This design comes from an exercise in tuning for small area on the open sky130 flow, not from production work.
At most, simulation tests tie the RTL to the original design; equivalence was not proved.
Not every run is shown, and edits may drop behaviour that the tests do not exercise.
Function not checked in run 8: the RTL went through the layout flow alone.
Power is estimated from default activity; no workload was simulated.

==> config.mk <==
export PLATFORM = sky130hd
export DESIGN_NAME = pong
export DESIGN_NICKNAME = pong
export VERILOG_FILES = /design/flow/design.v
export SDC_FILE = /design/flow/constraint.sdc
export NUM_CORES = 4
export LEC_CHECK = 0
export CAP_MARGIN = 20
export CORE_MARGIN = 2
export CORE_UTILIZATION = 40
export SLEW_MARGIN = 20
==> constraint.sdc <==
create_clock -name core_clock -period 10.0 [get_ports {i_Clk}]
set_input_delay 2.0000 -clock core_clock [delete_from_list [all_inputs] [get_ports {i_Clk}]]
set_output_delay 2.0000 -clock core_clock [all_outputs]
set_load 0.01 [all_outputs]
==> design.v <==
module bin_to_7seg
  (
    input  [7:0] i_bin,
    output o_Segment1_A,
    output o_Segment1_B,
    output o_Segment1_C,
    output o_Segment1_D,
    output o_Segment1_E,
    output o_Segment1_F,
    output o_Segment1_G,
    output o_Segment2_A,
    output o_Segment2_B,
    output o_Segment2_C,
    output o_Segment2_D,
    output o_Segment2_E,
    output o_Segment2_F,
    output o_Segment2_G
  );
  wire [6:0] w_Segment1;
  wire [6:0] w_Segment2;
  assign o_Segment1_A = w_Segment1[6];
  assign o_Segment1_B = w_Segment1[5];
  assign o_Segment1_C = w_Segment1[4];
  assign o_Segment1_D = w_Segment1[3];
  assign o_Segment1_E = w_Segment1[2];
  assign o_Segment1_F = w_Segment1[1];
  assign o_Segment1_G = w_Segment1[0];
  assign o_Segment2_A = w_Segment2[6];
  assign o_Segment2_B = w_Segment2[5];
  assign o_Segment2_C = w_Segment2[4];
  assign o_Segment2_D = w_Segment2[3];
  assign o_Segment2_E = w_Segment2[2];
  assign o_Segment2_F = w_Segment2[1];
  assign o_Segment2_G = w_Segment2[0];
  assign w_Segment1 = encode(i_bin[7:4]);
  assign w_Segment2 = encode(i_bin[3:0]);
	function [6:0] encode;
		input [3:0] i_bin_val;
		encode =	(i_bin_val[3:0] == 4'b0000) ? ~7'b1111110 :
					(i_bin_val[3:0] == 4'b0001) ? ~7'b0110000 :
					(i_bin_val[3:0] == 4'b0010) ? ~7'b1101101 :
					(i_bin_val[3:0] == 4'b0011) ? ~7'b1111001 :
					(i_bin_val[3:0] == 4'b0100) ? ~7'b0110011 :
					(i_bin_val[3:0] == 4'b0101) ? ~7'b1011011 :
					(i_bin_val[3:0] == 4'b0110) ? ~7'b1011111 :
					(i_bin_val[3:0] == 4'b0111) ? ~7'b1110000 :
					(i_bin_val[3:0] == 4'b1000) ? ~7'b1111111 :
					(i_bin_val[3:0] == 4'b1001) ? ~7'b1111011 :
					(i_bin_val[3:0] == 4'b1010) ? ~7'b1110111 :
					(i_bin_val[3:0] == 4'b1011) ? ~7'b0011111 :
					(i_bin_val[3:0] == 4'b1100) ? ~7'b1001110 :
					(i_bin_val[3:0] == 4'b1101) ? ~7'b0111101 :
					(i_bin_val[3:0] == 4'b1110) ? ~7'b1001111 :
					(i_bin_val[3:0] == 4'b1111) ? ~7'b1000111 :
											      ~7'b0000000;
	endfunction
endmodule
module LFSR (
	input i_Clk,
	input i_Rst,
	input i_run,
	output reg [8:0] o_reg
);
	localparam [8:0]  INITIAL_VAL = 9'b1_1010_1110;
	localparam [16:0] DLY_START = 17'h1FFFF,
	                  DLY_END   = 17'h15728;
	reg [16:0] r_dly;
	wire w_end = (r_dly == DLY_END);
	always @(posedge i_Clk) begin
		if (i_Rst || (i_run && w_end))
			r_dly <= DLY_START;
		else if (i_run)
			r_dly <= {r_dly[15:0], r_dly[16] ^ r_dly[13]};
	end
	always @(posedge i_Clk) begin
		if (i_Rst || !i_run)
			o_reg <= INITIAL_VAL;
		else if (w_end)
			o_reg <= {o_reg[7] ^ o_reg[8], o_reg[6:5], o_reg[4] ^ o_reg[8],
			          o_reg[3], o_reg[2] ^ o_reg[8], o_reg[1] ^ o_reg[8], o_reg[0], o_reg[8]};
	end
endmodule
module paddle #(parameter SW_STEP_COUNT = 16) (
	input i_Clk,
	input i_Rst,
	input i_up,
	input i_down,
	input i_enable,
	output reg o1,
	output reg o2,
	output reg [8:0] o_top	 
	);
	reg [4:0] r_up_cnt;
	reg [4:0] r_dn_cnt;
	always @(posedge i_Clk) begin
		if (i_Rst) begin
			r_up_cnt <= 0;
			r_dn_cnt <= 0;
			o1 <= 1'b0;
			o2 <= 1'b0;
			o_top <= 9'd200;
		end else if (i_enable) begin
			if (i_up && !i_down) begin
				if (r_up_cnt[4]) begin
					r_up_cnt <= 0;
					if (o_top != 0) o_top <= o_top - 1'b1;
				end else begin
					r_up_cnt <= r_up_cnt + 1'b1;
					o1 <= 1'b1;
				end
			end else if (!i_up && i_down) begin
				if (r_dn_cnt[4]) begin
					r_dn_cnt <= 0;
					if (o_top != 9'd399) o_top <= o_top + 1'b1;
				end else begin
					r_dn_cnt <= r_dn_cnt + 1'b1;
					o2 <= 1'b1;
				end
			end else begin
				r_up_cnt <= 0;
				r_dn_cnt <= 0;
				o1 <= 1'b0;
				o2 <= 1'b0;
			end
		end else begin
			o_top <= 9'd200;
		end
	end
endmodule
module ball (
	input i_Clk,
	input i_Rst,
	input i_enable,
	input i_P1_sw_up,
	input i_P1_sw_down,
	input i_P2_sw_up,
	input i_P2_sw_down,
	input [8:0] i_P1_top,
	input [8:0] i_P2_top,
	output reg [9:0] o_left,	 
	output reg [9:0] o_top		 
	);
	reg [4:0] r_speed;
	reg [4:0] r_hi;
	reg [3:0] r_lo;
	reg r_xdir;			 
	reg [1:0] r_ydir;	 
	wire [9:0] w_bottom = o_top + 10'd10;
	wire w_step = (r_hi == 0) && (r_lo == 0);
	wire w_hit1 = (o_left == 10'd54) && (o_top < {1'b0, i_P1_top} + 10'd80) && (w_bottom > {1'b0, i_P1_top});
	wire w_hit2 = (o_left == 10'd576) && (o_top < {1'b0, i_P2_top} + 10'd80) && (w_bottom > {1'b0, i_P2_top});
	wire w_hit = r_xdir ? w_hit2 : w_hit1;
	wire w_up = r_xdir ? i_P2_sw_up : i_P1_sw_up;
	wire w_dn = r_xdir ? i_P2_sw_down : i_P1_sw_down;
	always @(posedge i_Clk) begin
		if (i_Rst || !i_enable) begin
			o_left <= 10'd315;
			o_top <= 10'd235;
			r_speed <= 5'd20;
			r_hi <= 5'd20;
			r_lo <= 0;
			r_ydir <= 0;
			if (i_Rst) r_xdir <= 1'b1;
		end else if (w_step) begin
			r_hi <= r_speed;
			o_left <= r_xdir ? o_left + 1'b1 : o_left - 1'b1;
			if (w_hit) begin
				r_xdir <= ~r_xdir;
				if (r_speed != 5'd1) r_speed <= r_speed - 1'b1;
				if (w_up && !w_dn) begin
					if (r_ydir == 0) r_ydir <= 1;
					else if (r_ydir == 2) r_ydir <= 0;
				end else if (!w_up && w_dn) begin
					if (r_ydir == 0) r_ydir <= 2;
					else if (r_ydir == 1) r_ydir <= 0;
				end
			end
			if (r_ydir == 1) begin
				o_top <= o_top - 1'b1;
				if (o_top == 0) r_ydir <= 2;
			end else if (r_ydir == 2) begin
				o_top <= o_top + 1'b1;
				if (o_top == 10'd469) r_ydir <= 1;
			end
		end else if (r_lo == 0) begin
			r_lo <= 4'd9;
			r_hi <= r_hi - 1'b1;
		end else begin
			r_lo <= r_lo - 1'b1;
		end
	end
endmodule
module sync_pulse_generator (
	input i_Clk,
	input i_Rst,
	output reg [9:0] o_X_Cursor,
	output reg [9:0] o_Y_Cursor
	);
	always @(posedge i_Clk) begin
		if (i_Rst) begin
			o_X_Cursor <= 0;
			o_Y_Cursor <= 0;
		end else if (o_X_Cursor == 10'd799) begin
			o_X_Cursor <= 0;
			o_Y_Cursor <= (o_Y_Cursor == 10'd524) ? 10'd0 : o_Y_Cursor + 1'b1;
		end else begin
			o_X_Cursor <= o_X_Cursor + 1'b1;
		end
	end
endmodule
module vga_sync_porch (
	input [9:0] i_X_Cursor,
	input [9:0] i_Y_Cursor,
	output o_H_Sync,
	output o_V_Sync
	);
	assign o_H_Sync = (i_X_Cursor < 10'd658) || (i_X_Cursor > 10'd750);
	assign o_V_Sync = (i_Y_Cursor < 10'd490) || (i_Y_Cursor > 10'd492);
endmodule
module display_to_screen (
	input i_Clk,
	input i_Rst,
	input [1:0] i_device_state,
	input [3:0] i_p1_score,
	input [3:0] i_p2_score,
	input [8:0] i_P1_top,
	input [8:0] i_P2_top,
	input [9:0] i_B_left,
	input [9:0] i_B_top,
	input [9:0] i_X_cursor,
	input [9:0] i_Y_cursor,
	output [2:0] o_VGA_Red,
	output [2:0] o_VGA_Grn,
	output [2:0] o_VGA_Blu
);
	parameter 	w_w = 46, 	 
				s_w = 4,	 
				u_h = 46,	 
				b_h = 23,	 
				ste = 8,	 
				X_OFFSET = (640-(5*w_w+4*s_w))/2,
				Y_OFFSET = (480-(2*u_h+b_h))/2;
	wire [8:0] start_output;
	reg start_output_flag;
	assign start_output = (start_output_flag == 1) ? 9'b111111111 : 9'b000000000;  
	wire [8:0] game_output;
	wire [8:0] score_output;
	wire [8:0] p1_score;
	wire [8:0] p2_score;
	wire [8:0] finish_output;
	reg finish_output_flag;
	wire [8:0] w_rand_RGB;
	LFSR rand_RGB (.i_Clk(i_Clk), .i_Rst(i_Rst), .i_run(i_device_state != 0), .o_reg(w_rand_RGB));
	assign finish_output = (finish_output_flag == 1) ? w_rand_RGB : 9'b000000000;
	assign {o_VGA_Red, o_VGA_Grn, o_VGA_Blu} = 	
		(i_device_state == 0) ? start_output :
		(i_device_state == 1) ? game_output :
		(i_device_state == 2) ? score_output :
		(i_device_state == 3) ? finish_output :
		0;
	always @(posedge i_Clk) begin  
		if (i_Rst)
			start_output_flag <= 0;
		else if (
			(i_Y_cursor>Y_OFFSET+0 && i_Y_cursor<=Y_OFFSET+u_h) && (i_X_cursor == X_OFFSET+4*w_w+3*s_w-ste || i_X_cursor == X_OFFSET+4*w_w+3*s_w)			 
			||(i_Y_cursor>Y_OFFSET+u_h/2 && i_Y_cursor<=Y_OFFSET+u_h/2+ste) && (i_X_cursor == X_OFFSET+2*w_w+2*s_w+ste || i_X_cursor == X_OFFSET+3*w_w+2*s_w)	 
			||(i_Y_cursor>Y_OFFSET+u_h/2+ste && i_Y_cursor<=Y_OFFSET+u_h) && (i_X_cursor == X_OFFSET+3*w_w+2*s_w-ste || i_X_cursor == X_OFFSET+3*w_w+2*s_w)
			||(i_Y_cursor>Y_OFFSET+u_h && i_Y_cursor<=Y_OFFSET+u_h+ste) && (i_X_cursor == X_OFFSET+0 || i_X_cursor == X_OFFSET+w_w || i_X_cursor == X_OFFSET+w_w+s_w || 			 
				i_X_cursor == X_OFFSET+2*w_w+s_w || i_X_cursor == X_OFFSET+2*w_w+2*s_w || i_X_cursor == X_OFFSET+3*w_w+2*s_w || i_X_cursor == X_OFFSET+3*w_w+3*s_w || 
				i_X_cursor == X_OFFSET+4*w_w+3*s_w || i_X_cursor == X_OFFSET+4*w_w+4*s_w || i_X_cursor == X_OFFSET+4*w_w+4*s_w+ste || i_X_cursor == X_OFFSET+5*w_w+4*s_w-ste ||
				i_X_cursor == X_OFFSET+5*w_w+4*s_w )
			||(i_Y_cursor>Y_OFFSET+u_h+ste && i_Y_cursor<=Y_OFFSET+u_h+b_h-ste/2) && (i_X_cursor == X_OFFSET+0 || i_X_cursor == X_OFFSET+ste || i_X_cursor == X_OFFSET+w_w+s_w || 
				i_X_cursor == X_OFFSET+w_w+s_w+ste || i_X_cursor == X_OFFSET+2*w_w+s_w-ste || i_X_cursor == X_OFFSET+2*w_w+s_w || i_X_cursor == X_OFFSET+2*w_w+2*s_w || 
				i_X_cursor == X_OFFSET+2*w_w+2*s_w+ste || i_X_cursor == X_OFFSET+3*w_w+2*s_w-ste || i_X_cursor == X_OFFSET+3*w_w+2*s_w || i_X_cursor == X_OFFSET+3*w_w+3*s_w || 
				i_X_cursor == X_OFFSET+3*w_w+3*s_w+ste || i_X_cursor == X_OFFSET+4*w_w+3*s_w-ste || i_X_cursor == X_OFFSET+4*w_w+3*s_w || i_X_cursor == X_OFFSET+4*w_w+4*s_w || 
				i_X_cursor == X_OFFSET+4*w_w+4*s_w+ste || i_X_cursor == X_OFFSET+5*w_w+4*s_w-ste || i_X_cursor == X_OFFSET+5*w_w+4*s_w )
			||(i_Y_cursor>Y_OFFSET+u_h+b_h-ste/2 && i_Y_cursor<=Y_OFFSET+u_h+b_h+ste/2) && (i_X_cursor == X_OFFSET+0 || i_X_cursor == X_OFFSET+ste || i_X_cursor == X_OFFSET+w_w+s_w || 
				i_X_cursor == X_OFFSET+2*w_w+s_w || i_X_cursor == X_OFFSET+2*w_w+2*s_w || i_X_cursor == X_OFFSET+2*w_w+2*s_w+ste || i_X_cursor == X_OFFSET+3*w_w+2*s_w-ste || 
				i_X_cursor == X_OFFSET+3*w_w+2*s_w || i_X_cursor == X_OFFSET+3*w_w+3*s_w || i_X_cursor == X_OFFSET+3*w_w+3*s_w+ste || i_X_cursor == X_OFFSET+4*w_w+3*s_w-ste || 
				i_X_cursor == X_OFFSET+4*w_w+3*s_w || i_X_cursor == X_OFFSET+4*w_w+4*s_w || i_X_cursor == X_OFFSET+4*w_w+4*s_w+ste || i_X_cursor == X_OFFSET+5*w_w+4*s_w-ste || 
				i_X_cursor == X_OFFSET+5*w_w+4*s_w )
			||(i_Y_cursor>Y_OFFSET+u_h+b_h+ste/2 && i_Y_cursor<=Y_OFFSET+2*u_h-ste) && (i_X_cursor == X_OFFSET+0 || i_X_cursor == X_OFFSET+ste || i_X_cursor == X_OFFSET+w_w+s_w || 
				i_X_cursor == X_OFFSET+w_w+s_w+ste || i_X_cursor == X_OFFSET+2*w_w+2*s_w || 
				i_X_cursor == X_OFFSET+2*w_w+2*s_w+ste || i_X_cursor == X_OFFSET+3*w_w+2*s_w-ste || i_X_cursor == X_OFFSET+3*w_w+2*s_w || i_X_cursor == X_OFFSET+3*w_w+3*s_w || 
				i_X_cursor == X_OFFSET+3*w_w+3*s_w+ste || i_X_cursor == X_OFFSET+4*w_w+3*s_w-ste || i_X_cursor == X_OFFSET+4*w_w+3*s_w || i_X_cursor == X_OFFSET+4*w_w+4*s_w || 
				i_X_cursor == X_OFFSET+4*w_w+4*s_w+ste || i_X_cursor == X_OFFSET+5*w_w+4*s_w-ste || i_X_cursor == X_OFFSET+5*w_w+4*s_w )								
			||(i_Y_cursor>Y_OFFSET+2*u_h-ste && i_Y_cursor<=Y_OFFSET+2*u_h) && (i_X_cursor == X_OFFSET+0 || i_X_cursor == X_OFFSET+ste || i_X_cursor == X_OFFSET+w_w+s_w || 
				i_X_cursor == X_OFFSET+2*w_w+s_w || i_X_cursor == X_OFFSET+2*w_w+2*s_w || i_X_cursor == X_OFFSET+3*w_w+2*s_w || i_X_cursor == X_OFFSET+3*w_w+3*s_w || 
				i_X_cursor == X_OFFSET+4*w_w+3*s_w || i_X_cursor == X_OFFSET+4*w_w+4*s_w || i_X_cursor == X_OFFSET+5*w_w+4*s_w )
			||(i_Y_cursor>Y_OFFSET+2*u_h && i_Y_cursor<=Y_OFFSET+2*u_h+b_h-ste) && (i_X_cursor == X_OFFSET+5*w_w+4*s_w-ste || i_X_cursor == X_OFFSET+5*w_w+4*s_w)	 
			||(i_Y_cursor>Y_OFFSET+2*u_h+b_h-ste && i_Y_cursor<=Y_OFFSET+2*u_h+b_h) && (i_X_cursor == X_OFFSET+4*w_w+4*s_w || i_X_cursor == X_OFFSET+5*w_w+4*s_w) 	
		) 
			start_output_flag <= ~start_output_flag;
		else
			start_output_flag <= start_output_flag;
	    end
	wire [9:0] w_B_right = i_B_left + 10'd10;
	wire [9:0] w_B_bottom = i_B_top + 10'd10;
	assign game_output = ((i_X_cursor > 10'd44 && i_X_cursor < 10'd54 && i_Y_cursor > {1'b0, i_P1_top} && i_Y_cursor < {1'b0, i_P1_top} + 10'd80) ||
						  (i_X_cursor > 10'd586 && i_X_cursor < 10'd596 && i_Y_cursor > {1'b0, i_P2_top} && i_Y_cursor < {1'b0, i_P2_top} + 10'd80) ||
						  (i_X_cursor > i_B_left && i_X_cursor < w_B_right && i_Y_cursor > i_B_top && i_Y_cursor < w_B_bottom)
							) ? 9'b111111111 : 9'b000000000;
	assign score_output = game_output | p1_score | p2_score;
	print_score #(.X_OFFSET((640-(3*w_w+2*s_w))/2), .Y_OFFSET((480-(2*u_h))/2)) player_1 
		(.i_Clk(i_Clk), .i_Rst(i_Rst), .i_score_val(i_p1_score), .i_X_cursor(i_X_cursor), .i_Y_cursor(i_Y_cursor), .o_score_RGB(p1_score));
	print_score #(.X_OFFSET((640-(3*w_w+2*s_w))/2+2*w_w+2*s_w), .Y_OFFSET((480-(2*u_h))/2)) player_2
		(.i_Clk(i_Clk), .i_Rst(i_Rst), .i_score_val(i_p2_score), .i_X_cursor(i_X_cursor), .i_Y_cursor(i_Y_cursor), .o_score_RGB(p2_score));
	always @(posedge i_Clk) begin  
		if (i_Rst)
		finish_output_flag <= 0;
	else if (
			(i_Y_cursor>Y_OFFSET+0 && i_Y_cursor<=Y_OFFSET+ste) && (i_X_cursor == X_OFFSET+0 || i_X_cursor == X_OFFSET+w_w)			 
			||(i_Y_cursor>Y_OFFSET+ste && i_Y_cursor<=Y_OFFSET+u_h) && (i_X_cursor == X_OFFSET+0 || i_X_cursor == X_OFFSET+ste || i_X_cursor == X_OFFSET+w_w-ste || i_X_cursor == X_OFFSET+w_w)
			||(i_Y_cursor>Y_OFFSET+u_h && i_Y_cursor<=Y_OFFSET+u_h+ste) && (i_X_cursor == X_OFFSET+0 || i_X_cursor == X_OFFSET+w_w || 
				i_X_cursor == X_OFFSET+3*w_w+3*s_w || i_X_cursor == X_OFFSET+3*w_w+3*s_w+ste || i_X_cursor == X_OFFSET+3*w_w+3*s_w+w_w/2-ste/2 || i_X_cursor == X_OFFSET+3*w_w+3*s_w+w_w/2+ste/2 ||
				i_X_cursor == X_OFFSET+4*w_w+3*s_w-ste || i_X_cursor == X_OFFSET+4*w_w+3*s_w || i_X_cursor == X_OFFSET+4*w_w+4*s_w || i_X_cursor == X_OFFSET+5*w_w+4*s_w ||
				i_X_cursor == X_OFFSET+5*w_w+5*s_w || i_X_cursor == X_OFFSET+6*w_w+5*s_w)
			||(i_Y_cursor>Y_OFFSET+u_h+ste && i_Y_cursor<=Y_OFFSET+2*u_h-ste) && (i_X_cursor == X_OFFSET+0 || i_X_cursor == X_OFFSET+ste || 
				i_X_cursor == X_OFFSET+3*w_w+3*s_w || i_X_cursor == X_OFFSET+3*w_w+3*s_w+ste || i_X_cursor == X_OFFSET+3*w_w+3*s_w+w_w/2-ste/2 || i_X_cursor == X_OFFSET+3*w_w+3*s_w+w_w/2+ste/2 ||
				i_X_cursor == X_OFFSET+4*w_w+3*s_w-ste || i_X_cursor == X_OFFSET+4*w_w+3*s_w || i_X_cursor == X_OFFSET+4*w_w+4*s_w || i_X_cursor == X_OFFSET+4*w_w+4*s_w+ste ||
				i_X_cursor == X_OFFSET+5*w_w+4*s_w-ste ||i_X_cursor == X_OFFSET+5*w_w+4*s_w || i_X_cursor == X_OFFSET+5*w_w+5*s_w || i_X_cursor == X_OFFSET+5*w_w+5*s_w+ste || 
				i_X_cursor == X_OFFSET+6*w_w+5*s_w-ste || i_X_cursor == X_OFFSET+6*w_w+5*s_w)
			||(i_Y_cursor>Y_OFFSET+2*u_h-ste && i_Y_cursor<=Y_OFFSET+2*u_h) && (i_X_cursor == X_OFFSET+0 || i_X_cursor == X_OFFSET+ste || 
				i_X_cursor == X_OFFSET+3*w_w+3*s_w || i_X_cursor == X_OFFSET+4*w_w+3*s_w || i_X_cursor == X_OFFSET+4*w_w+4*s_w || i_X_cursor == X_OFFSET+5*w_w+4*s_w || 
				i_X_cursor == X_OFFSET+5*w_w+5*s_w || i_X_cursor == X_OFFSET+5*w_w+5*s_w+ste || i_X_cursor == X_OFFSET+6*w_w+5*s_w-ste || i_X_cursor == X_OFFSET+6*w_w+5*s_w)
			|| ((i_p1_score > i_p2_score) && ((i_Y_cursor>Y_OFFSET+0 && i_Y_cursor<=Y_OFFSET+2*u_h) && (i_X_cursor==X_OFFSET+2*w_w+s_w-ste || i_X_cursor==X_OFFSET+2*w_w+s_w)))	 
			|| ((i_p1_score < i_p2_score) && ((i_Y_cursor>Y_OFFSET+0 && i_Y_cursor<=Y_OFFSET+ste) && (i_X_cursor==X_OFFSET+w_w+s_w+0 || i_X_cursor==X_OFFSET+w_w+s_w+w_w)		 
				|| (i_Y_cursor>Y_OFFSET+ste && i_Y_cursor<=Y_OFFSET+u_h-ste/2) && (i_X_cursor==X_OFFSET+w_w+s_w+w_w-ste || i_X_cursor==X_OFFSET+w_w+s_w+w_w)
				|| (i_Y_cursor>Y_OFFSET+u_h-ste/2 && i_Y_cursor<=Y_OFFSET+u_h+ste/2) && (i_X_cursor==X_OFFSET+w_w+s_w+0 || i_X_cursor==X_OFFSET+w_w+s_w+w_w)
				|| (i_Y_cursor>Y_OFFSET+u_h+ste/2 && i_Y_cursor<=Y_OFFSET+2*u_h-ste) && (i_X_cursor==X_OFFSET+w_w+s_w+0 || i_X_cursor==X_OFFSET+w_w+s_w+ste)
				|| (i_Y_cursor>Y_OFFSET+2*u_h-ste && i_Y_cursor<=Y_OFFSET+2*u_h) && (i_X_cursor==X_OFFSET+w_w+s_w+0 || i_X_cursor==X_OFFSET+w_w+s_w+w_w)))
		) 
		finish_output_flag <= ~finish_output_flag;
	else
		finish_output_flag <= finish_output_flag;
	end
endmodule
module print_score #(
	parameter	X_OFFSET = 0,
				Y_OFFSET = 0,
				w_w = 46, 	 
				s_w = 4,	 
				u_h = 46,	 
				b_h = 23,	 
				ste = 8	 
	)
	(
	input i_Clk,
	input i_Rst,
	input [3:0] i_score_val,
	input [9:0] i_X_cursor,
	input [9:0] i_Y_cursor,
	output [8:0] o_score_RGB
	);
	reg score_flag;
	assign o_score_RGB = (score_flag == 1) ? 9'b111111111 : 9'b000000000;
	always @(posedge i_Clk) begin
		if (i_Rst) score_flag <= 0;
		else
		case(i_score_val)
			0: score_flag <= ((i_Y_cursor>Y_OFFSET+0 && i_Y_cursor<=Y_OFFSET+ste) && (i_X_cursor==X_OFFSET+0 || i_X_cursor==X_OFFSET+w_w)
	|| (i_Y_cursor>Y_OFFSET+ste && i_Y_cursor<=Y_OFFSET+2*u_h-ste) && (i_X_cursor==X_OFFSET+0 || i_X_cursor==X_OFFSET+ste || i_X_cursor==X_OFFSET+w_w-ste || i_X_cursor==X_OFFSET+w_w)
	|| (i_Y_cursor>Y_OFFSET+2*u_h-ste && i_Y_cursor<=Y_OFFSET+2*u_h) && (i_X_cursor==X_OFFSET+0 || i_X_cursor==X_OFFSET+w_w)) ? ~score_flag : score_flag;
			1: score_flag <= ((i_Y_cursor>Y_OFFSET+0 && i_Y_cursor<=Y_OFFSET+2*u_h) && (i_X_cursor==X_OFFSET+w_w-ste || i_X_cursor==X_OFFSET+w_w)) ? ~score_flag : score_flag;
			2: score_flag <= ((i_Y_cursor>Y_OFFSET+0 && i_Y_cursor<=Y_OFFSET+ste) && (i_X_cursor==X_OFFSET+0 || i_X_cursor==X_OFFSET+w_w)
	|| (i_Y_cursor>Y_OFFSET+ste && i_Y_cursor<=Y_OFFSET+u_h-ste/2) && (i_X_cursor==X_OFFSET+w_w-ste || i_X_cursor==X_OFFSET+w_w)
	|| (i_Y_cursor>Y_OFFSET+u_h-ste/2 && i_Y_cursor<=Y_OFFSET+u_h+ste/2) && (i_X_cursor==X_OFFSET+0 || i_X_cursor==X_OFFSET+w_w)
	|| (i_Y_cursor>Y_OFFSET+u_h+ste/2 && i_Y_cursor<=Y_OFFSET+2*u_h-ste) && (i_X_cursor==X_OFFSET+0 || i_X_cursor==X_OFFSET+ste)
	|| (i_Y_cursor>Y_OFFSET+2*u_h-ste && i_Y_cursor<=Y_OFFSET+2*u_h) && (i_X_cursor==X_OFFSET+0 || i_X_cursor==X_OFFSET+w_w)) ? ~score_flag : score_flag;
			3: score_flag <= ((i_Y_cursor>Y_OFFSET+0 && i_Y_cursor<=Y_OFFSET+ste) && (i_X_cursor==X_OFFSET+0 || i_X_cursor==X_OFFSET+w_w)
	|| (i_Y_cursor>Y_OFFSET+ste && i_Y_cursor<=Y_OFFSET+u_h-ste/2) && (i_X_cursor==X_OFFSET+w_w-ste || i_X_cursor==X_OFFSET+w_w)
	|| (i_Y_cursor>Y_OFFSET+u_h-ste/2 && i_Y_cursor<=Y_OFFSET+u_h+ste/2) && (i_X_cursor==X_OFFSET+0 || i_X_cursor==X_OFFSET+w_w)
	|| (i_Y_cursor>Y_OFFSET+u_h+ste/2 && i_Y_cursor<=Y_OFFSET+2*u_h-ste) && (i_X_cursor==X_OFFSET+w_w-ste || i_X_cursor==X_OFFSET+w_w)
	|| (i_Y_cursor>Y_OFFSET+2*u_h-ste && i_Y_cursor<=Y_OFFSET+2*u_h) && (i_X_cursor==X_OFFSET+0 || i_X_cursor==X_OFFSET+w_w)) ? ~score_flag : score_flag; 
			4: score_flag <= ((i_Y_cursor>Y_OFFSET+0 && i_Y_cursor<=Y_OFFSET+u_h-ste/2) && (i_X_cursor==X_OFFSET+0 || i_X_cursor==X_OFFSET+ste || i_X_cursor==X_OFFSET+w_w-ste || i_X_cursor==X_OFFSET+w_w)
	|| (i_Y_cursor>Y_OFFSET+u_h-ste/2 && i_Y_cursor<=Y_OFFSET+u_h+ste/2) && (i_X_cursor==X_OFFSET+0 || i_X_cursor==X_OFFSET+w_w)
	|| (i_Y_cursor>Y_OFFSET+u_h+ste/2 && i_Y_cursor<=Y_OFFSET+2*u_h) && (i_X_cursor==X_OFFSET+w_w-ste || i_X_cursor==X_OFFSET+w_w)) ? ~score_flag : score_flag;
			5: score_flag <= ((i_Y_cursor>Y_OFFSET+0 && i_Y_cursor<=Y_OFFSET+ste) && (i_X_cursor==X_OFFSET+0 || i_X_cursor==X_OFFSET+w_w)
	|| (i_Y_cursor>Y_OFFSET+ste && i_Y_cursor<=Y_OFFSET+u_h-ste/2) && (i_X_cursor==X_OFFSET+0 || i_X_cursor==X_OFFSET+ste)
	|| (i_Y_cursor>Y_OFFSET+u_h-ste/2 && i_Y_cursor<=Y_OFFSET+u_h+ste/2) && (i_X_cursor==X_OFFSET+0 || i_X_cursor==X_OFFSET+w_w)
	|| (i_Y_cursor>Y_OFFSET+u_h+ste/2 && i_Y_cursor<=Y_OFFSET+2*u_h-ste) && (i_X_cursor==X_OFFSET+w_w-ste || i_X_cursor==X_OFFSET+w_w)
	|| (i_Y_cursor>Y_OFFSET+2*u_h-ste && i_Y_cursor<=Y_OFFSET+2*u_h) && (i_X_cursor==X_OFFSET+0 || i_X_cursor==X_OFFSET+w_w)) ? ~score_flag : score_flag;
			6: score_flag <= ((i_Y_cursor>Y_OFFSET+0 && i_Y_cursor<=Y_OFFSET+ste) && (i_X_cursor==X_OFFSET+0 || i_X_cursor==X_OFFSET+w_w)
	|| (i_Y_cursor>Y_OFFSET+ste && i_Y_cursor<=Y_OFFSET+u_h-ste/2) && (i_X_cursor==X_OFFSET+0 || i_X_cursor==X_OFFSET+ste)
	|| (i_Y_cursor>Y_OFFSET+u_h-ste/2 && i_Y_cursor<=Y_OFFSET+u_h+ste/2) && (i_X_cursor==X_OFFSET+0 || i_X_cursor==X_OFFSET+w_w)
	|| (i_Y_cursor>Y_OFFSET+u_h+ste/2 && i_Y_cursor<=Y_OFFSET+2*u_h-ste) && (i_X_cursor==X_OFFSET+0 || i_X_cursor==X_OFFSET+ste || i_X_cursor==X_OFFSET+w_w-ste || i_X_cursor==X_OFFSET+w_w)
	|| (i_Y_cursor>Y_OFFSET+2*u_h-ste && i_Y_cursor<=Y_OFFSET+2*u_h) && (i_X_cursor==X_OFFSET+0 || i_X_cursor==X_OFFSET+w_w)) ? ~score_flag : score_flag;
			7: score_flag <= ((i_Y_cursor>Y_OFFSET+0 && i_Y_cursor<=Y_OFFSET+ste) && (i_X_cursor==X_OFFSET+0 || i_X_cursor==X_OFFSET+w_w)
	|| (i_Y_cursor>Y_OFFSET+ste && i_Y_cursor<=Y_OFFSET+2*u_h) && (i_X_cursor==X_OFFSET+w_w-ste || i_X_cursor==X_OFFSET+w_w)) ? ~score_flag : score_flag;
			8: score_flag <= ((i_Y_cursor>Y_OFFSET+0 && i_Y_cursor<=Y_OFFSET+ste) && (i_X_cursor==X_OFFSET+0 || i_X_cursor==X_OFFSET+w_w)
	|| (i_Y_cursor>Y_OFFSET+ste && i_Y_cursor<=Y_OFFSET+u_h-ste/2) && (i_X_cursor==X_OFFSET+0 || i_X_cursor==X_OFFSET+ste || i_X_cursor==X_OFFSET+w_w-ste || i_X_cursor==X_OFFSET+w_w)
	|| (i_Y_cursor>Y_OFFSET+u_h-ste/2 && i_Y_cursor<=Y_OFFSET+u_h+ste/2) && (i_X_cursor==X_OFFSET+0 || i_X_cursor==X_OFFSET+w_w)
	|| (i_Y_cursor>Y_OFFSET+u_h+ste/2 && i_Y_cursor<=Y_OFFSET+2*u_h-ste) && (i_X_cursor==X_OFFSET+0 || i_X_cursor==X_OFFSET+ste || i_X_cursor==X_OFFSET+w_w-ste || i_X_cursor==X_OFFSET+w_w)
	|| (i_Y_cursor>Y_OFFSET+2*u_h-ste && i_Y_cursor<=Y_OFFSET+2*u_h) && (i_X_cursor==X_OFFSET+0 || i_X_cursor==X_OFFSET+w_w)) ? ~score_flag : score_flag;
			9: score_flag <= ((i_Y_cursor>Y_OFFSET+0 && i_Y_cursor<=Y_OFFSET+ste) && (i_X_cursor==X_OFFSET+0 || i_X_cursor==X_OFFSET+w_w)
	|| (i_Y_cursor>Y_OFFSET+ste && i_Y_cursor<=Y_OFFSET+u_h-ste/2) && (i_X_cursor==X_OFFSET+0 || i_X_cursor==X_OFFSET+ste || i_X_cursor==X_OFFSET+w_w-ste || i_X_cursor==X_OFFSET+w_w)
	|| (i_Y_cursor>Y_OFFSET+u_h-ste/2 && i_Y_cursor<=Y_OFFSET+u_h+ste/2) && (i_X_cursor==X_OFFSET+0 || i_X_cursor==X_OFFSET+w_w)
	|| (i_Y_cursor>Y_OFFSET+u_h+ste/2 && i_Y_cursor<=Y_OFFSET+2*u_h-ste) && (i_X_cursor==X_OFFSET+w_w-ste || i_X_cursor==X_OFFSET+w_w)
	|| (i_Y_cursor>Y_OFFSET+2*u_h-ste && i_Y_cursor<=Y_OFFSET+2*u_h) && (i_X_cursor==X_OFFSET+0 || i_X_cursor==X_OFFSET+w_w)) ? ~score_flag : score_flag;
			default: score_flag <= score_flag;
		endcase
	end
endmodule
module pong (
  input i_Clk,
  input i_Rst,
  input i_Switch_1,
  input i_Switch_2,
  input i_Switch_3,
  input i_Switch_4,
  output o_LED_1,
  output o_LED_2,
  output o_LED_3,
  output o_LED_4,
  output o_Segment1_A,
  output o_Segment1_B,
  output o_Segment1_C,
  output o_Segment1_D,
  output o_Segment1_E,
  output o_Segment1_F,
  output o_Segment1_G,
  output o_Segment2_A,
  output o_Segment2_B,
  output o_Segment2_C,
  output o_Segment2_D,
  output o_Segment2_E,
  output o_Segment2_F,
  output o_Segment2_G,
  output o_VGA_Red_0,
  output o_VGA_Red_1,
  output o_VGA_Red_2,
  output o_VGA_Grn_0,
  output o_VGA_Grn_1,
  output o_VGA_Grn_2,
  output o_VGA_Blu_0,
  output o_VGA_Blu_1,
  output o_VGA_Blu_2,
  output o_VGA_HSync,
  output o_VGA_VSync
  );
  wire [9:0] w_X_Cursor;
  wire [9:0] w_Y_Cursor;
  wire [8:0] w_P1_top;
  wire [8:0] w_P2_top;
  wire [9:0] w_B_left;
  wire [9:0] w_B_top;
  reg [1:0] device_state;	 
  reg [3:0] r_p1_score;	 
  reg [3:0] r_p2_score;
  wire w_en = (device_state == 2'd1);
  wire w_any_sw = i_Switch_1 | i_Switch_2 | i_Switch_3 | i_Switch_4;
  wire w_p1_point = (w_B_left == 10'd630);
  wire w_p2_point = (w_B_left == 10'd1023);
  always @(posedge i_Clk) begin
    if (i_Rst) begin
      device_state <= 0;
      r_p1_score <= 0;
      r_p2_score <= 0;
    end else if (device_state == 2'd1) begin
      if (w_p1_point || w_p2_point) begin
        if (w_p1_point) r_p1_score <= r_p1_score + 1'b1;
        else r_p2_score <= r_p2_score + 1'b1;
        device_state <= (r_p1_score == 4'd9 || r_p2_score == 4'd9) ? 2'd3 : 2'd2;
      end
    end else if (w_any_sw) begin
      if (device_state == 2'd3) begin
        r_p1_score <= 0;
        r_p2_score <= 0;
      end
      device_state <= 2'd1;
    end
  end
  bin_to_7seg U_BIN2SEG(
    .i_bin({r_p1_score, r_p2_score}),
    .o_Segment1_A(o_Segment1_A),
    .o_Segment1_B(o_Segment1_B),
    .o_Segment1_C(o_Segment1_C),
    .o_Segment1_D(o_Segment1_D),
    .o_Segment1_E(o_Segment1_E),
    .o_Segment1_F(o_Segment1_F),
    .o_Segment1_G(o_Segment1_G),
    .o_Segment2_A(o_Segment2_A),
    .o_Segment2_B(o_Segment2_B),
    .o_Segment2_C(o_Segment2_C),
    .o_Segment2_D(o_Segment2_D),
    .o_Segment2_E(o_Segment2_E),
    .o_Segment2_F(o_Segment2_F),
    .o_Segment2_G(o_Segment2_G)
    );
  paddle Paddle1 (
    .i_Clk(i_Clk),
    .i_Rst(i_Rst),
    .i_up(i_Switch_1),
    .i_down(i_Switch_2),
    .i_enable(w_en),
    .o1(o_LED_1),
    .o2(o_LED_2),
    .o_top(w_P1_top)
    );
  paddle Paddle2 (
    .i_Clk(i_Clk),
    .i_Rst(i_Rst),
    .i_up(i_Switch_3),
    .i_down(i_Switch_4),
    .i_enable(w_en),
    .o1(o_LED_3),
    .o2(o_LED_4),
    .o_top(w_P2_top)
    );
  ball Ball_Unit (
    .i_Clk(i_Clk),
    .i_Rst(i_Rst),
    .i_enable(w_en),
    .i_P1_sw_up(i_Switch_1),
    .i_P1_sw_down(i_Switch_2),
    .i_P2_sw_up(i_Switch_3),
    .i_P2_sw_down(i_Switch_4),
    .i_P1_top(w_P1_top),
    .i_P2_top(w_P2_top),
    .o_left(w_B_left),
    .o_top(w_B_top)
    );
  sync_pulse_generator SPG1 (
    .i_Clk(i_Clk),
    .i_Rst(i_Rst),
    .o_X_Cursor(w_X_Cursor),
    .o_Y_Cursor(w_Y_Cursor)
    );
  vga_sync_porch VSP1 (
    .i_X_Cursor(w_X_Cursor),
    .i_Y_Cursor(w_Y_Cursor),
    .o_H_Sync(o_VGA_HSync),
    .o_V_Sync(o_VGA_VSync)
    );
  display_to_screen Display1 (
    .i_Clk(i_Clk),
    .i_Rst(i_Rst),
    .i_device_state(device_state),
    .i_p1_score(r_p1_score),
    .i_p2_score(r_p2_score),
    .i_P1_top(w_P1_top),
    .i_P2_top(w_P2_top),
    .i_B_left(w_B_left),
    .i_B_top(w_B_top),
    .i_X_cursor(w_X_Cursor),
    .i_Y_cursor(w_Y_Cursor),
    .o_VGA_Red({o_VGA_Red_2, o_VGA_Red_1, o_VGA_Red_0}),
    .o_VGA_Grn({o_VGA_Grn_2, o_VGA_Grn_1, o_VGA_Grn_0}),
    .o_VGA_Blu({o_VGA_Blu_2, o_VGA_Blu_1, o_VGA_Blu_0})
    );
endmodule
==> run.sh <==
#!/bin/bash
# synth_recipe.tcl (not shown) runs the flow's synth.tcl, then flattens the netlist and writes it again
# the make line also repeats each setting of config.mk as NAME=value (left out here)
make -C /OpenROAD-flow-scripts/flow DESIGN_CONFIG=/design/flow/config.mk WORK_HOME=/design/flow/orfs CLKGATE_MAP_FILE= SYNTH_SCRIPT=/design/flow/synth_recipe.tcl finish
==> run_1/drive_strength.png <==
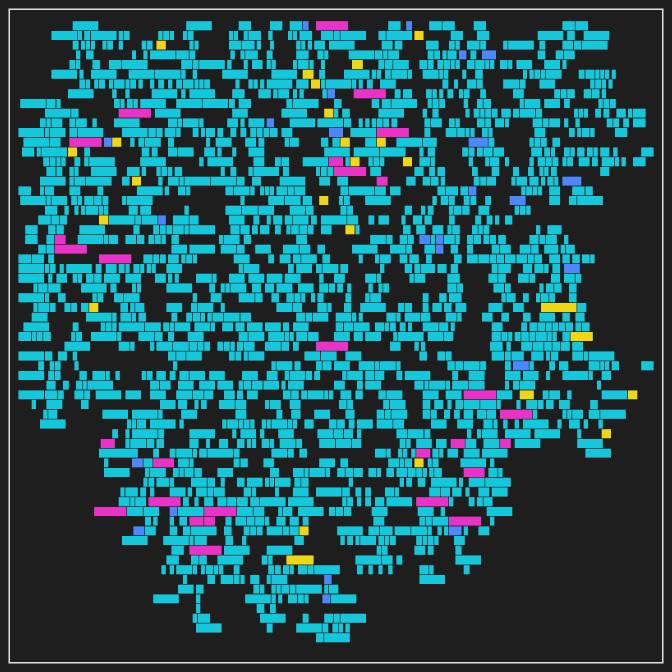
Magenta is drive 6 and up, cells 28. Cyan is drive 1 or less, cells 1621. Blue is drive 2, cells 24. Yellow is drive 3 to 4, cells 25.
Final WS setup: 3.598 ns
Post-Layout Inst Area: 0.01395 mm^2
area grow syn2layout: 9.398%
Non-CTS buffers: 52

==> run_1/port_nets.png <==
The bar under the picture is 50 um long.
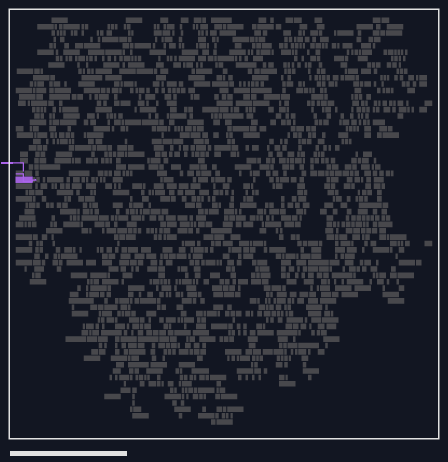
Purple is o_LED_4, bits 1, direction output, end cells 1, wire 22.0 um.
IO buf count: 34
# IOs: 35

==> run_1/final_congestion.png <==
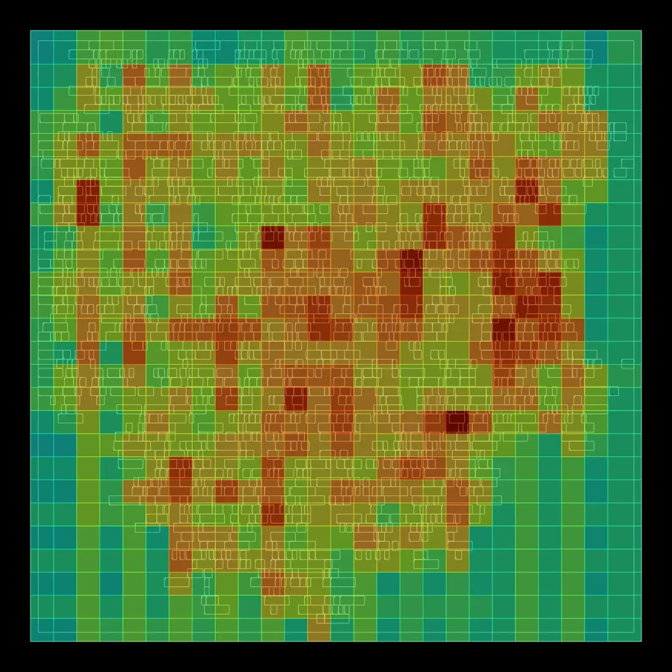
met2 Usage GRT: 34.78%
Most Used Layer, Global Route: met2
Final Util: 44.33%

==> out/metrics.cfg, run 1 <==
[outcome]
status=complete, no violations

[yosys]
synth_fp_nets=1880
ys_warn_count=9
synth.top_cell.area_share_pct=21.66
synth_edf_count=1
synth_flop_cell=dfxtp_1
synth_cells=1699
synthesis.area_mm2=0.01275
synthArstFlopShare_pct=0
yosys-top-cells-count=nand2_1 (206), ha_1 (171), nor2_1 (147), dfxtp_1 (138), a21oi_1 (120)
synth.distinct_cells=88
yosysMostFrequentCell=nand2_1
ys_ff_latch=139
synth.area.top_cells=dfxtp_1 (22%), ha_1 (17%), nand2_1 (6.1%)
synth_area_per_cell_um2=7.506
yosys.area.top_type=dfxtp_1
synth-seq-area-share_pct=21.90

[grt]
grt_max_degree=52
grt_pass1_vias=11189
grt_pass1_wl_um=58720
overflow=0
antenna_found_initial=0
grtUsageTotal_pct=21.63

[sta]
slew_headroom_pct=32.06
finalCritPeriodShare_pct=64.02
final.setup.tns_ns=0
skew_ns=0.009662
finalHoldViolations=0
clock.fmax_mhz=156.2
period_needed_ns=6.402
finalSetupViolations=0
maxSlewViolCount=0
worst_pin_slew_ns=1.010
rsz0062_at_grt=false

[setup_path]
crit_type=flop to primary output
cpPeakStageDelay_ns=0.68
path_max_fanout=9
path_common_cell=ha_1
end_kind=primary output
worstSetupEndpoint=o_VGA_Red_1
cp_num_cells=14
cpMaxStageDelayCell=a2111oi_0
critPathBufInv=3
cp.required_ns=8.00
timing.rr.end=Ball_Unit.r_speed[0]
crit_arrival_ns=4.40
critical_path.top_delay_family=compound AO/OA/AOI/OAI gates
crit_start=Ball_Unit.o_top[2]
reg2reg_setup_slack_ns=6.56
startpoint_type=flop
path_cells=ha_1, o2111ai_1, xnor2_1, inv_1, ha_1, a21oi_1, nor2b_1, o21ai_0, nand4_1, a2111oi_0, a221oi_1, clkbuf_2, nand2_1, clkdlybuf4s50_1
rr_startpoint=Ball_Unit.o_top[2]
reg2reg_depth=11

[drt]
wirelength_um=35900
drc_errors=0
dr.pass1.iters=6
vias=12262
ant_nets=0
first_iter_violations=1091
via_per_inst=5.839
avgRoutedWirePerCell_um=17.10

[cells_and_area]
n_antenna_cell=0
fillers=3091
largest_register=Display1.rand_RGB.r_dly
largest_reg_flops=17
drive_gt1_share_pct=4.535
nets=1866
layout.cells.non_filler=2100

[power]
leakage_uw=0.005762
peakVddDrop_mv=0.1269
powerDensity_mw_per_mm2=93.96

[clock_network]
path_clk_slew_ns=0.07
clk_root_buffer_cell=clkbuf_16
cts_tree=yes
postCtsHoldBufs=0
clockBufferDepth=2
htree_levels=4
post_cts_resize_count=0
post_cts_buffers=0
insertion_delay_ns=0.46
cts.sinks=139
cts_made_buffers=17

[placed_design]
dp_cells=2067
dpl.hpwl_um=26300
gp_congestion=0.9481

[floorplan]
die_w_um=182.6
rows=65
fp.coreArea_mm2=0.03147
die_y_um=182.6
dieArea_mm2=0.03333
start_util_pct=40.52

[flow_run]
maxCapViolCount=0

[worst_hold_path]
holdCritPathClass=flop to flop

run 1: cells by family (layout without fill, tap and decap cells):
| family | count (synthesis) | after routing | synth area share (%) |
|---|---|---|---|
| buffers and inverters | 177 | 176 | 5.504 |
| and+or+nand+nor | 683 | 683 | 26.46 |
| muxes | 20 | 20 | 1.599 |
| xor gates and xnor gates | 74 | 74 | 5.082 |
| AOI/OAI and AO/OA | 431 | 431 | 22.05 |
| adders and majority gates | 175 | 175 | 17.40 |
| DFF | 139 | 139 | 21.90 |
run 1: worst min-delay path by stage:
stage	from	to	slack, ns	cells past startpoint
6_report	Ball_Unit.r_hi[1]	Ball_Unit.r_hi[1]	0.47	2
5_1_grt	Display1.rand_RGB.r_dly[10]	Display1.rand_RGB.r_dly[11]	0.50	2
4_1_cts	Ball_Unit.r_hi[1]	Ball_Unit.r_hi[1]	0.47	2
3_5_place_dp	Ball_Unit.r_hi[1]	Ball_Unit.r_hi[1]	0.46	2
3_3_place_gp	Ball_Unit.r_hi[1]	Ball_Unit.r_hi[1]	0.46	2
2_1_floorplan	Paddle2.r_up_cnt[3]	Paddle2.r_up_cnt[3]	0.44	1
run 1: area by class of cell:
class / count / area, um^2 / share of cell area (%)
Clock buffer: 17 / 425.4 / 3.049
Sequential cell: 139 / 2793 / 20.02
Timing Repair Buffer: 52 / 467.9 / 3.354
Multi-Input combinational cell: 1383 / 9261 / 66.38
Inverter: 92 / 345.3 / 2.475
Tap cell: 402 / 503.0 / 3.605
Clock inverter: 15 / 156.4 / 1.121
run 1: worst min-delay path: stages (launching register included):
cell and delay [ns]:
dfxtp_1 0.32, nand2_1 0.06, a21oi_1 0.05
run 1: cells in the final DEF, fill, tap and decap left out, types with 20 or more instances in the layout:
cell	count
nor4_1	20
o21ai_0	94
nor3_1	46
nand3_1	67
a21o_1	21
xnor2_1	56
dfxtp_1	138
nand2_1	206
a21oi_1	120
clkdlybuf4s50_1	33
a31oi_1	21
nor2b_1	33
inv_1	92
o211ai_1	31
ha_1	171
nand4_1	53
nand2b_1	26
nor2_1	146
run 1: report_power, final:
group	total, uW	internal, uW	switching (uW)
Sequential	576	564	11.7
Clock	637	333	305
Combinational	98.0	37.4	60.5
Total	1310	934	377
run 1: layer usage:
layer  vias to the layer above  share of wire, %  global-route usage, %  wire length [um]
met3                        41               5.3                  3.113              1891
met1                      5702                48                  30.18             17180
met4                         0               1.5                  5.903               532
met5                         -                 0                      0                 0
li1                       6152                 -                      -                 -
met2                       367                45                  34.78             16290
run 1: stage by stage:
step | hold WS, ns | power, uW | utilization, % | setup slack (ns) | area (um^2)
after CTS | 0.4708 | 1329 | 44.31 | 3.557 | 13950
after floorplan | 0.4363 | 655.5 | - | 5.432 | 12750
after detailed placement | 0.4602 | 685.7 | 42.46 | 4.061 | 13370
after global routing | 0.5042 | 1362 | 44.33 | 3.422 | 13950
final | 0.4685 | 1311 | 44.33 | 3.598 | 13950
after global placement | 0.4552 | 684.1 | 42.44 | 4.168 | 13360
==> run 1 -> run 2 <==
==> flow/run.sh (new file) <==
#!/bin/bash
# Own layout flow: the standard synthesis, then an area-oriented re-mapping of the
# combinational logic (registers untouched: same cells, same names), then the standard
# layout from floorplan to finish.
set -euo pipefail
W=$(pwd)
R=$W/orfs/results/${FLOW_PLATFORM}/pong/base
YOSYS=yosys
[[ -x $FLOW_HOME/../tools/install/yosys/bin/yosys ]] && YOSYS=$FLOW_HOME/../tools/install/yosys/bin/yosys

# 1. standard synthesis
bash standard.sh synth > $W/1_standard_synth.log 2>&1

# 2. re-map the logic between the registers for area
cp $R/1_2_yosys.v $W/synth_standard.v
LIB=$FLOW_HOME/platforms/${FLOW_PLATFORM}/lib/sky130_fd_sc_hd__tt_025C_1v80.lib
sed -e "s#@LIB@#$LIB#g" -e "s#@IN@#$W/synth_standard.v#g" -e "s#@OUT@#$W/synth_remapped.v#g" \
    -e "s#@ABC@#$W/flow/area.abc#g" -e "s#@TOP@#$FLOW_TOP#g" $W/flow/remap.ys > $W/remap.ys
$YOSYS -s $W/remap.ys > $W/2_remap.log 2>&1
cp $W/synth_remapped.v $R/1_2_yosys.v
touch $R/1_2_yosys.v

# 3. standard layout on the re-mapped netlist
bash standard.sh finish > $W/3_standard_layout.log 2>&1
==> flow/area.abc (new file) <==
strash; &get -n; &deepsyn -T 60; &put; dch -f; amap
==> flow/remap.ys (new file) <==
read_liberty -ignore_miss_func @LIB@
read_verilog @IN@
hierarchy -top @TOP@
blackbox sky130_fd_sc_hd__dfxtp_1 sky130_fd_sc_hd__dfxtp_2 sky130_fd_sc_hd__dfxtp_4 sky130_fd_sc_hd__edfxtp_1 sky130_fd_sc_hd__conb_1
flatten
opt_clean -purge
abc -liberty @LIB@ -dont_use *lpflow* -dont_use *probe* -dont_use *__ha_* -dont_use *__fa_* -script @ABC@
opt_clean -purge
hilomap -singleton -hicell sky130_fd_sc_hd__conb_1 HI -locell sky130_fd_sc_hd__conb_1 LO
splitnets
opt_clean -purge
insbuf -buf sky130_fd_sc_hd__buf_4 A X
stat -liberty @LIB@
write_verilog -noattr -nohex -nodec @OUT@
==> standard.sh (new file) <==
#!/bin/bash
# synth_recipe.tcl (not shown) runs the flow's synth.tcl, then flattens the netlist and writes it again
# the make line also repeats each setting of config.mk as NAME=value (left out here)
make -C /OpenROAD-flow-scripts/flow DESIGN_CONFIG=/design/flow/config.mk WORK_HOME=/design/flow/orfs CLKGATE_MAP_FILE= SYNTH_SCRIPT=/design/flow/synth_recipe.tcl "${@:-finish}"
removed: run.sh
==> out/metrics.cfg, run 2 <==
[outcome]
status=complete, no violations

[sta]
rsz0062_at_grt=false
slew_headroom_pct=37.78  ; +5.7 points
finalSetupViolations=0  ; unchanged
maxSlewViolCount=0  ; unchanged
finalHoldViolations=0  ; unchanged
period_needed_ns=6.495  ; +0.09356 ns
clock.fmax_mhz=154.0  ; -1.4%
worst_pin_slew_ns=0.9211  ; -0.08872 ns
final.setup.tns_ns=0  ; unchanged
finalCritPeriodShare_pct=64.95  ; +0.94 points
skew_ns=0.008526  ; -0.001136 ns

[placed_design]
dpl.hpwl_um=22010  ; -16%
port_buffers=34  ; unchanged
gp_congestion=0.9933  ; +4.8%

[drt]
drc_errors=0  ; unchanged
dr.pass1.iters=6  ; unchanged
vias=9709  ; -21%
ant_nets=0  ; unchanged
via_per_inst=6.027  ; +3.2%
first_iter_violations=1088  ; -0.27%
wirelength_um=29140  ; -19%

[floorplan]
fp.coreArea_mm2=0.02096  ; -33%
rows=53  ; -18%
num_io_pins=35  ; unchanged
die_w_um=150.0  ; -18%
die_y_um=150.0  ; -18%
dieArea_mm2=0.02251  ; -32%
start_util_pct=40.71  ; +0.19 points

[grt]
grt_pass1_vias=8882  ; -21%
antenna_found_initial=0  ; unchanged
overflow=0  ; unchanged
grt_pass1_wl_um=46720  ; -20%
grt_max_degree=41  ; -21%

[setup_path]
cp.required_ns=8.00  ; about the same
end_kind=primary output
reg2reg_depth=20  ; +9
cpMaxStageDelayCell=a41oi_1
crit_arrival_ns=4.50  ; +0.10 ns
path_cells=clkinv_1, nor2_1, nor2_1, nor2_1, clkinv_1, o221ai_1, a31oi_1, o311ai_0, o21ai_0, nor2_1, nor3_1, a41oi_1, o21ai_0, clkdlybuf4s50_1
crit_type=flop to primary output
path_common_cell=nor2_1
startpoint_type=flop
path_max_fanout=9  ; unchanged
cpPeakStageDelay_ns=0.72  ; +0.04 ns

[yosys]
ys_warn_count=9  ; unchanged
synthesis.area_mm2=0.008531  ; -33%
synth_cells=1267  ; -25%
synth_fp_nets=1273  ; -32%
synth_area_per_cell_um2=6.733  ; -10%

[cells_and_area]
drive_gt1_share_pct=2.695  ; -1.8 points
largest_register=Display1.rand_RGB.r_dly
n_antenna_cell=0  ; unchanged
layout_common_cells=nor2_1 (293), clkinv_1 (175), dfxtp_1 (138)
synthToLayoutAreaGrowth_pct=15.31
largest_reg_flops=17  ; unchanged
nets=1329  ; -29%
final_common_cell=nor2_1

[clock_network]
path_clk_slew_ns=0.07  ; about the same
htree_levels=4  ; unchanged
clockBufferDepth=2  ; unchanged
cts_made_buffers=17  ; unchanged
cts_tree=yes
postCtsHoldBufs=0  ; unchanged
post_cts_buffers=0  ; unchanged
post_cts_resize_count=0  ; unchanged
cts.sinks=139  ; unchanged
clk_root_buffer_cell=clkbuf_16
insertion_delay_ns=0.43  ; -0.03 ns

[power]
power_uw=1272  ; -3.0%
peakVddDrop_mv=0.1081  ; -15%
leakage_uw=0.003217  ; -44%
powerDensity_mw_per_mm2=129.3  ; +38%

[worst_hold_path]
holdCritPathClass=flop to flop
holdPathStages=1  ; -1

[flow_run]
maxCapViolCount=0  ; unchanged

[run 2: cell types whose count changed in the layout (fill, tap and decap cells not counted), sizes merged, moves of 27 or more]
cell,before,now
a21oi,120,72
clkinv,4,179
ha,171,0
inv,101,10
nand2,206,93
nand3,68,24
nand4,53,7
nor2,149,294
nor2b,33,5
nor3,46,75
o211ai,31,4
xnor2,56,0
[run 2: worst paths after layout]
path                                              to  slack, ns                from
worst max register to register  Ball_Unit.r_speed[3]       5.49  Ball_Unit.o_top[2]
worst min register to register     Ball_Unit.r_lo[0]       0.44   Ball_Unit.r_lo[0]
worst max-delay path                     o_VGA_Red_0       3.50    Paddle1.o_top[4]
worst min-delay path               Ball_Unit.r_lo[0]       0.44   Ball_Unit.r_lo[0]
[run 2: through the flow]
step	instances	hold slack [ns]	utilization [%]	cell area, um^2	setup WS [ns]
2_1_floorplan	1267	0.4128	-	8531	5.419
4_1_cts	1611	0.4468	46.94	9837	3.612
5_1_grt	1611	0.4610	46.94	9837	3.067
3_5_place_dp	1579	0.4364	44.09	9240	4.090
3_3_place_gp	1579	0.4277	44.08	9238	4.304
6_report	1611	0.4425	46.94	9837	3.505
[run 2: where the power goes]
part | internal, uW | total, uW | switching, uW
clock | 358 | 652 | 294
sequential | 560 | 566 | 5.58
combinational | 17.8 | 54.0 | 36.1
total | 936 | 1270 | 336
[run 2: final cells by class]
class | count | area, um^2
clock inverters | 15 | 171.4
multi-input cells | 953 | 5084
flip-flops and latches | 139 | 2793
clock buffers | 17 | 425.4
well taps | 275 | 344.1
fillers | 2191 | 11120
inverters | 175 | 656.9
repair buffers | 37 | 362.8
[run 2: critical path: cells and delay by family (launching register included)]
kind / cells / cell delay, ns
simple gates: 5 / 1.01
buf+inv: 3 / 0.92
compound gates: 6 / 1.70
flops: 1 / 0.44
[run 2: metal layers]
metal	part of all wire, %	wire length (um)	vias up	track usage, %
met5	0	0	-	0
met4	3.1	913	0	10.05
met3	9.4	2748	80	7.530
met2	42	12140	431	38.58
met1	46	13330	4443	36.08
li1	-	-	4755	-
==> run_2/port_nets.png <==
The bar under the picture is 50 um long.
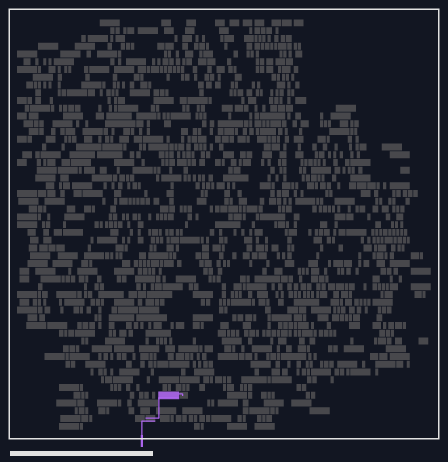
Purple is o_LED_4, bits 1, direction output, end cells 1, wire 30.9 um.

==> run_2/final_congestion.png <==
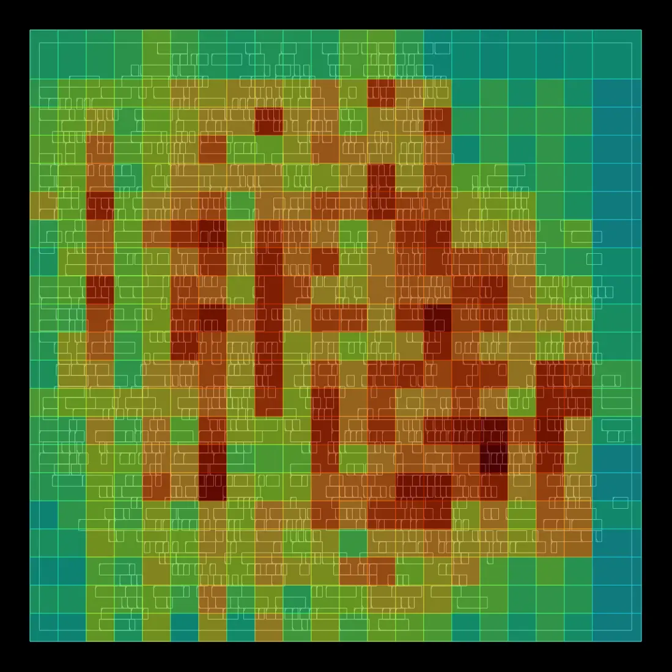
GRT Overall Usage: 26.20%
met1 usage: 36.08%
Final Util: 46.94%
wire per inst: 18.09 um

==> run 2 -> run 3 <==
--- a/flow/run.sh
+++ b/flow/run.sh
@@ -21,4 +21,5 @@
 touch $R/1_2_yosys.v
 
-# 3. standard layout on the re-mapped netlist
+# 3. standard layout on the re-mapped netlist; ports get the smallest buffer
+export BUFFER_PORTS_ARGS="-buffer_cell sky130_fd_sc_hd__buf_1"
 bash standard.sh finish > $W/3_standard_layout.log 2>&1
==> flow/area.abc (replaced) <==
strash; &get -n; &deepsyn -J 100 -T 400; &put; dch -f; amap
--- a/config.mk
+++ b/config.mk
@@ -8,4 +8,5 @@
 export CAP_MARGIN = 20
 export CORE_MARGIN = 2
-export CORE_UTILIZATION = 40
+export CORE_UTILIZATION = 65
+export CTS_BUF_LIST = sky130_fd_sc_hd__clkbuf_8
 export SLEW_MARGIN = 20
==> run_3/cell_classes.png <==
Fill, decap, tap and diode cells in gray.
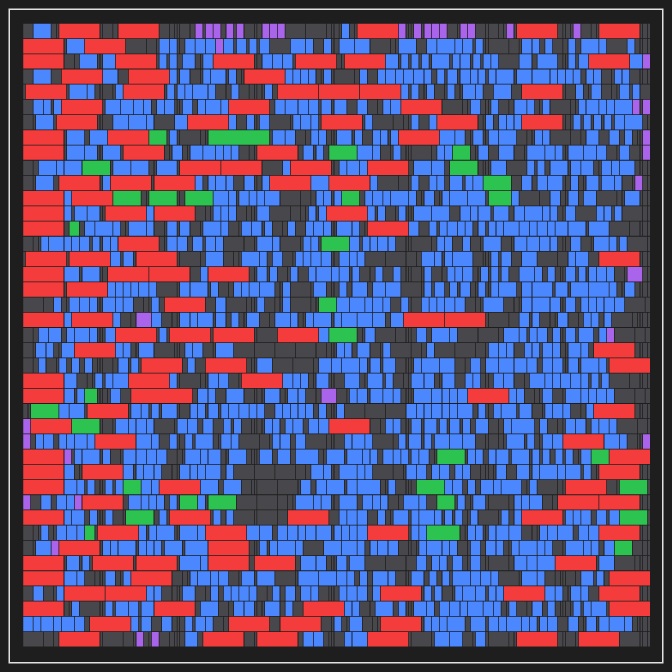
Blue is all other logic, cells 1079, share of their area 62%. Red is flip-flops, cells 139, share of their area 32%. Purple is other buffers and delay cells, cells 37, share of their area 1.7%. Green is clock drivers and dummy loads, cells 32, share of their area 4.4%.
Post-Layout Inst Area: 0.008999 mm^2
core area: 0.01252 mm^2
sequential cell area share: 31.03%
Final Util: 71.89%
# rows: 41

==> run_3/final_congestion.png <==
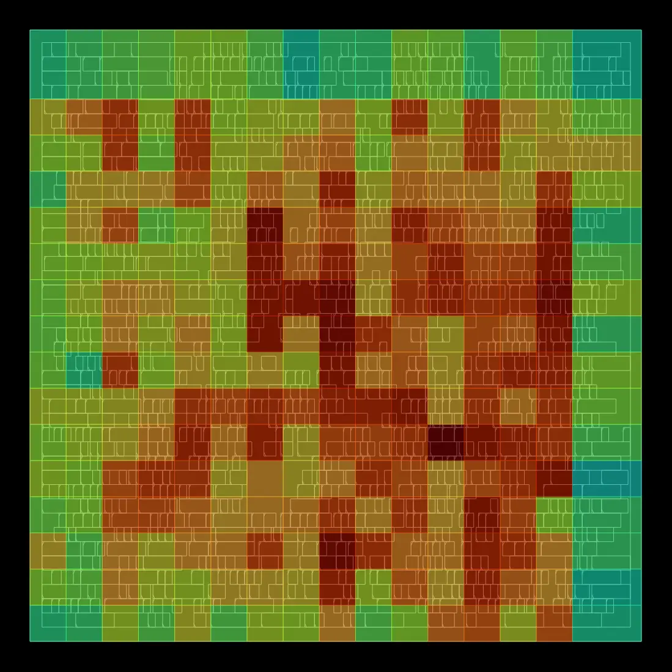
met2 Usage GRT: 58.02%
met3 Use GR: 8.874%
met1 usage: 49.73%

==> out/metrics.cfg, run 3 <==
[placed_design]
dpl.hpwl_um=18250  ; -17%
gp_congestion=1.024  ; +3.1%
port_buffers=34  ; unchanged
dp_cells=1427  ; -9.6%
dpl-instance-area_mm2=0.008612  ; -6.8%

[grt]
grt_pass1_vias=8233  ; -7.3%
grt_pass1_wl_um=39940  ; -15%
antenna_found_initial=0  ; unchanged
overflow=0  ; unchanged
grtUsageTotal_pct=37.04  ; +11 points
grt_max_degree=34  ; -17%

[outcome]
status=complete, no violations

[floorplan]
die_w_um=116.6  ; -22%
start_util_pct=65.88  ; +25 points
num_io_pins=35  ; unchanged
dieArea_mm2=0.01360  ; -40%
die_y_um=116.6  ; -22%

[setup_path]
end_kind=primary output
startpoint_type=flop
timing.rr.end=Ball_Unit.o_top[7]
crit_type=flop to primary output
path_max_fanout=15  ; +6
crit_arrival_ns=3.59  ; -0.91 ns
reg2reg_setup_slack_ns=6.01  ; +0.52 ns
cp.required_ns=8.00  ; about the same
reg2reg_depth=19  ; -5.0%
rr_startpoint=Ball_Unit.r_lo[1]

[worst_hold_path]
whs_endpoint=Ball_Unit.r_lo[0]
holdPathStages=1  ; unchanged
holdCritPathClass=flop to flop
min-delay-start=Ball_Unit.r_lo[0]

[cells_and_area]
largest_reg_flops=17  ; unchanged
final_common_cell=nor2_1
largest_register=Display1.rand_RGB.r_dly
synthToLayoutAreaGrowth_pct=9.118
drive_gt1_share_pct=2.720  ; +0.025 points
layout_common_cells=nor2_1 (288), clkinv_1 (162), dfxtp_1 (138)
nets=1280  ; -3.7%
layout.cells.non_filler=1459  ; -9.4%
n_antenna_cell=0  ; unchanged

[power]
peakVddDrop_mv=0.1985  ; +84%
leakage_uw=0.002857  ; -11%
powerDensity_mw_per_mm2=119.7  ; -7.5%
power_uw=1077  ; -15%

[clock_network]
post_cts_resize_count=0  ; unchanged
insertion_delay_ns=0.47  ; +0.04 ns
cts_tree=yes
htree_levels=4  ; unchanged
post_cts_buffers=0  ; unchanged
cts_made_buffers=17  ; unchanged
clk_root_buffer_cell=clkbuf_8
postCtsHoldBufs=0  ; unchanged
path_clk_slew_ns=0.08  ; about the same
clockBufferDepth=2  ; unchanged
cts.sinks=139  ; unchanged

[sta]
skew_ns=0.01139  ; +0.002867 ns
finalSetupViolations=0  ; unchanged
rsz0062_at_grt=false
final.setup.tns_ns=0  ; unchanged
worst_pin_slew_ns=1.118  ; +0.1968 ns
slew_headroom_pct=24.78  ; -13 points
clock.fmax_mhz=178.7  ; +16%
finalCritPeriodShare_pct=55.95  ; -9.0 points
maxSlewViolCount=0  ; unchanged
period_needed_ns=5.595  ; -0.9006 ns
finalHoldViolations=0  ; unchanged

[drt]
vias=9496  ; -2.2%
wirelength_um=24880  ; -15%
via_per_inst=6.509  ; +8.0%
first_iter_violations=1072  ; -1.5%
ant_nets=0  ; unchanged
avgRoutedWirePerCell_um=17.05  ; -5.7%
drc_errors=0  ; unchanged
dr.pass1.iters=8  ; +2

[yosys]
synth_cells=1218  ; -3.9%
synthesis.area_mm2=0.008247  ; -3.3%
synth_area_per_cell_um2=6.771  ; +0.56%
ys_warn_count=9  ; unchanged
synth_fp_nets=1224  ; -3.8%

[flow_run]
maxCapViolCount=0  ; unchanged

==> run 3: worst max path at each step <==
stage | start | to | slack, ns
after floorplan | SPG1.o_Y_Cursor[3] | o_VGA_Blu_0 | 5.60
after global placement | SPG1.o_Y_Cursor[3] | o_VGA_Red_1 | 4.99
after detailed placement | SPG1.o_Y_Cursor[3] | o_VGA_Blu_2 | 4.94
after CTS | SPG1.o_Y_Cursor[3] | o_VGA_Blu_2 | 4.45
after global routing | SPG1.o_Y_Cursor[3] | o_VGA_Red_1 | 3.94
final | SPG1.o_Y_Cursor[3] | o_VGA_Red_2 | 4.41
==> run 3: layout make-up <==
class	count	area, um^2
multi-input cells	917	4846
fillers	1119	3518
flip-flops and latches	139	2793
inverters	162	608.1
clock buffers	17	234.0
well taps	172	215.2
clock inverters	15	152.6
repair buffers	37	150.1
==> run 3: report_power, final <==
| group | internal (uW) | switching (uW) | leakage (uW) |
|---|---|---|---|
| clock network | 205 | 257 | 0.000202 |
| logic | 13.2 | 34.1 | 0.00153 |
| registers | 560 | 6.91 | 0.00113 |
==> run 3: per-layer routing <==
layer	global-route usage, %	routed length (um)	vias up
met5	0	0	-
met4	14.12	915	0
met3	8.874	2644	105
met2	58.02	10960	548
met1	49.73	10360	4288
li1	-	-	4555
==> run 3: per-stage QoR <==
stage | hold slack, ns | worst slack, ns
finish | 0.4482 | 4.405
global route | 0.4649 | 3.937
global placement | 0.4225 | 4.994
CTS | 0.4450 | 4.445
detailed placement | 0.4260 | 4.937
floorplan | 0.4068 | 5.600
==> run 3: worst max-delay path, stage by stage (launching register included) <==
cell and delay [ns]:
dfxtp_1 0.66, clkinv_1 0.38, o22ai_1 0.24, nor2_1 0.07
a21oi_1 0.21, a31oi_1 0.13, o41a_1 0.33, nor4_1 0.22
nor2_1 0.10, nor2_1 0.09, nor2_1 0.07, nor2_1 0.08
o21ai_0 0.22, o21ai_0 0.15, buf_1 0.17
==> run 3 -> run 4 <==
--- a/design.v
+++ b/design.v
@@ -148,7 +148,7 @@
 	wire [9:0] w_bottom = o_top + 10'd10;
 	wire w_step = (r_hi == 0) && (r_lo == 0);
-	wire w_hit1 = (o_left == 10'd54) && (o_top < {1'b0, i_P1_top} + 10'd80) && (w_bottom > {1'b0, i_P1_top});
-	wire w_hit2 = (o_left == 10'd576) && (o_top < {1'b0, i_P2_top} + 10'd80) && (w_bottom > {1'b0, i_P2_top});
-	wire w_hit = r_xdir ? w_hit2 : w_hit1;
+	wire [9:0] w_pt = {1'b0, r_xdir ? i_P2_top : i_P1_top};
+	wire [10:0] w_e = {1'b0, o_top} + 11'd9 - {1'b0, w_pt};
+	wire w_hit = (o_left == (r_xdir ? 10'd576 : 10'd54)) && !w_e[10] && (w_e[9:0] <= 10'd88);
 	wire w_up = r_xdir ? i_P2_sw_up : i_P1_sw_up;
 	wire w_dn = r_xdir ? i_P2_sw_down : i_P1_sw_down;
@@ -295,10 +295,10 @@
 			start_output_flag <= start_output_flag;
 	    end
-	wire [9:0] w_B_right = i_B_left + 10'd10;
-	wire [9:0] w_B_bottom = i_B_top + 10'd10;
-	assign game_output = ((i_X_cursor > 10'd44 && i_X_cursor < 10'd54 && i_Y_cursor > {1'b0, i_P1_top} && i_Y_cursor < {1'b0, i_P1_top} + 10'd80) ||
-						  (i_X_cursor > 10'd586 && i_X_cursor < 10'd596 && i_Y_cursor > {1'b0, i_P2_top} && i_Y_cursor < {1'b0, i_P2_top} + 10'd80) ||
-						  (i_X_cursor > i_B_left && i_X_cursor < w_B_right && i_Y_cursor > i_B_top && i_Y_cursor < w_B_bottom)
-							) ? 9'b111111111 : 9'b000000000;
+	wire [10:0] w_dx = {1'b0, i_X_cursor} - {1'b0, i_B_left} - 11'd1;
+	wire [10:0] w_dy = {1'b0, i_Y_cursor} - {1'b0, i_B_top} - 11'd1;
+	wire w_pad_col = (i_X_cursor > 10'd44 && i_X_cursor < 10'd54) || (i_X_cursor > 10'd586 && i_X_cursor < 10'd596);
+	wire [8:0] w_pt = i_X_cursor[9] ? i_P2_top : i_P1_top;
+	wire [10:0] w_dp = {1'b0, i_Y_cursor} - {2'b0, w_pt} - 11'd1;
+	assign game_output = ((w_pad_col && w_dp <= 11'd78) || (w_dx <= 11'd8 && w_dy <= 11'd8)) ? 9'b111111111 : 9'b000000000;
 	assign score_output = game_output | p1_score | p2_score;
 	print_score #(.X_OFFSET((640-(3*w_w+2*s_w))/2), .Y_OFFSET((480-(2*u_h))/2)) player_1 
--- a/config.mk
+++ b/config.mk
@@ -8,5 +8,6 @@
 export CAP_MARGIN = 20
 export CORE_MARGIN = 2
-export CORE_UTILIZATION = 65
-export CTS_BUF_LIST = sky130_fd_sc_hd__clkbuf_8
+export CORE_UTILIZATION = 45
+export CTS_BUF_LIST = sky130_fd_sc_hd__clkbuf_4 sky130_fd_sc_hd__clkbuf_16
+export CTS_CLUSTER_SIZE = 8
 export SLEW_MARGIN = 20
==> run_4/zoom.png <==
Region (53, 53) to (83, 83) um. Cells in gray, sequential cells in the stronger gray; small squares are vias.
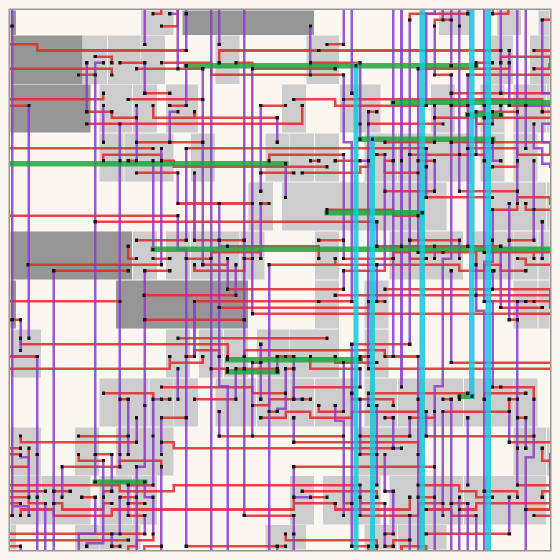
Green is met3. Red is met1. Purple is met2. Cyan is met4.
89 logic cells have their middle in the window. Netlist names of flops here include SPG1.o_Y_Cursor (5). Most frequent: nor2_1 (25), nand2_1 (11), nor3_1 (9). Sequential cells in the window: 5.

==> run_4/final_congestion.png <==
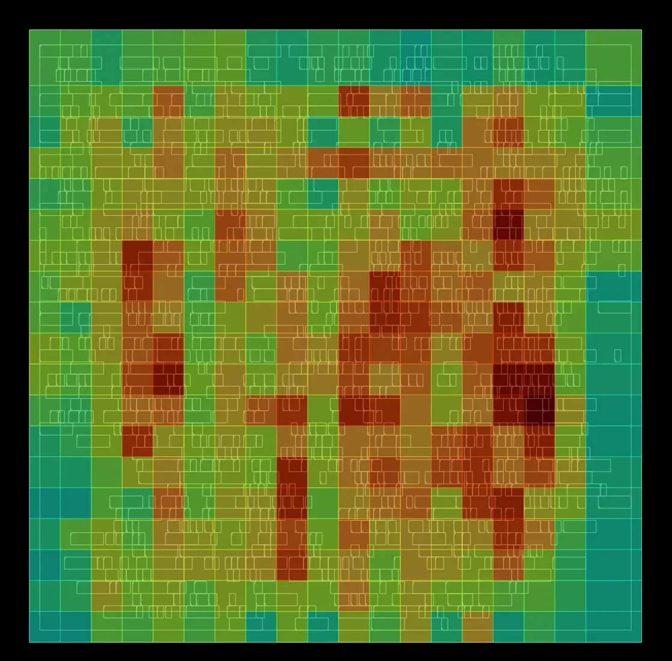
wire per inst: 16.03 um
Final Util: 52.08%
met3 Use GR: 3.630%
met2 Usage GRT: 38.33%
met1 usage: 34.83%

==> out/metrics.cfg, run 4 <==
[outcome]
status=complete, no violations

[cells_and_area]
nets=1202  ; -6.1%
largest_reg_flops=17  ; unchanged
n_antenna_cell=0  ; unchanged
drive_gt1_share_pct=2.895  ; +0.18 points
largest_register=Display1.rand_RGB.r_dly
final_common_cell=nor2_1
layout_common_cells=nor2_1 (268), dfxtp_1 (138), clkinv_1 (131)
synthToLayoutAreaGrowth_pct=13.38

[yosys]
synthesis.area_mm2=0.007918  ; -4.0%
synth_cells=1140  ; -6.4%
synth_fp_nets=1146  ; -6.4%
ys_warn_count=9  ; unchanged
synth_area_per_cell_um2=6.945  ; +2.6%

[sta]
skew_ns=0.01113  ; -0.0002661 ns
worst_pin_slew_ns=1.024  ; -0.09442 ns
slew_headroom_pct=31.14  ; +6.4 points
clock.fmax_mhz=170.8  ; -4.4%
rsz0062_at_grt=false
whs_ns=0.4410  ; -0.007205 ns
final.setup.tns_ns=0  ; unchanged
finalCritPeriodShare_pct=58.55  ; +2.6 points
finalHoldViolations=0  ; unchanged
finalSetupViolations=0  ; unchanged
maxSlewViolCount=0  ; unchanged
period_needed_ns=5.855  ; +0.2601 ns

[setup_path]
reg2reg_setup_slack_ns=5.73  ; -0.28 ns
path_max_fanout=18  ; +3
path_cells=clkinv_1, o22ai_1, o21ai_0, or2_0, o32a_1, o311a_1, nor2_1, o21ai_0, o21ai_0, buf_1
startpoint_type=flop
crit_type=flop to primary output
end_kind=primary output
cp.required_ns=8.00  ; about the same
cpMaxStageDelayCell=dfxtp_1
crit_arrival_ns=3.85  ; +0.26 ns
cpPeakStageDelay_ns=0.69  ; +0.03 ns
path_common_cell=o21ai_0

[grt]
grtUsageTotal_pct=25.00  ; -12 points
grt_max_degree=28  ; -18%
grt_pass1_wl_um=37140  ; -7.0%
overflow=0  ; unchanged
antenna_found_initial=0  ; unchanged
grt_pass1_vias=7382  ; -10%

[placed_design]
port_buffers=34  ; unchanged
dpl.hpwl_um=17300  ; -5.2%
gp_congestion=0.9440  ; -7.8%

[floorplan]
fp.coreArea_mm2=0.01724  ; +38%
start_util_pct=45.93  ; -20 points
rows=48  ; +17%
num_io_pins=35  ; unchanged
die_y_um=136.6  ; +17%
die_w_um=136.6  ; +17%
dieArea_mm2=0.01867  ; +37%

[power]
leakage_uw=0.002897  ; +1.4%
peakVddDrop_mv=0.1157  ; -42%
powerDensity_mw_per_mm2=144.0  ; +20%

[clock_network]
cts.sinks=139  ; unchanged
cts_made_buffers=17  ; unchanged
postCtsHoldBufs=0  ; unchanged
htree_levels=4  ; unchanged
post_cts_buffers=0  ; unchanged
clk_root_buffer_cell=clkbuf_16
cts_tree=yes
post_cts_resize_count=0  ; unchanged
insertion_delay_ns=0.44  ; -0.03 ns
path_clk_slew_ns=0.06  ; -0.02 ns
clockBufferDepth=2  ; unchanged

[worst_hold_path]
holdCritPathClass=flop to flop

[drt]
ant_nets=0  ; unchanged
first_iter_violations=600  ; -44%
wirelength_um=22990  ; -7.6%
via_per_inst=5.825  ; -11%
vias=8353  ; -12%
drc_errors=0  ; unchanged
dr.pass1.iters=5  ; -3

[flow_run]
maxCapViolCount=0  ; unchanged

[run 4: worst paths after layout]
check                           cells past startpoint                   end               start
worst max-delay path                               10           o_VGA_Red_1  SPG1.o_X_Cursor[9]
worst min-delay path                                1     Ball_Unit.r_lo[0]   Ball_Unit.r_lo[0]
worst max register to register                     11  Ball_Unit.r_speed[3]    Ball_Unit.r_xdir
worst min register to register                      1     Ball_Unit.r_lo[0]   Ball_Unit.r_lo[0]
[run 4: layout make-up]
| class | count | area, um^2 |
|---|---|---|
| clock buffers | 17 | 425.4 |
| multi-input cells | 870 | 4633 |
| well taps | 225 | 281.5 |
| repair buffers | 37 | 150.1 |
| fillers | 1702 | 8259 |
| flip-flops and latches | 139 | 2793 |
| inverters | 131 | 491.7 |
| clock inverters | 15 | 202.7 |
[run 4: per-layer routing]
metal,wire length [um],vias to the layer above,GRT usage (%)
met1,11290,3818,34.83
met3,940,40,3.630
met2,10050,204,38.33
li1,-,4291,-
met4,703,0,11.00
met5,0,-,0
[run 4: critical path: cells and delay by family, from the launching register on]
kind / cells / cell delay [ns]
AOI/OAI and AO/OA: 6 / 1.68
buffers and inverters: 2 / 0.70
DFF: 1 / 0.69
and+or+nand+nor: 2 / 0.36
[run 4: power breakdown]
| part | switching [uW] | internal, uW | leakage, uW |
|---|---|---|---|
| registers | 7.50 | 562 | 0.00113 |
| clock network | 287 | 382 | 0.000303 |
| logic | 38.5 | 16.0 | 0.00147 |
[run 4: through the flow]
stage	cells	instance area [um^2]	power, uW	util (%)	worst slack, ns
floorplan	1140	7918	615.3	-	5.394
global placement	1402	8349	635.8	48.44	4.783
detailed placement	1402	8349	635.8	48.44	4.648
CTS	1434	8977	1304	52.08	4.171
global route	1434	8977	1335	52.08	3.790
finish	1434	8977	1293	52.08	4.145
==> run 4 -> run 5 <==
--- a/config.mk
+++ b/config.mk
@@ -9,5 +9,4 @@
 export CORE_MARGIN = 2
 export CORE_UTILIZATION = 45
-export CTS_BUF_LIST = sky130_fd_sc_hd__clkbuf_4 sky130_fd_sc_hd__clkbuf_16
-export CTS_CLUSTER_SIZE = 8
+export CTS_BUF_LIST = sky130_fd_sc_hd__clkbuf_8
 export SLEW_MARGIN = 20
==> run_5/drive_strength.png <==
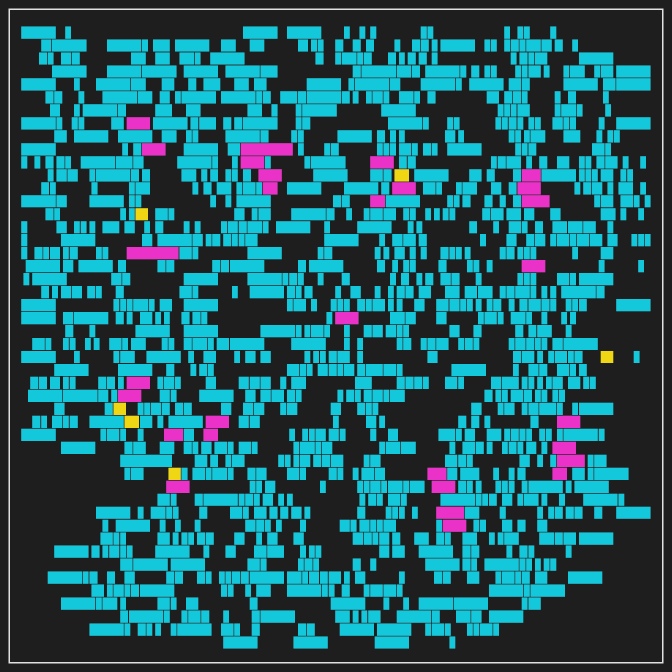
Yellow is drive 3 to 4, cells 6. Cyan is drive 1 or less, cells 1174. Magenta is drive 6 and up, cells 29.
area grow syn2layout: 10.97%
Final WS setup: 4.072 ns

==> run_5/zoom.png <==
Region (53, 53) to (83, 83) um. Cells in gray, sequential cells in the stronger gray; small squares are vias.
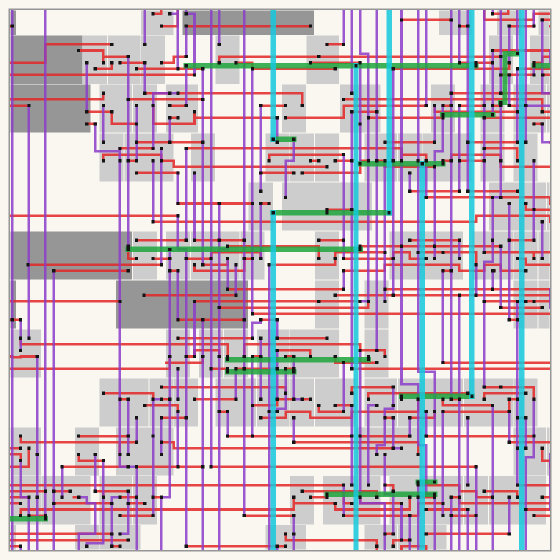
Purple is met2. Green is met3. Red is met1. Cyan is met4.
Most frequent: nor2_1 (25), nand2_1 (11), nor3_1 (9). 89 logic cells have their middle in the window. Sequential cells in the window: 5. Netlist names of flops here include SPG1.o_Y_Cursor (5).

==> out/metrics.cfg, run 5 <==
[sta]
skew_ns=0.01712  ; +0.005990 ns
final.setup.tns_ns=0  ; unchanged
maxSlewViolCount=0  ; unchanged
finalHoldViolations=0  ; unchanged
slew_headroom_pct=33.10  ; +2.0 points
period_needed_ns=5.928  ; +0.07312 ns
rsz0062_at_grt=false
finalSetupViolations=0  ; unchanged
finalCritPeriodShare_pct=59.28  ; +0.73 points
worst_pin_slew_ns=0.9943  ; -0.02922 ns
clock.fmax_mhz=168.7  ; -1.2%

[grt]
grt_pass1_wl_um=37230  ; +0.24%
overflow=0  ; unchanged
grt_max_degree=28  ; unchanged
grt_pass1_vias=7351  ; -0.42%
grtUsageTotal_pct=25.06  ; +0.055 points
antenna_found_initial=0  ; unchanged

[drt]
ant_nets=0  ; unchanged
first_iter_violations=592  ; -1.3%
vias=8383  ; +0.36%
wirelength_um=23080  ; +0.37%
avgRoutedWirePerCell_um=16.09  ; +0.37%
drc_errors=0  ; unchanged
dr.pass1.iters=5  ; unchanged
via_per_inst=5.846  ; +0.36%

[cells_and_area]
layout_common_cells=nor2_1 (268), dfxtp_1 (138), clkinv_1 (131)
nets=1202  ; unchanged
n_antenna_cell=0  ; unchanged
final_common_cell=nor2_1
largest_reg_flops=17  ; unchanged
largest_register=Display1.rand_RGB.r_dly
drive_gt1_share_pct=2.895  ; unchanged
final_area_mm2=0.008786  ; -2.1%

[setup_path]
cpPeakStageDelay_ns=0.71  ; +0.02 ns
end_kind=primary output
critical_path.top_delay_family=compound AO/OA/AOI/OAI gates
path_common_cell=o21ai_0
cp.required_ns=8.00  ; about the same
crit_type=flop to primary output
path_max_fanout=18  ; unchanged
crit_arrival_ns=3.93  ; +0.08 ns
startpoint_type=flop
critPathBufInv=2  ; unchanged
path_cells=clkinv_1, o22ai_1, o21ai_0, or2_0, o32a_1, o311a_1, nor2_1, o21ai_0, o21ai_0, buf_1
cpMaxStageDelayCell=dfxtp_1

[power]
switchingPower_uw=314.9  ; -5.5%
p_sw_share_pct=27.91  ; +2.1 points
peakVddDrop_mv=0.07845  ; -32%
pwr-share-comb_pct=4.8  ; +0.6 points
leakage_uw=0.002810  ; -3.0%
clock_power_share_pct=44.7  ; -7.1 points
p_int_uw=813.3  ; -15%
pwr-share-seq_pct=50.4  ; +6.4 points
powerDensity_mw_per_mm2=128.4  ; -11%

[yosys]
synthesis.area_mm2=0.007918  ; unchanged
ys_warn_count=9  ; unchanged
synth_fp_nets=1146  ; unchanged
synth_area_per_cell_um2=6.945  ; unchanged
synth_cells=1140  ; unchanged

[clock_network]
insertion_delay_ns=0.48  ; +0.04 ns
cts_tree=yes
path_clk_slew_ns=0.09  ; +0.03 ns
postCtsHoldBufs=0  ; unchanged
cts_made_buffers=17  ; unchanged
cts.sinks=139  ; unchanged
post_cts_buffers=0  ; unchanged
htree_levels=4  ; unchanged
clk_root_buffer_cell=clkbuf_8
post_cts_resize_count=0  ; unchanged
clockBufferDepth=2  ; unchanged

[floorplan]
rows=48  ; unchanged
die_w_um=136.6  ; unchanged
die_y_um=136.6  ; unchanged
fp.coreArea_mm2=0.01724  ; unchanged
start_util_pct=45.93  ; unchanged
dieArea_mm2=0.01867  ; unchanged
num_io_pins=35  ; unchanged

[flow_run]
maxCapViolCount=0  ; unchanged

[placed_design]
dpl.hpwl_um=17300  ; unchanged
port_buffers=34  ; unchanged
gp_congestion=0.9440  ; unchanged
dpl-instance-area_mm2=0.008349  ; unchanged

[outcome]
status=complete, no violations

[worst_hold_path]
holdCritPathClass=flop to flop

## run 5: final timing paths
path,start,endpoint,slack (ns),cells past startpoint
worst max register to register,Ball_Unit.r_xdir,Ball_Unit.r_speed[3],5.71,11
worst max-delay path,SPG1.o_X_Cursor[9],o_VGA_Red_1,4.07,10
worst min-delay path,Ball_Unit.r_lo[0],Ball_Unit.r_lo[0],0.44,1
worst min register to register,Ball_Unit.r_lo[0],Ball_Unit.r_lo[0],0.44,1
## run 5: layout make-up
| class | count | area (um^2) |
|---|---|---|
| clock buffer | 17 | 234.0 |
| clock inverter | 15 | 202.7 |
| fill | 1723 | 8451 |
| inverter | 131 | 491.7 |
| multi-input combinational | 870 | 4633 |
| sequential | 139 | 2793 |
| tap | 225 | 281.5 |
| timing repair buffer | 37 | 150.1 |
## run 5: power groups by stage
stage | clock network [uW] | registers [uW] | logic [uW]
4_1_cts | 513 | 569 | 54.7
6_report | 505 | 569 | 54.7
5_1_grt | 536 | 570 | 61.5
3_3_place_gp | 0 | 582 | 54.1
3_5_place_dp | 0 | 581 | 54.4
2_1_floorplan | 0 | 580 | 35.5
## run 5: layer usage
metal | share of wire (%) | global-route usage (%)
met5 | 0 | 0
met1 | 49 | 34.76
met2 | 44 | 38.69
met4 | 2.5 | 9.606
met3 | 4.4 | 4.407
## run 5: metrics by stage
stage | cells | setup slack, ns | util, % | total power (uW) | hold WS [ns]
floorplan | 1140 | 5.394 | - | 615.3 | 0.4149
global placement | 1402 | 4.783 | 48.44 | 635.8 | 0.4335
detailed placement | 1402 | 4.648 | 48.44 | 635.8 | 0.4308
CTS | 1434 | 4.120 | 50.97 | 1137 | 0.4434
global route | 1434 | 3.728 | 50.97 | 1168 | 0.4750
finish | 1434 | 4.072 | 50.97 | 1128 | 0.4439
## run 5: worst reg2reg max path: cells and delay by family, from the launching register on
kind	cells	cell delay, ns
buffers and inverters	1	0.55
flip-flops	1	0.79
AO/OA/AOI/OAI	2	0.52
AND/OR/NAND/NOR	8	2.34
==> run 5 -> run 6 <==
==> flow/area.abc (replaced) <==
strash; &get -n; &deepsyn -J 20 -T 300; &put; dch -f; amap -F 4 -A 8
--- a/config.mk
+++ b/config.mk
@@ -6,7 +6,8 @@
 export NUM_CORES = 4
 export LEC_CHECK = 0
-export CAP_MARGIN = 20
+export CAP_MARGIN = 0
 export CORE_MARGIN = 2
 export CORE_UTILIZATION = 45
 export CTS_BUF_LIST = sky130_fd_sc_hd__clkbuf_8
-export SLEW_MARGIN = 20
+export CTS_CLUSTER_SIZE = 30
+export SLEW_MARGIN = 0
==> run_6/zoom.png <==
Region (54, 54) to (84, 84) um. Cells in gray, sequential cells in the stronger gray; small squares are vias.
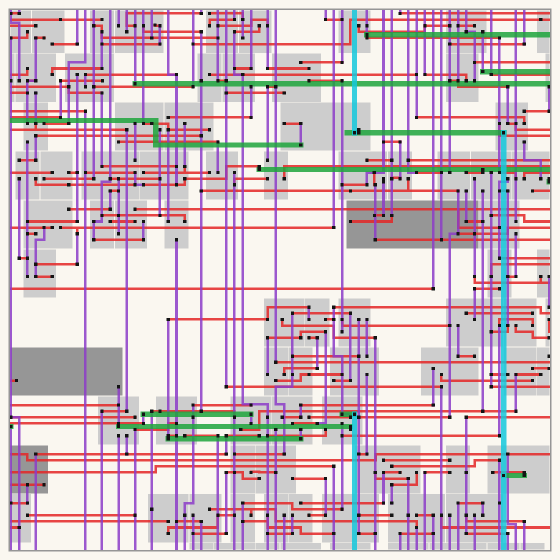
Cyan is met4. Green is met3. Red is met1. Purple is met2.
Sequential cells in the window: 2. Netlist names of flops here include Paddle1.o_top (1), SPG1.o_X_Cursor (1). Most frequent: nor2_1 (14), o22ai_1 (6), o21ai_0 (5). 69 logic cells have their middle in the window.

==> out/metrics.cfg, run 6 <==
[cells_and_area]
fillers=1816  ; +5.4%
regArea_mm2=0.002793  ; unchanged
multiInputGateArea_mm2=0.004688  ; +1.2%
n_antenna_cell=0  ; unchanged
largest_reg_flops=17  ; unchanged
synthToLayoutAreaGrowth_pct=10.26
layout_common_cells=nor2_1 (244), clkinv_1 (165), dfxtp_1 (138)
nets=1225  ; +1.9%
final_common_cell=nor2_1
drive_gt1_share_pct=3.003  ; +0.11 points
largest_register=Display1.rand_RGB.r_dly

[grt]
grt_util_met2_pct=41.27  ; +2.6 points
grt_pass1_wl_um=40300  ; +8.2%
grt_max_degree=45  ; +61%
grtUsageMet1_pct=34.68  ; -0.075 points
overflow=0  ; unchanged
grt-busiest-layer=met2
grtUsageTotal_pct=25.47  ; +0.41 points
grt_pass1_vias=7999  ; +8.8%
met3_usage_pct=5.126  ; +0.72 points
antenna_found_initial=0  ; unchanged

[sta]
finalSetupViolations=0  ; unchanged
finalCritPeriodShare_pct=60.81  ; +1.5 points
period_needed_ns=6.081  ; +0.1534 ns
worst_pin_slew_ns=0.9972  ; +0.002872 ns
final.setup.tns_ns=0  ; unchanged
maxSlewViolCount=0  ; unchanged
finalHoldViolations=0  ; unchanged
skew_ns=0.01170  ; -0.005420 ns
rsz0062_at_grt=false
slew_headroom_pct=32.91  ; -0.19 points
clock.fmax_mhz=164.4  ; -2.5%

[drt]
vias=8754  ; +4.4%
first_iter_violations=722  ; +22%
ant_nets=0  ; unchanged
dr.pass1.iters=6  ; +1
avgRoutedWirePerCell_um=16.67  ; +3.6%
via_per_inst=5.992  ; +2.5%
drc_errors=0  ; unchanged
wirelength_um=24350  ; +5.5%

[yosys]
synth_area_per_cell_um2=6.977  ; +0.46%
synthesis.area_mm2=0.008100  ; +2.3%
ys_warn_count=9  ; unchanged
synth_fp_nets=1167  ; +1.8%
synth_cells=1161  ; +1.8%

[setup_path]
crit_type=flop to primary output
path_cells=clkinv_1, o22ai_1, nor2b_1, nor2_1, nor2_1, nor2_1, o311a_1, a211oi_1, a21oi_1, a211oi_1, o21ai_0, buf_1
path_max_fanout=17  ; -1
cpMaxStageDelayCell=dfxtp_1
crit_arrival_ns=4.08  ; +0.15 ns
end_kind=primary output
reg2reg_depth=16  ; +5
critical_path.top_delay_family=compound AO/OA/AOI/OAI gates
cpPeakStageDelay_ns=0.73  ; +0.02 ns
critPathBufInv=2  ; unchanged
cp.required_ns=8.00  ; about the same
startpoint_type=flop
cp_num_cells=12  ; +2
path_common_cell=nor2_1

[floorplan]
num_io_pins=35  ; unchanged
die_w_um=138.2  ; +1.1%
dieArea_mm2=0.01909  ; +2.2%
start_util_pct=45.40  ; -0.53 points
die_y_um=138.2  ; +1.1%

[clock_network]
cts_tree=yes
post_cts_resize_count=0  ; unchanged
path_clk_slew_ns=0.10  ; about the same
clockBufferDepth=2  ; unchanged
clk_root_buffer_cell=clkbuf_8
postCtsHoldBufs=0  ; unchanged
insertion_delay_ns=0.46  ; -0.02 ns
htree_levels=4  ; unchanged
post_cts_buffers=0  ; unchanged
cts_made_buffers=17  ; unchanged
cts.sinks=139  ; unchanged

[placed_design]
port_buffers=34  ; unchanged
gp_congestion=0.9111  ; -3.5%
dpl.hpwl_um=18410  ; +6.4%

[power]
peakVddDrop_mv=0.1177  ; +50%
leakage_uw=0.002745  ; -2.3%
powerDensity_mw_per_mm2=120.2  ; -6.4%
power_uw=1074  ; -4.8%

[worst_hold_path]
holdCritPathClass=flop to flop
holdPathStages=1  ; unchanged

[flow_run]
maxCapViolCount=0  ; unchanged

[outcome]
status=complete, no violations

==> run_6/cell_classes.png <==
Fill, decap, tap and diode cells in gray.
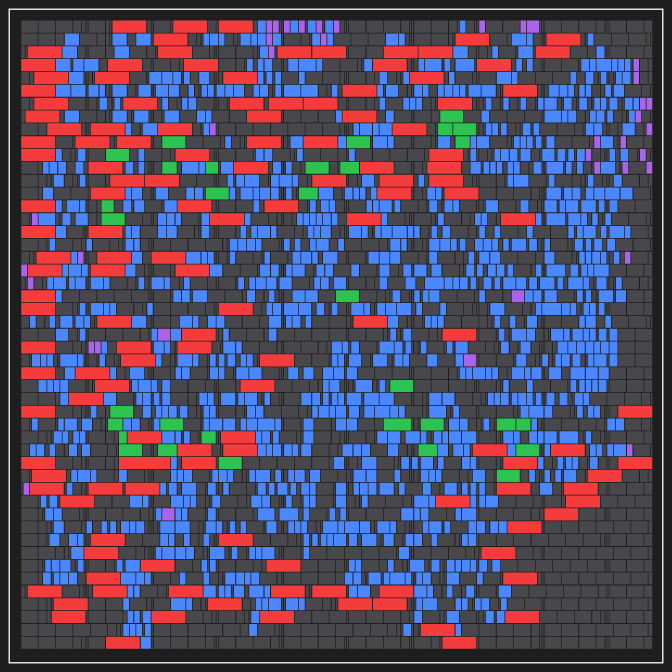
Green is clock drivers and dummy loads, cells 32, share of their area 4.4%. Red is flip-flops, cells 139, share of their area 32%. Purple is other buffers and delay cells, cells 39, share of their area 1.9%. Blue is all other logic, cells 1022, share of their area 61%.
core area: 0.01784 mm^2
# rows: 49
sequential cell area share: 31.27%

[run 6: cell count changes in the layout (fill, tap and decap cells not counted), sizes merged, moves of 6 or more]
cell    delta
o32a       -7
a22oi     +10
o22a       +6
o21ai     +15
and3       -6
clkinv    +32
nor2      -24
nand2     -21
a21o       -6
a21oi     +10
[run 6: area by class of cell]
class,count,share of cell area (%)
multi-input combinational,857,52.49
clock inverter,15,1.625
timing repair buffer,39,1.849
clock buffer,17,2.620
sequential,139,31.27
tap,229,3.208
inverter,165,6.935
[run 6: worst register-to-register path, cell delays in order, from the launching register on]
cell and delay (ns):
edfxtp_1 0.73, clkinv_1 0.58, o22ai_1 0.46, clkinv_1 0.15
a22oi_1 0.23, a21boi_0 0.29, a31o_1 0.14, a2111oi_0 0.10
o221a_1 0.24, nor4_1 0.46, clkinv_1 0.23, nor2_1 0.23
clkinv_1 0.11, nor2_1 0.16, nand2_1 0.13, o21ai_0 0.16
nand3_1 0.09
[run 6: path summary, 6_finish.rpt]
check | start | to | slack, ns
min reg2reg | Ball_Unit.r_lo[0] | Ball_Unit.r_lo[0] | 0.44
max | SPG1.o_X_Cursor[9] | o_VGA_Red_2 | 3.92
max reg2reg | Ball_Unit.r_xdir | Ball_Unit.r_speed[4] | 5.40
min | Ball_Unit.r_lo[0] | Ball_Unit.r_lo[0] | 0.44
[run 6: power breakdown]
part	switching, uW	internal [uW]	total [uW]
Combinational	36.7	16.4	53.1
Sequential	7.18	563	570
Clock	265	185	450
[run 6: per-stage QoR]
step	setup WS, ns	hold WS [ns]	std cells	area [um^2]	utilization [%]
6_report	3.919	0.4380	1461	8931	50.06
3_3_place_gp	4.506	0.4221	1429	8552	47.93
5_1_grt	3.467	0.4528	1461	8931	50.06
4_1_cts	3.938	0.4406	1461	8931	50.06
2_1_floorplan	5.304	0.4122	1161	8100	-
3_5_place_dp	4.442	0.4251	1429	8552	47.93
[run 6: routing by layer]
layer	part of all wire, %	vias to the layer above
li1	-	4401
met1	48	4031
met2	45	282
met3	5.8	40
met4	1.6	0
met5	0	-
==> run_6/drive_strength.png <==
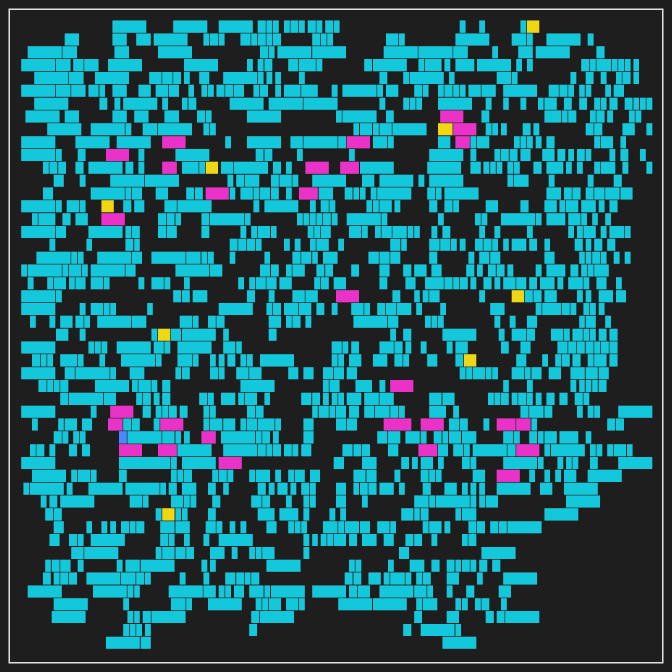

==> run 6 -> run 7 <==
--- a/design.v
+++ b/design.v
@@ -48,9 +48,9 @@
 					(i_bin_val[3:0] == 4'b1001) ? ~7'b1111011 :
 					(i_bin_val[3:0] == 4'b1010) ? ~7'b1110111 :
-					(i_bin_val[3:0] == 4'b1011) ? ~7'b0011111 :
-					(i_bin_val[3:0] == 4'b1100) ? ~7'b1001110 :
-					(i_bin_val[3:0] == 4'b1101) ? ~7'b0111101 :
-					(i_bin_val[3:0] == 4'b1110) ? ~7'b1001111 :
-					(i_bin_val[3:0] == 4'b1111) ? ~7'b1000111 :
+					(i_bin_val[3:0] == 4'b1011) ? 7'b0001110 :
+					(i_bin_val[3:0] == 4'b1100) ? 7'b0000100 :
+					(i_bin_val[3:0] == 4'b1101) ? 7'b0100100 :
+					(i_bin_val[3:0] == 4'b1110) ? 7'b0101000 :
+					(i_bin_val[3:0] == 4'b1111) ? 7'b0001111 :
 											      ~7'b0000000;
 	endfunction
@@ -112,5 +112,5 @@
 				if (r_dn_cnt[4]) begin
 					r_dn_cnt <= 0;
-					if (o_top != 9'd399) o_top <= o_top + 1'b1;
+					if (!(o_top[8:7] == 2'b11 && o_top[3:0] == 4'b1111)) o_top <= o_top + 1'b1;	 
 				end else begin
 					r_dn_cnt <= r_dn_cnt + 1'b1;
@@ -201,7 +201,7 @@
 			o_X_Cursor <= 0;
 			o_Y_Cursor <= 0;
-		end else if (o_X_Cursor == 10'd799) begin
+		end else if (o_X_Cursor[9:8] == 2'b11 && o_X_Cursor[4:0] == 5'b11111) begin	 
 			o_X_Cursor <= 0;
-			o_Y_Cursor <= (o_Y_Cursor == 10'd524) ? 10'd0 : o_Y_Cursor + 1'b1;
+			o_Y_Cursor <= (o_Y_Cursor[9] && o_Y_Cursor[3:2] == 2'b11) ? 10'd0 : o_Y_Cursor + 1'b1;	 
 		end else begin
 			o_X_Cursor <= o_X_Cursor + 1'b1;
@@ -450,6 +450,6 @@
   wire w_en = (device_state == 2'd1);
   wire w_any_sw = i_Switch_1 | i_Switch_2 | i_Switch_3 | i_Switch_4;
-  wire w_p1_point = (w_B_left == 10'd630);
-  wire w_p2_point = (w_B_left == 10'd1023);
+  wire w_p1_point = w_B_left[9] && (w_B_left[6:0] == 7'b1110110);	 
+  wire w_p2_point = (w_B_left[9:8] == 2'b11);	 
   always @(posedge i_Clk) begin
     if (i_Rst) begin
==> flow/run.sh (replaced) <==
#!/bin/bash
# Own layout flow: the standard synthesis, then an area-oriented re-mapping of the
# logic between the registers (registers untouched: same cells, same names), then the standard flow's
# standard layout from floorplan to finish with smaller port and clock buffers.
set -euo pipefail
W=$(pwd)
R=$W/orfs/results/${FLOW_PLATFORM}/pong/base
YOSYS=yosys
[[ -x $FLOW_HOME/../tools/install/yosys/bin/yosys ]] && YOSYS=$FLOW_HOME/../tools/install/yosys/bin/yosys
LIB=$FLOW_HOME/platforms/${FLOW_PLATFORM}/lib/sky130_fd_sc_hd__tt_025C_1v80.lib

# 1. standard synthesis
bash standard.sh synth > $W/1_standard_synth.log 2>&1
cp $R/1_2_yosys.v $W/synth_standard.v

# 2. re-map the logic for area: ABC deepsyn with several seeds in parallel, keep the smallest
SEEDS="1 2 3 4"
for S in $SEEDS; do
  sed -e "s#@SEED@#$S#g" $W/flow/area.abc > $W/area_$S.abc
  sed -e "s#@LIB@#$LIB#g" -e "s#@IN@#$W/synth_standard.v#g" -e "s#@OUT@#$W/synth_remapped_$S.v#g" \
      -e "s#@ABC@#$W/area_$S.abc#g" -e "s#@TOP@#$FLOW_TOP#g" $W/flow/remap.ys > $W/remap_$S.ys
  $YOSYS -s $W/remap_$S.ys > $W/2_remap_$S.log 2>&1 &
done
wait || true
BEST=""; BEST_AREA=""
for S in $SEEDS; do
  A=$(grep -a "Chip area for module" $W/2_remap_$S.log | tail -1 | sed 's/.*: //') || true
  [[ -s $W/synth_remapped_$S.v && -n "$A" ]] || continue
  if [[ -z "$BEST" ]] || awk "BEGIN {exit !($A < $BEST_AREA)}"; then BEST=$S; BEST_AREA=$A; fi
done
echo "remap seeds: best $BEST area $BEST_AREA" > $W/2_remap_choice.log
for S in $SEEDS; do echo "seed $S: $(grep -a 'Chip area for module' $W/2_remap_$S.log | tail -1)" >> $W/2_remap_choice.log; done
[[ -n "$BEST" ]]
cp $W/synth_remapped_$BEST.v $R/1_2_yosys.v
touch $R/1_2_yosys.v

# 3. standard layout on the re-mapped netlist; ports get the smallest buffer, the clock tree
#    small buffers and no dummy loads
export BUFFER_PORTS_ARGS="-buffer_cell sky130_fd_sc_hd__buf_1"
export CTS_ARGS="-sink_clustering_enable -repair_clock_nets -root_buf sky130_fd_sc_hd__clkbuf_8 -buf_list sky130_fd_sc_hd__clkbuf_8 -dont_use_dummy_load"
bash standard.sh finish > $W/3_standard_layout.log 2>&1
==> flow/area.abc (replaced) <==
strash; &get -n; &deepsyn -J 100 -T 500 -S @SEED@; &put; dch -f; amap -F 4 -A 8
--- a/flow/remap.ys
+++ b/flow/remap.ys
@@ -2,5 +2,5 @@
 read_verilog @IN@
 hierarchy -top @TOP@
-blackbox sky130_fd_sc_hd__dfxtp_1 sky130_fd_sc_hd__dfxtp_2 sky130_fd_sc_hd__dfxtp_4 sky130_fd_sc_hd__edfxtp_1 sky130_fd_sc_hd__conb_1
+blackbox sky130_fd_sc_hd__*df* sky130_fd_sc_hd__*dl* sky130_fd_sc_hd__conb_1
 flatten
 opt_clean -purge
--- a/config.mk
+++ b/config.mk
@@ -9,5 +9,3 @@
 export CORE_MARGIN = 2
 export CORE_UTILIZATION = 45
-export CTS_BUF_LIST = sky130_fd_sc_hd__clkbuf_8
-export CTS_CLUSTER_SIZE = 30
 export SLEW_MARGIN = 0
==> run_7/drive_strength.png <==
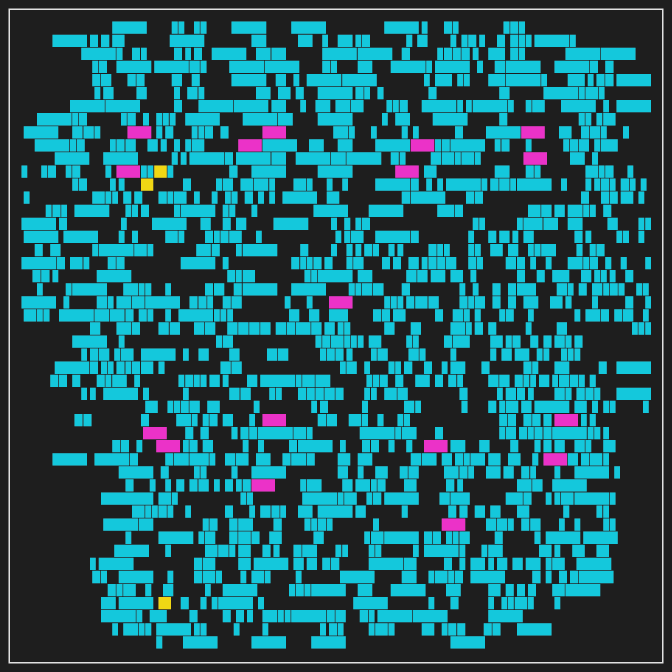
Cyan is drive 1 or less, cells 1136. Magenta is drive 6 and up, cells 17. Yellow is drive 3 to 4, cells 3.
Post-Layout Inst Area: 0.008459 mm^2
Final WS setup: 4.226 ns
Non-CTS buffers: 37
area grow syn2layout: 8.541%

==> out/metrics.cfg, run 7 <==
[outcome]
status=complete, no violations

[grt]
grt_max_degree=44  ; -2.2%
antenna_found_initial=0  ; unchanged
grtUsageTotal_pct=25.23  ; -0.24 points
grt_pass1_vias=7431  ; -7.1%
overflow=0  ; unchanged
grt_pass1_wl_um=37320  ; -7.4%

[sta]
worst_pin_slew_ns=0.8435  ; -0.1537 ns
clock.fmax_mhz=173.2  ; +5.3%
finalSetupViolations=0  ; unchanged
whs_ns=0.4312  ; -0.006837 ns
final.setup.tns_ns=0  ; unchanged
rsz0062_at_grt=false
skew_ns=0.03375  ; +0.02206 ns
finalHoldViolations=0  ; unchanged
finalCritPeriodShare_pct=57.74  ; -3.1 points
period_needed_ns=5.774  ; -0.3070 ns
slew_headroom_pct=43.25  ; +10 points
maxSlewViolCount=0  ; unchanged

[cells_and_area]
nets=1164  ; -5.0%
fillers=1803  ; -0.72%
largest_reg_flops=17  ; unchanged
multiInputGateArea_mm2=0.004412  ; -5.9%
layout_common_cells=nor2_1 (194), clkinv_1 (157), dfxtp_1 (138)
regArea_mm2=0.002793  ; unchanged
n_antenna_cell=0  ; unchanged
final_common_cell=nor2_1
fin_util_pct=49.42  ; -0.64 points
drive_gt1_share_pct=1.730  ; -1.3 points
largest_register=Display1.rand_RGB.r_dly

[yosys]
ys_warn_count=9  ; unchanged
synthesis.area_mm2=0.007794  ; -3.8%
synth_area_per_cell_um2=7.072  ; +1.4%
synth_cells=1102  ; -5.1%
synth_fp_nets=1108  ; -5.1%

[floorplan]
num_io_pins=35  ; unchanged
rows=48  ; -2.0%
die_w_um=135.6  ; -1.9%
dieArea_mm2=0.01839  ; -3.7%
fp.coreArea_mm2=0.01712  ; -4.1%
die_y_um=135.6  ; -1.9%
start_util_pct=45.53  ; +0.13 points

[clock_network]
post_cts_buffers=0  ; unchanged
post_cts_resize_count=0  ; unchanged
clockBufferDepth=2  ; unchanged
cts.sinks=139  ; unchanged
cts_tree=yes
path_clk_slew_ns=0.07  ; -0.03 ns
cts_made_buffers=17  ; unchanged
clk_root_buffer_cell=clkbuf_8
insertion_delay_ns=0.46  ; about the same
postCtsHoldBufs=0  ; unchanged
htree_levels=4  ; unchanged

[flow_run]
maxCapViolCount=0  ; unchanged

[setup_path]
crit_type=flop to primary output
startpoint_type=flop
crit_arrival_ns=3.77  ; -0.31 ns
cp.required_ns=8.00  ; about the same
end_kind=primary output
path_max_fanout=15  ; -2

[placed_design]
dpl-instance-area_mm2=0.008225  ; -3.8%
dpl.hpwl_um=17170  ; -6.8%
gp_congestion=0.9200  ; +0.98%
port_buffers=34  ; unchanged

[power]
peakVddDrop_mv=0.07483  ; -36%
powerDensity_mw_per_mm2=113.1  ; -5.9%
p_int_uw=725.7  ; -5.1%
p_sw_share_pct=24.14  ; -4.6 points
power_uw=956.7  ; -11%
pwr-share-comb_pct=5.7  ; +0.8 points
leakage_uw=0.002668  ; -2.8%
pwr-share-seq_pct=59.3  ; +6.2 points
switchingPower_uw=231.0  ; -25%
clock_power_share_pct=35.0  ; -6.9 points

[drt]
dr.pass1.iters=6  ; unchanged
drc_errors=0  ; unchanged
avgRoutedWirePerCell_um=16.55  ; -0.70%
first_iter_violations=785  ; +8.7%
ant_nets=0  ; unchanged
vias=8318  ; -5.0%
wirelength_um=22860  ; -6.1%
via_per_inst=6.023  ; +0.52%

[worst_hold_path]
holdCritPathClass=flop to flop

==> run_7/zoom.png <==
Region (53, 53) to (83, 83) um. Cells in gray, sequential cells in the stronger gray; small squares are vias.
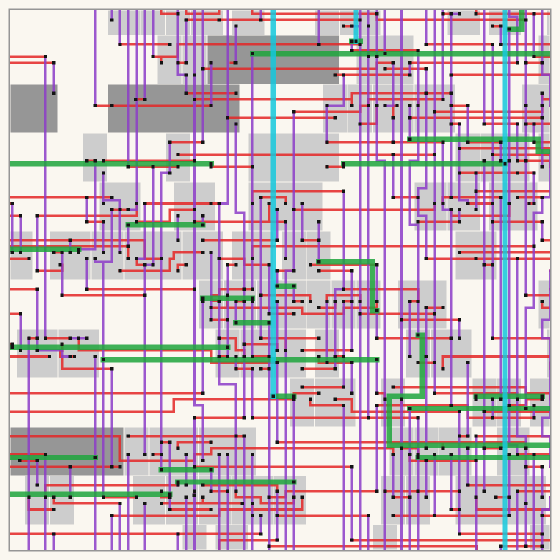
Cyan is met4. Purple is met2. Green is met3. Red is met1.
83 logic cells have their middle in the window. Most frequent: nor2_1 (18), clkinv_1 (9), a21oi_1 (9). Sequential cells in the window: 3. Netlist names of flops here include SPG1.o_Y_Cursor (2), SPG1.o_X_Cursor (1).

run 7: cell type report:
class                           instances  share of cell area [%]
Timing Repair Buffer                   37                   1.775
Tap cell                              225                   3.328
Inverter                              157                   6.966
Clock buffer                           17                   2.766
Multi-Input combinational cell        806                   52.15
Sequential cell                       139                   33.01
run 7: critical path, stage by stage (launching register included):
cell and delay (ns):
dfxtp_1 0.68, clkinv_1 0.49, nand2_1 0.20, o21ai_0 0.10, o221ai_1 0.09, o221ai_1 0.14, o21a_1 0.13, nor4_1 0.28
nand4_1 0.13, nor2_1 0.11, o2111ai_1 0.13, nand2b_1 0.15, o21bai_1 0.12, and2_0 0.13, o31ai_1 0.17, o21ai_0 0.13
buf_1 0.17
run 7: path summary, 6_finish.rpt:
path,startpoint,to,slack [ns],depth (start not counted)
worst max-delay path,SPG1.o_X_Cursor[3],o_VGA_Red_0,4.23,16
worst min-delay path,Ball_Unit.r_lo[0],Ball_Unit.r_lo[0],0.43,1
worst max register to register,Ball_Unit.r_xdir,Ball_Unit.r_speed[4],5.53,14
worst min register to register,Ball_Unit.r_lo[0],Ball_Unit.r_lo[0],0.43,1
run 7: metal layers:
layer | up-vias | part of all wire [%] | GRT usage [%] | wire, um
met5 | - | 0 | 0 | 0
met4 | 0 | 2.3 | 8.218 | 533
met3 | 43 | 5.5 | 4.489 | 1264
met2 | 284 | 45 | 39.73 | 10230
met1 | 3799 | 47 | 34.97 | 10830
li1 | 4192 | - | - | -
run 7: power by group through the flow:
stage	Clock (uW)	Combinational (uW)	Sequential [uW]
floorplan	0	36.4	578
global placement	0	53.9	579
detailed placement	0	54.5	579
CTS	347	54.8	567
global route	369	61.9	568
finish	335	54.6	567
run 7: metrics by stage:
step	std cells	setup slack [ns]
floorplan	1102	5.317
global placement	1364	4.803
detailed placement	1364	4.762
CTS	1381	4.276
global route	1381	3.733
finish	1381	4.226
## Run 8: large edit since run 7, in outline
design.v: 551 -> 765 lines; modules unchanged: 0
  bin_to_7seg: edited, 57 -> 57 lines
  LFSR: edited, 25 -> 36 lines
  paddle: edited, 47 -> 77 lines
  ball: edited, 63 -> 147 lines
  sync_pulse_generator: edited, 18 -> 34 lines
  vga_sync_porch: edited, 9 -> 19 lines
  display_to_screen: edited, 118 -> 124 lines
  print_score: edited, 66 -> 66 lines
  pong: edited, 148 -> 205 lines
==> module bin_to_7seg as of run 8 <==
module bin_to_7seg
  (
    input  [7:0] i_bin,
    output o_Segment1_A,
    output o_Segment1_B,
    output o_Segment1_C,
    output o_Segment1_D,
    output o_Segment1_E,
    output o_Segment1_F,
    output o_Segment1_G,
    output o_Segment2_A,
    output o_Segment2_B,
    output o_Segment2_C,
    output o_Segment2_D,
    output o_Segment2_E,
    output o_Segment2_F,
    output o_Segment2_G
  );
  wire [6:0] w_Segment1;
  wire [6:0] w_Segment2;
  assign o_Segment1_A = w_Segment1[6];
  assign o_Segment1_B = w_Segment1[5];
  assign o_Segment1_C = w_Segment1[4];
  assign o_Segment1_D = w_Segment1[3];
  assign o_Segment1_E = w_Segment1[2];
  assign o_Segment1_F = w_Segment1[1];
  assign o_Segment1_G = w_Segment1[0];
  assign o_Segment2_A = w_Segment2[6];
  assign o_Segment2_B = w_Segment2[5];
  assign o_Segment2_C = w_Segment2[4];
  assign o_Segment2_D = w_Segment2[3];
  assign o_Segment2_E = w_Segment2[2];
  assign o_Segment2_F = w_Segment2[1];
  assign o_Segment2_G = w_Segment2[0];
  assign w_Segment1 = encode(i_bin[7:4]);
  assign w_Segment2 = encode(i_bin[3:0]);
	function [6:0] encode;
		input [3:0] i_bin_val;
		encode =	(i_bin_val[3:0] == 4'b0000) ? ~7'b1111110 :
					(i_bin_val[3:0] == 4'b0001) ? ~7'b0110000 :
					(i_bin_val[3:0] == 4'b0010) ? ~7'b1101101 :
					(i_bin_val[3:0] == 4'b0011) ? ~7'b1111001 :
					(i_bin_val[3:0] == 4'b0100) ? ~7'b0110011 :
					(i_bin_val[3:0] == 4'b0101) ? ~7'b1011011 :
					(i_bin_val[3:0] == 4'b0110) ? ~7'b1011111 :
					(i_bin_val[3:0] == 4'b0111) ? ~7'b1110000 :
					(i_bin_val[3:0] == 4'b1000) ? ~7'b1111111 :
					(i_bin_val[3:0] == 4'b1001) ? ~7'b1111011 :
					(i_bin_val[3:0] == 4'b1010) ? ~7'b1110111 :
					(i_bin_val[3:0] == 4'b1011) ? ~7'b0011111 :
					(i_bin_val[3:0] == 4'b1100) ? ~7'b1001110 :
					(i_bin_val[3:0] == 4'b1101) ? ~7'b0111101 :
					(i_bin_val[3:0] == 4'b1110) ? ~7'b1001111 :
					(i_bin_val[3:0] == 4'b1111) ? ~7'b1000111 :
											      ~7'b0000000;
	endfunction
endmodule
==> module vga_sync_porch as of run 8 <==
module vga_sync_porch
 #(parameter total_col = 800,
             total_row = 525,
             active_col = 640,
             active_row = 480,
             H_F_Porch = 18,
             H_B_Porch = 50,
             V_F_Porch = 10,
             V_B_Porch = 33
  )
  (
   input [9:0] i_X_Cursor,
   input [9:0] i_Y_Cursor,
   output o_H_Sync,
   output o_V_Sync
  );
  assign o_H_Sync = (i_X_Cursor < active_col + H_F_Porch || i_X_Cursor > total_col - H_B_Porch) ? 1 : 0;
  assign o_V_Sync = (i_Y_Cursor < active_row + V_F_Porch || i_Y_Cursor > total_row - V_B_Porch) ? 1 : 0;
endmodule
==> run.sh (new file) <==
#!/bin/bash
# synth_recipe.tcl (not shown) runs the flow's synth.tcl, then flattens the netlist and writes it again
# the make line also repeats each setting of config.mk as NAME=value (left out here)
make -C /OpenROAD-flow-scripts/flow DESIGN_CONFIG=/design/flow/config.mk WORK_HOME=/design/flow/orfs CLKGATE_MAP_FILE= SYNTH_SCRIPT=/design/flow/synth_recipe.tcl finish
--- a/config.mk
+++ b/config.mk
@@ -6,6 +6,6 @@
 export NUM_CORES = 4
 export LEC_CHECK = 0
-export CAP_MARGIN = 0
+export CAP_MARGIN = 20
 export CORE_MARGIN = 2
-export CORE_UTILIZATION = 45
-export SLEW_MARGIN = 0
+export CORE_UTILIZATION = 40
+export SLEW_MARGIN = 20
removed: flow/run.sh
removed: flow/area.abc
removed: flow/remap.ys
removed: standard.sh
==> run_8/port_nets.png <==
The bar under the picture is 100 um long.
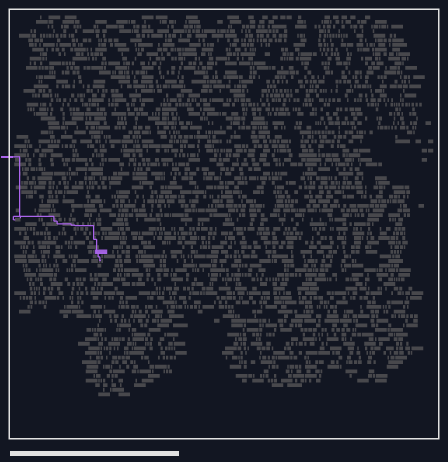
Purple is o_LED_4, bits 1, direction output, end cells 1, wire 128 um.

==> run_8/final_congestion.png <==
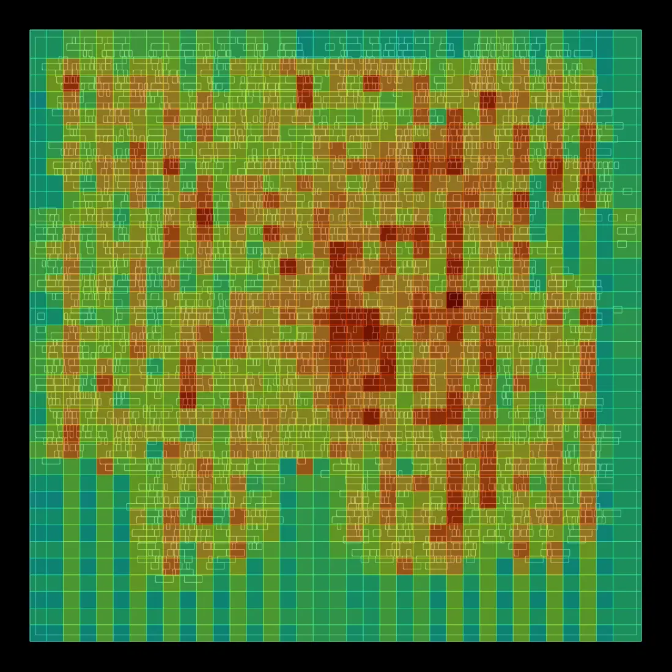
met1 usage: 28.77%
Final Util: 44.24%

==> out/metrics.cfg, run 8 <==
[cells_and_area]
drive_gt1_share_pct=4.353  ; +2.6 points
layout.cells.non_filler=4030  ; +190%
final_common_cell=nor2_1
synthToLayoutAreaGrowth_pct=9.689
n_antenna_cell=0  ; unchanged
layout_common_cells=nor2_1 (380), dfxtp_1 (361), nand2_1 (296)

[drt]
vias=22695  ; +170%
ant_nets=0  ; unchanged
drc_errors=0  ; unchanged

[floorplan]
rows=91  ; +90%
die_y_um=253.2  ; +87%
fp.coreArea_mm2=0.06160  ; +260%
start_util_pct=40.33  ; -5.2 points
dieArea_mm2=0.06412  ; +250%
die_w_um=253.2  ; +87%
num_io_pins=35  ; unchanged

[placed_design]
dpl.hpwl_um=46320  ; +170%
pre_cts_ws_ns=3.952  ; -0.8100 ns
gp_congestion=0.9231  ; +0.34%
dp_cells=3956  ; +190%

[yosys]
synth_cells=3210  ; +190%
synth_area_per_cell_um2=7.740  ; +9.4%
synth_fp_nets=3443  ; +210%
ys_warn_count=10  ; +1

[setup_path]
timing.rr.end=Ball_Unit.ball_X_speed[17]
crit_arrival_ns=4.73  ; +0.96 ns
crit_type=flop to primary output
reg2reg_depth=9  ; -5
startpoint_type=flop
cpMaxStageDelayCell=dfxtp_1
path_cells=ha_1, a211oi_1, o211ai_1, nor3_1, o211ai_1, o41a_1, o31ai_2, o21bai_1, a31oi_1, clkdlybuf4s50_1
rr_startpoint=Ball_Unit.ball_X_speed_count[0]
end_kind=primary output
reg2reg_setup_slack_ns=6.18  ; +0.65 ns
cp.required_ns=8.00  ; about the same

[grt]
grtUsageTotal_pct=20.12  ; -5.1 points
grt_pass1_wl_um=107800  ; +190%
grt_pass1_vias=20749  ; +180%
grt_max_degree=70  ; +59%
met3_usage_pct=2.416  ; -2.1 points
overflow=0  ; unchanged
antenna_found_initial=0  ; unchanged

[clock_network]
htree_levels=2  ; -2
insertion_delay_ns=0.58  ; +0.12 ns
cts_tree=yes
cts_made_buffers=43  ; +26
post_cts_buffers=0  ; unchanged
post_cts_resize_count=0  ; unchanged
clockBufferDepth=3  ; +1

[sta]
clock.fmax_mhz=148.5  ; -14%
finalHoldViolations=0  ; unchanged
finalSetupViolations=0  ; unchanged
finalCritPeriodShare_pct=67.33  ; +9.6 points
final.setup.tns_ns=0  ; unchanged
skew_ns=0.01736  ; -0.01640 ns
slew_headroom_pct=23.21  ; -20 points

[worst_hold_path]
holdCritPathClass=flop to flop
min-delay-start=Paddle1.Y_end[9]
holdPathStages=2  ; +1
whs_endpoint=Paddle1.Y_end[9]

[outcome]
status=complete, no violations

[power]
powerDensity_mw_per_mm2=117.9  ; +4.3%

## run 8: kinds of logic after synthesis
logic type	synth area share (%)
xor gates and xnor gates	6.345
DFF	29.09
and+or+nand+nor	26.59
adders and majority gates	11.67
buffers and inverters	4.875
AOI/OAI and AO/OA	19.98
muxes	1.450
## run 8: final cells by class
| class | instances | area [um^2] |
|---|---|---|
| Sequential cell | 361 | 7227 |
| Clock inverter | 12 | 127.6 |
| Fill cell | 6198 | 34350 |
| Multi-Input combinational cell | 2530 | 16450 |
| Inverter | 172 | 645.6 |
| Clock buffer | 62 | 1247 |
| Tap cell | 837 | 1047 |
| Timing Repair Buffer | 56 | 503.0 |
## run 8: how the worst max path moves through the flow
stage	to	slack, ns
finish	o_VGA_Blu_2	3.27
global route	o_VGA_Red_0	2.94
CTS	o_VGA_Grn_0	3.31
detailed placement	o_VGA_Grn_0	3.95
global placement	o_VGA_Grn_0	4.03
floorplan	o_VGA_Blu_0	5.12
## run 8: where the power goes
part	total (uW)	switching, uW	internal, uW
combinational	205	130	74.7
clock	1540	650	893
sequential	1470	16.0	1450
## run 8: per-stage QoR
stage / area (um^2) / util, % / power (uW)
2_1_floorplan: 24850 / - / 1644
3_3_place_gp: 25880 / 42.01 / 1701
3_5_place_dp: 25880 / 42.01 / 1701
4_1_cts: 27250 / 44.24 / 3260
5_1_grt: 27250 / 44.24 / 3340
6_report: 27250 / 44.24 / 3213
## run 8: worst max-delay path, delay by kind of cell, from the launching register on
family                   cells  cell delay (ns)
AND/OR/NAND/NOR              1             0.25
flip-flops                   1             0.75
AO/OA/AOI/OAI                7             2.20
adder cells (fa/ha/maj)      1             0.37
buffers and inverters        1             0.57
## run 8: routing by layer
layer	part of all wire, %	vias to the layer above
met5	0	-
met4	2.2	0
met3	4.5	75
met2	44	465
met1	50	10588
li1	-	11567

==> screenshots <==
Placed cells, one color a class.
Fill, decap, tap and diode cells in gray.
(a)
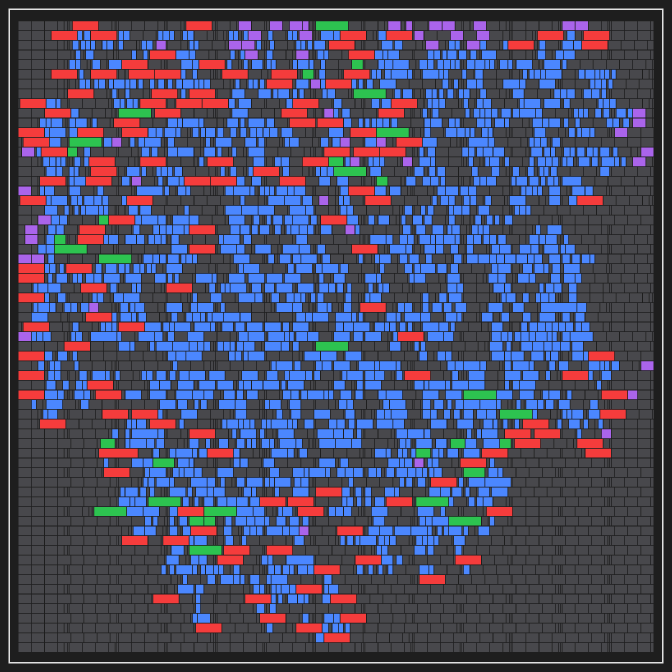
(b)
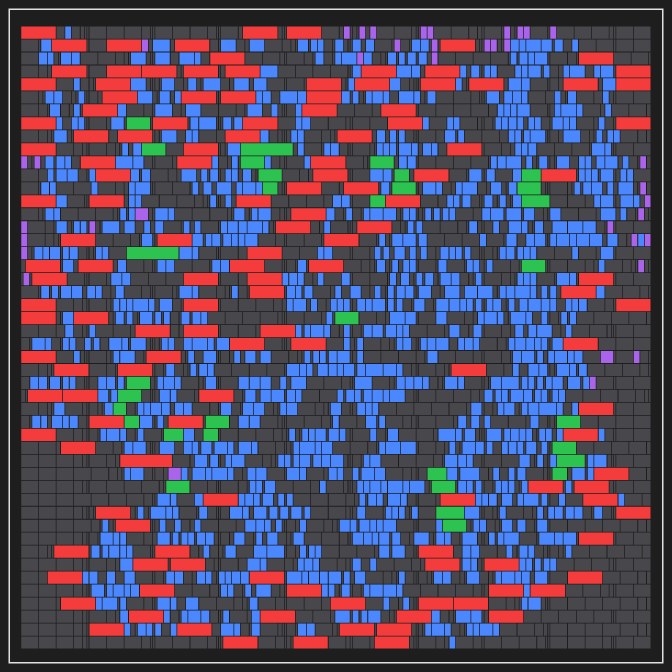
(c)
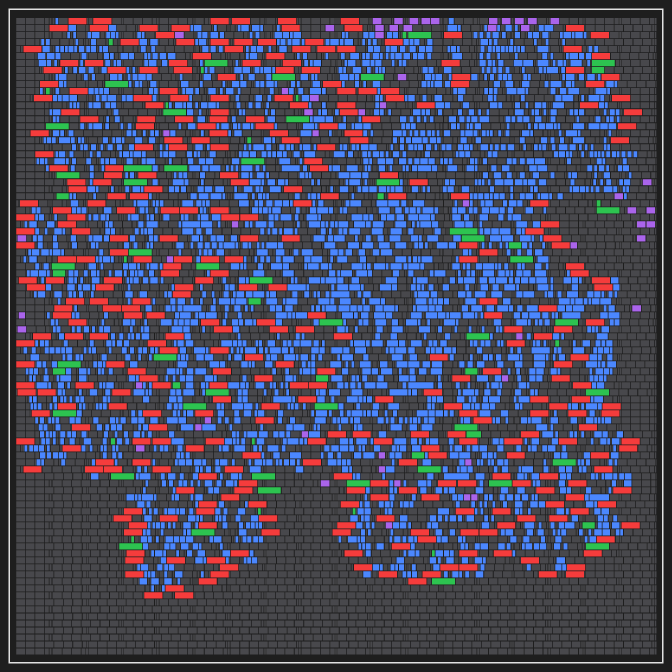
(d)
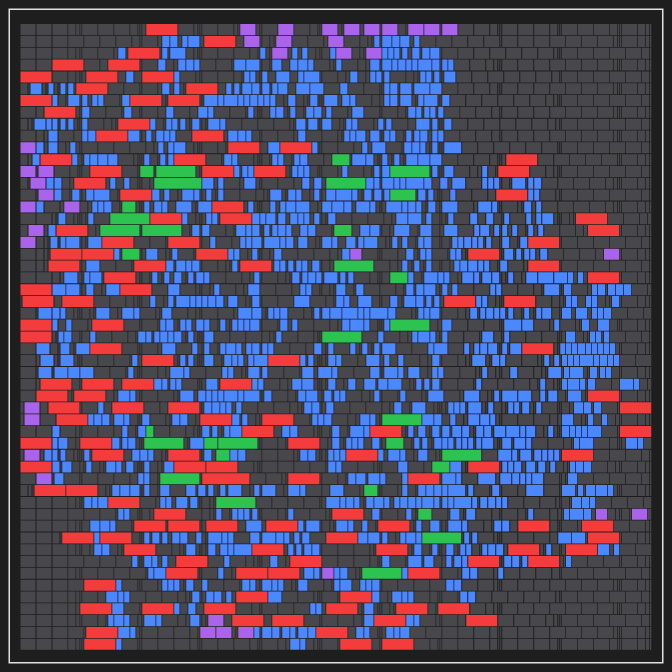
(c) is run 8.
(b) is run 5.
(a) is run 1.
(d) is run 2.
Of these, most sequential cells: (c)


## Gallery

A small window of the routed layout.
Plate I
Region (60, 60) to (90, 90) um. Cells in gray, sequential cells in the stronger gray; small squares are vias.
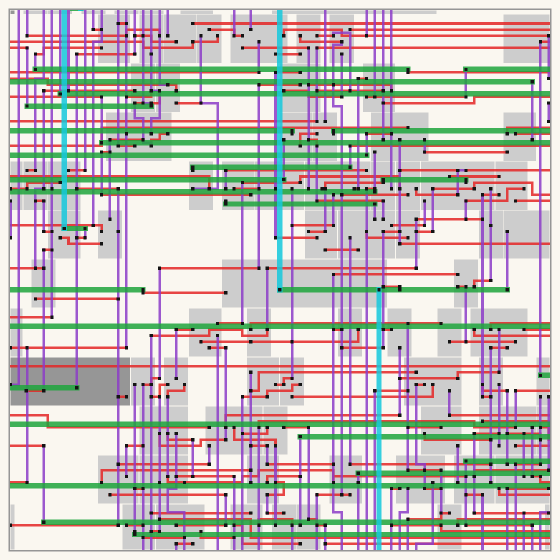
Plate II
Region (112, 112) to (142, 142) um. Cells in gray, sequential cells in the stronger gray; small squares are vias.
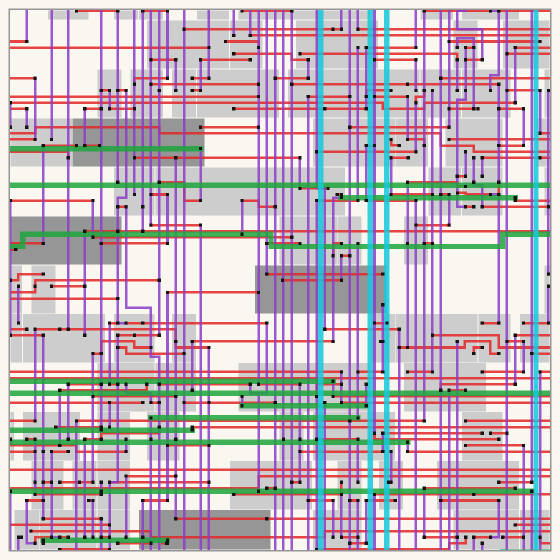
Plate III
Region (43, 43) to (73, 73) um. Cells in gray, sequential cells in the stronger gray; small squares are vias.
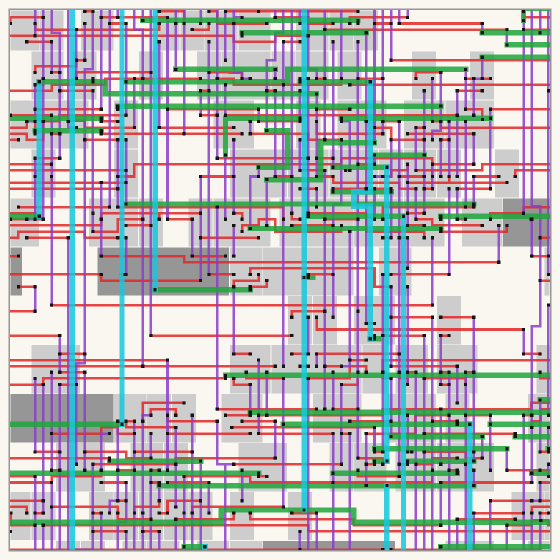
Plate IV
Region (76, 76) to (106, 106) um. Cells in gray, sequential cells in the stronger gray; small squares are vias.
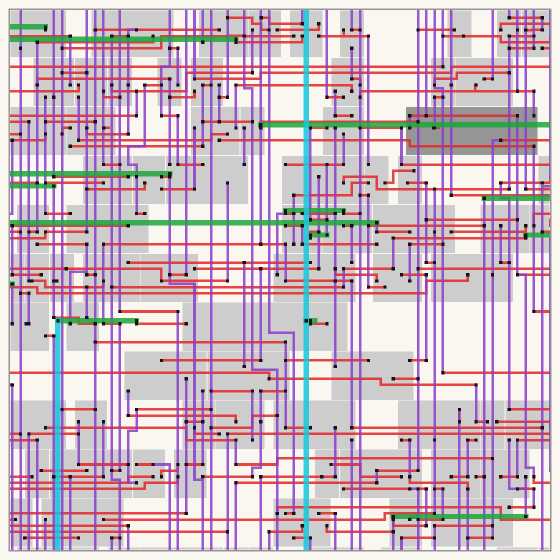
Plate II is run 8.
Plate IV is run 1.
Plate I is run 2.
Plate III is run 3.

Key to Plate III:
Red is met1. Purple is met2. Cyan is met4. Green is met3.
91 logic cells have their middle in the window. Sequential cells in the window: 2. Netlist names of flops here include Ball_Unit.o_left (1), Paddle2.o_top (1). Most frequent: nor2_1 (28), clkinv_1 (11), o22ai_1 (7).

## what the ideal ports hide
How much do the figures lean on ideal ports? The routed layouts below were timed once more, with nothing changed but the port constraints.
Step 1, drivers: a clkbuf_16 drives i_Clk and a buf_2 each remaining input, both assumed.
Step 2 times the ports against the registers' clock, not the clock port: input delays grow and output delays shrink by t, the midpoint of the rising clock arrivals with the driver on.
Three values: no drivers, after step 1, after step 2; two values: the first two.
run | shift t [ns] | setup WS [ns] | worst setup path at the end | clock arrival spread, ns | cell pins on the clock port's net
run 1 | 0.497 | 3.598 / 3.552 / 4.049 | register to output | 0.010 / 0.010 | 1
run 2 | 0.472 | 3.505 / 3.456 / 3.928 | register to output | 0.010 / 0.010 | 1
run 3 | 0.500 | 4.405 / 4.367 / 4.867 | register to output | 0.012 / 0.011 | 1
run 4 | 0.475 | 4.145 / 4.100 / 4.575 | register to output | 0.012 / 0.012 | 1
run 5 | 0.508 | 4.072 / 4.034 / 4.542 | register to output | 0.017 / 0.018 | 1
run 6 | 0.496 | 3.919 / 3.878 / 4.374 | register to output | 0.012 / 0.012 | 1
run 7 | 0.476 | 4.226 / 4.188 / 4.663 | register to output | 0.035 / 0.035 | 1
run 8 | 0.635 | 3.267 / 3.205 / 3.840 | register to output | 0.020 / 0.021 | 1
After both steps setup and hold are still met in every run listed.
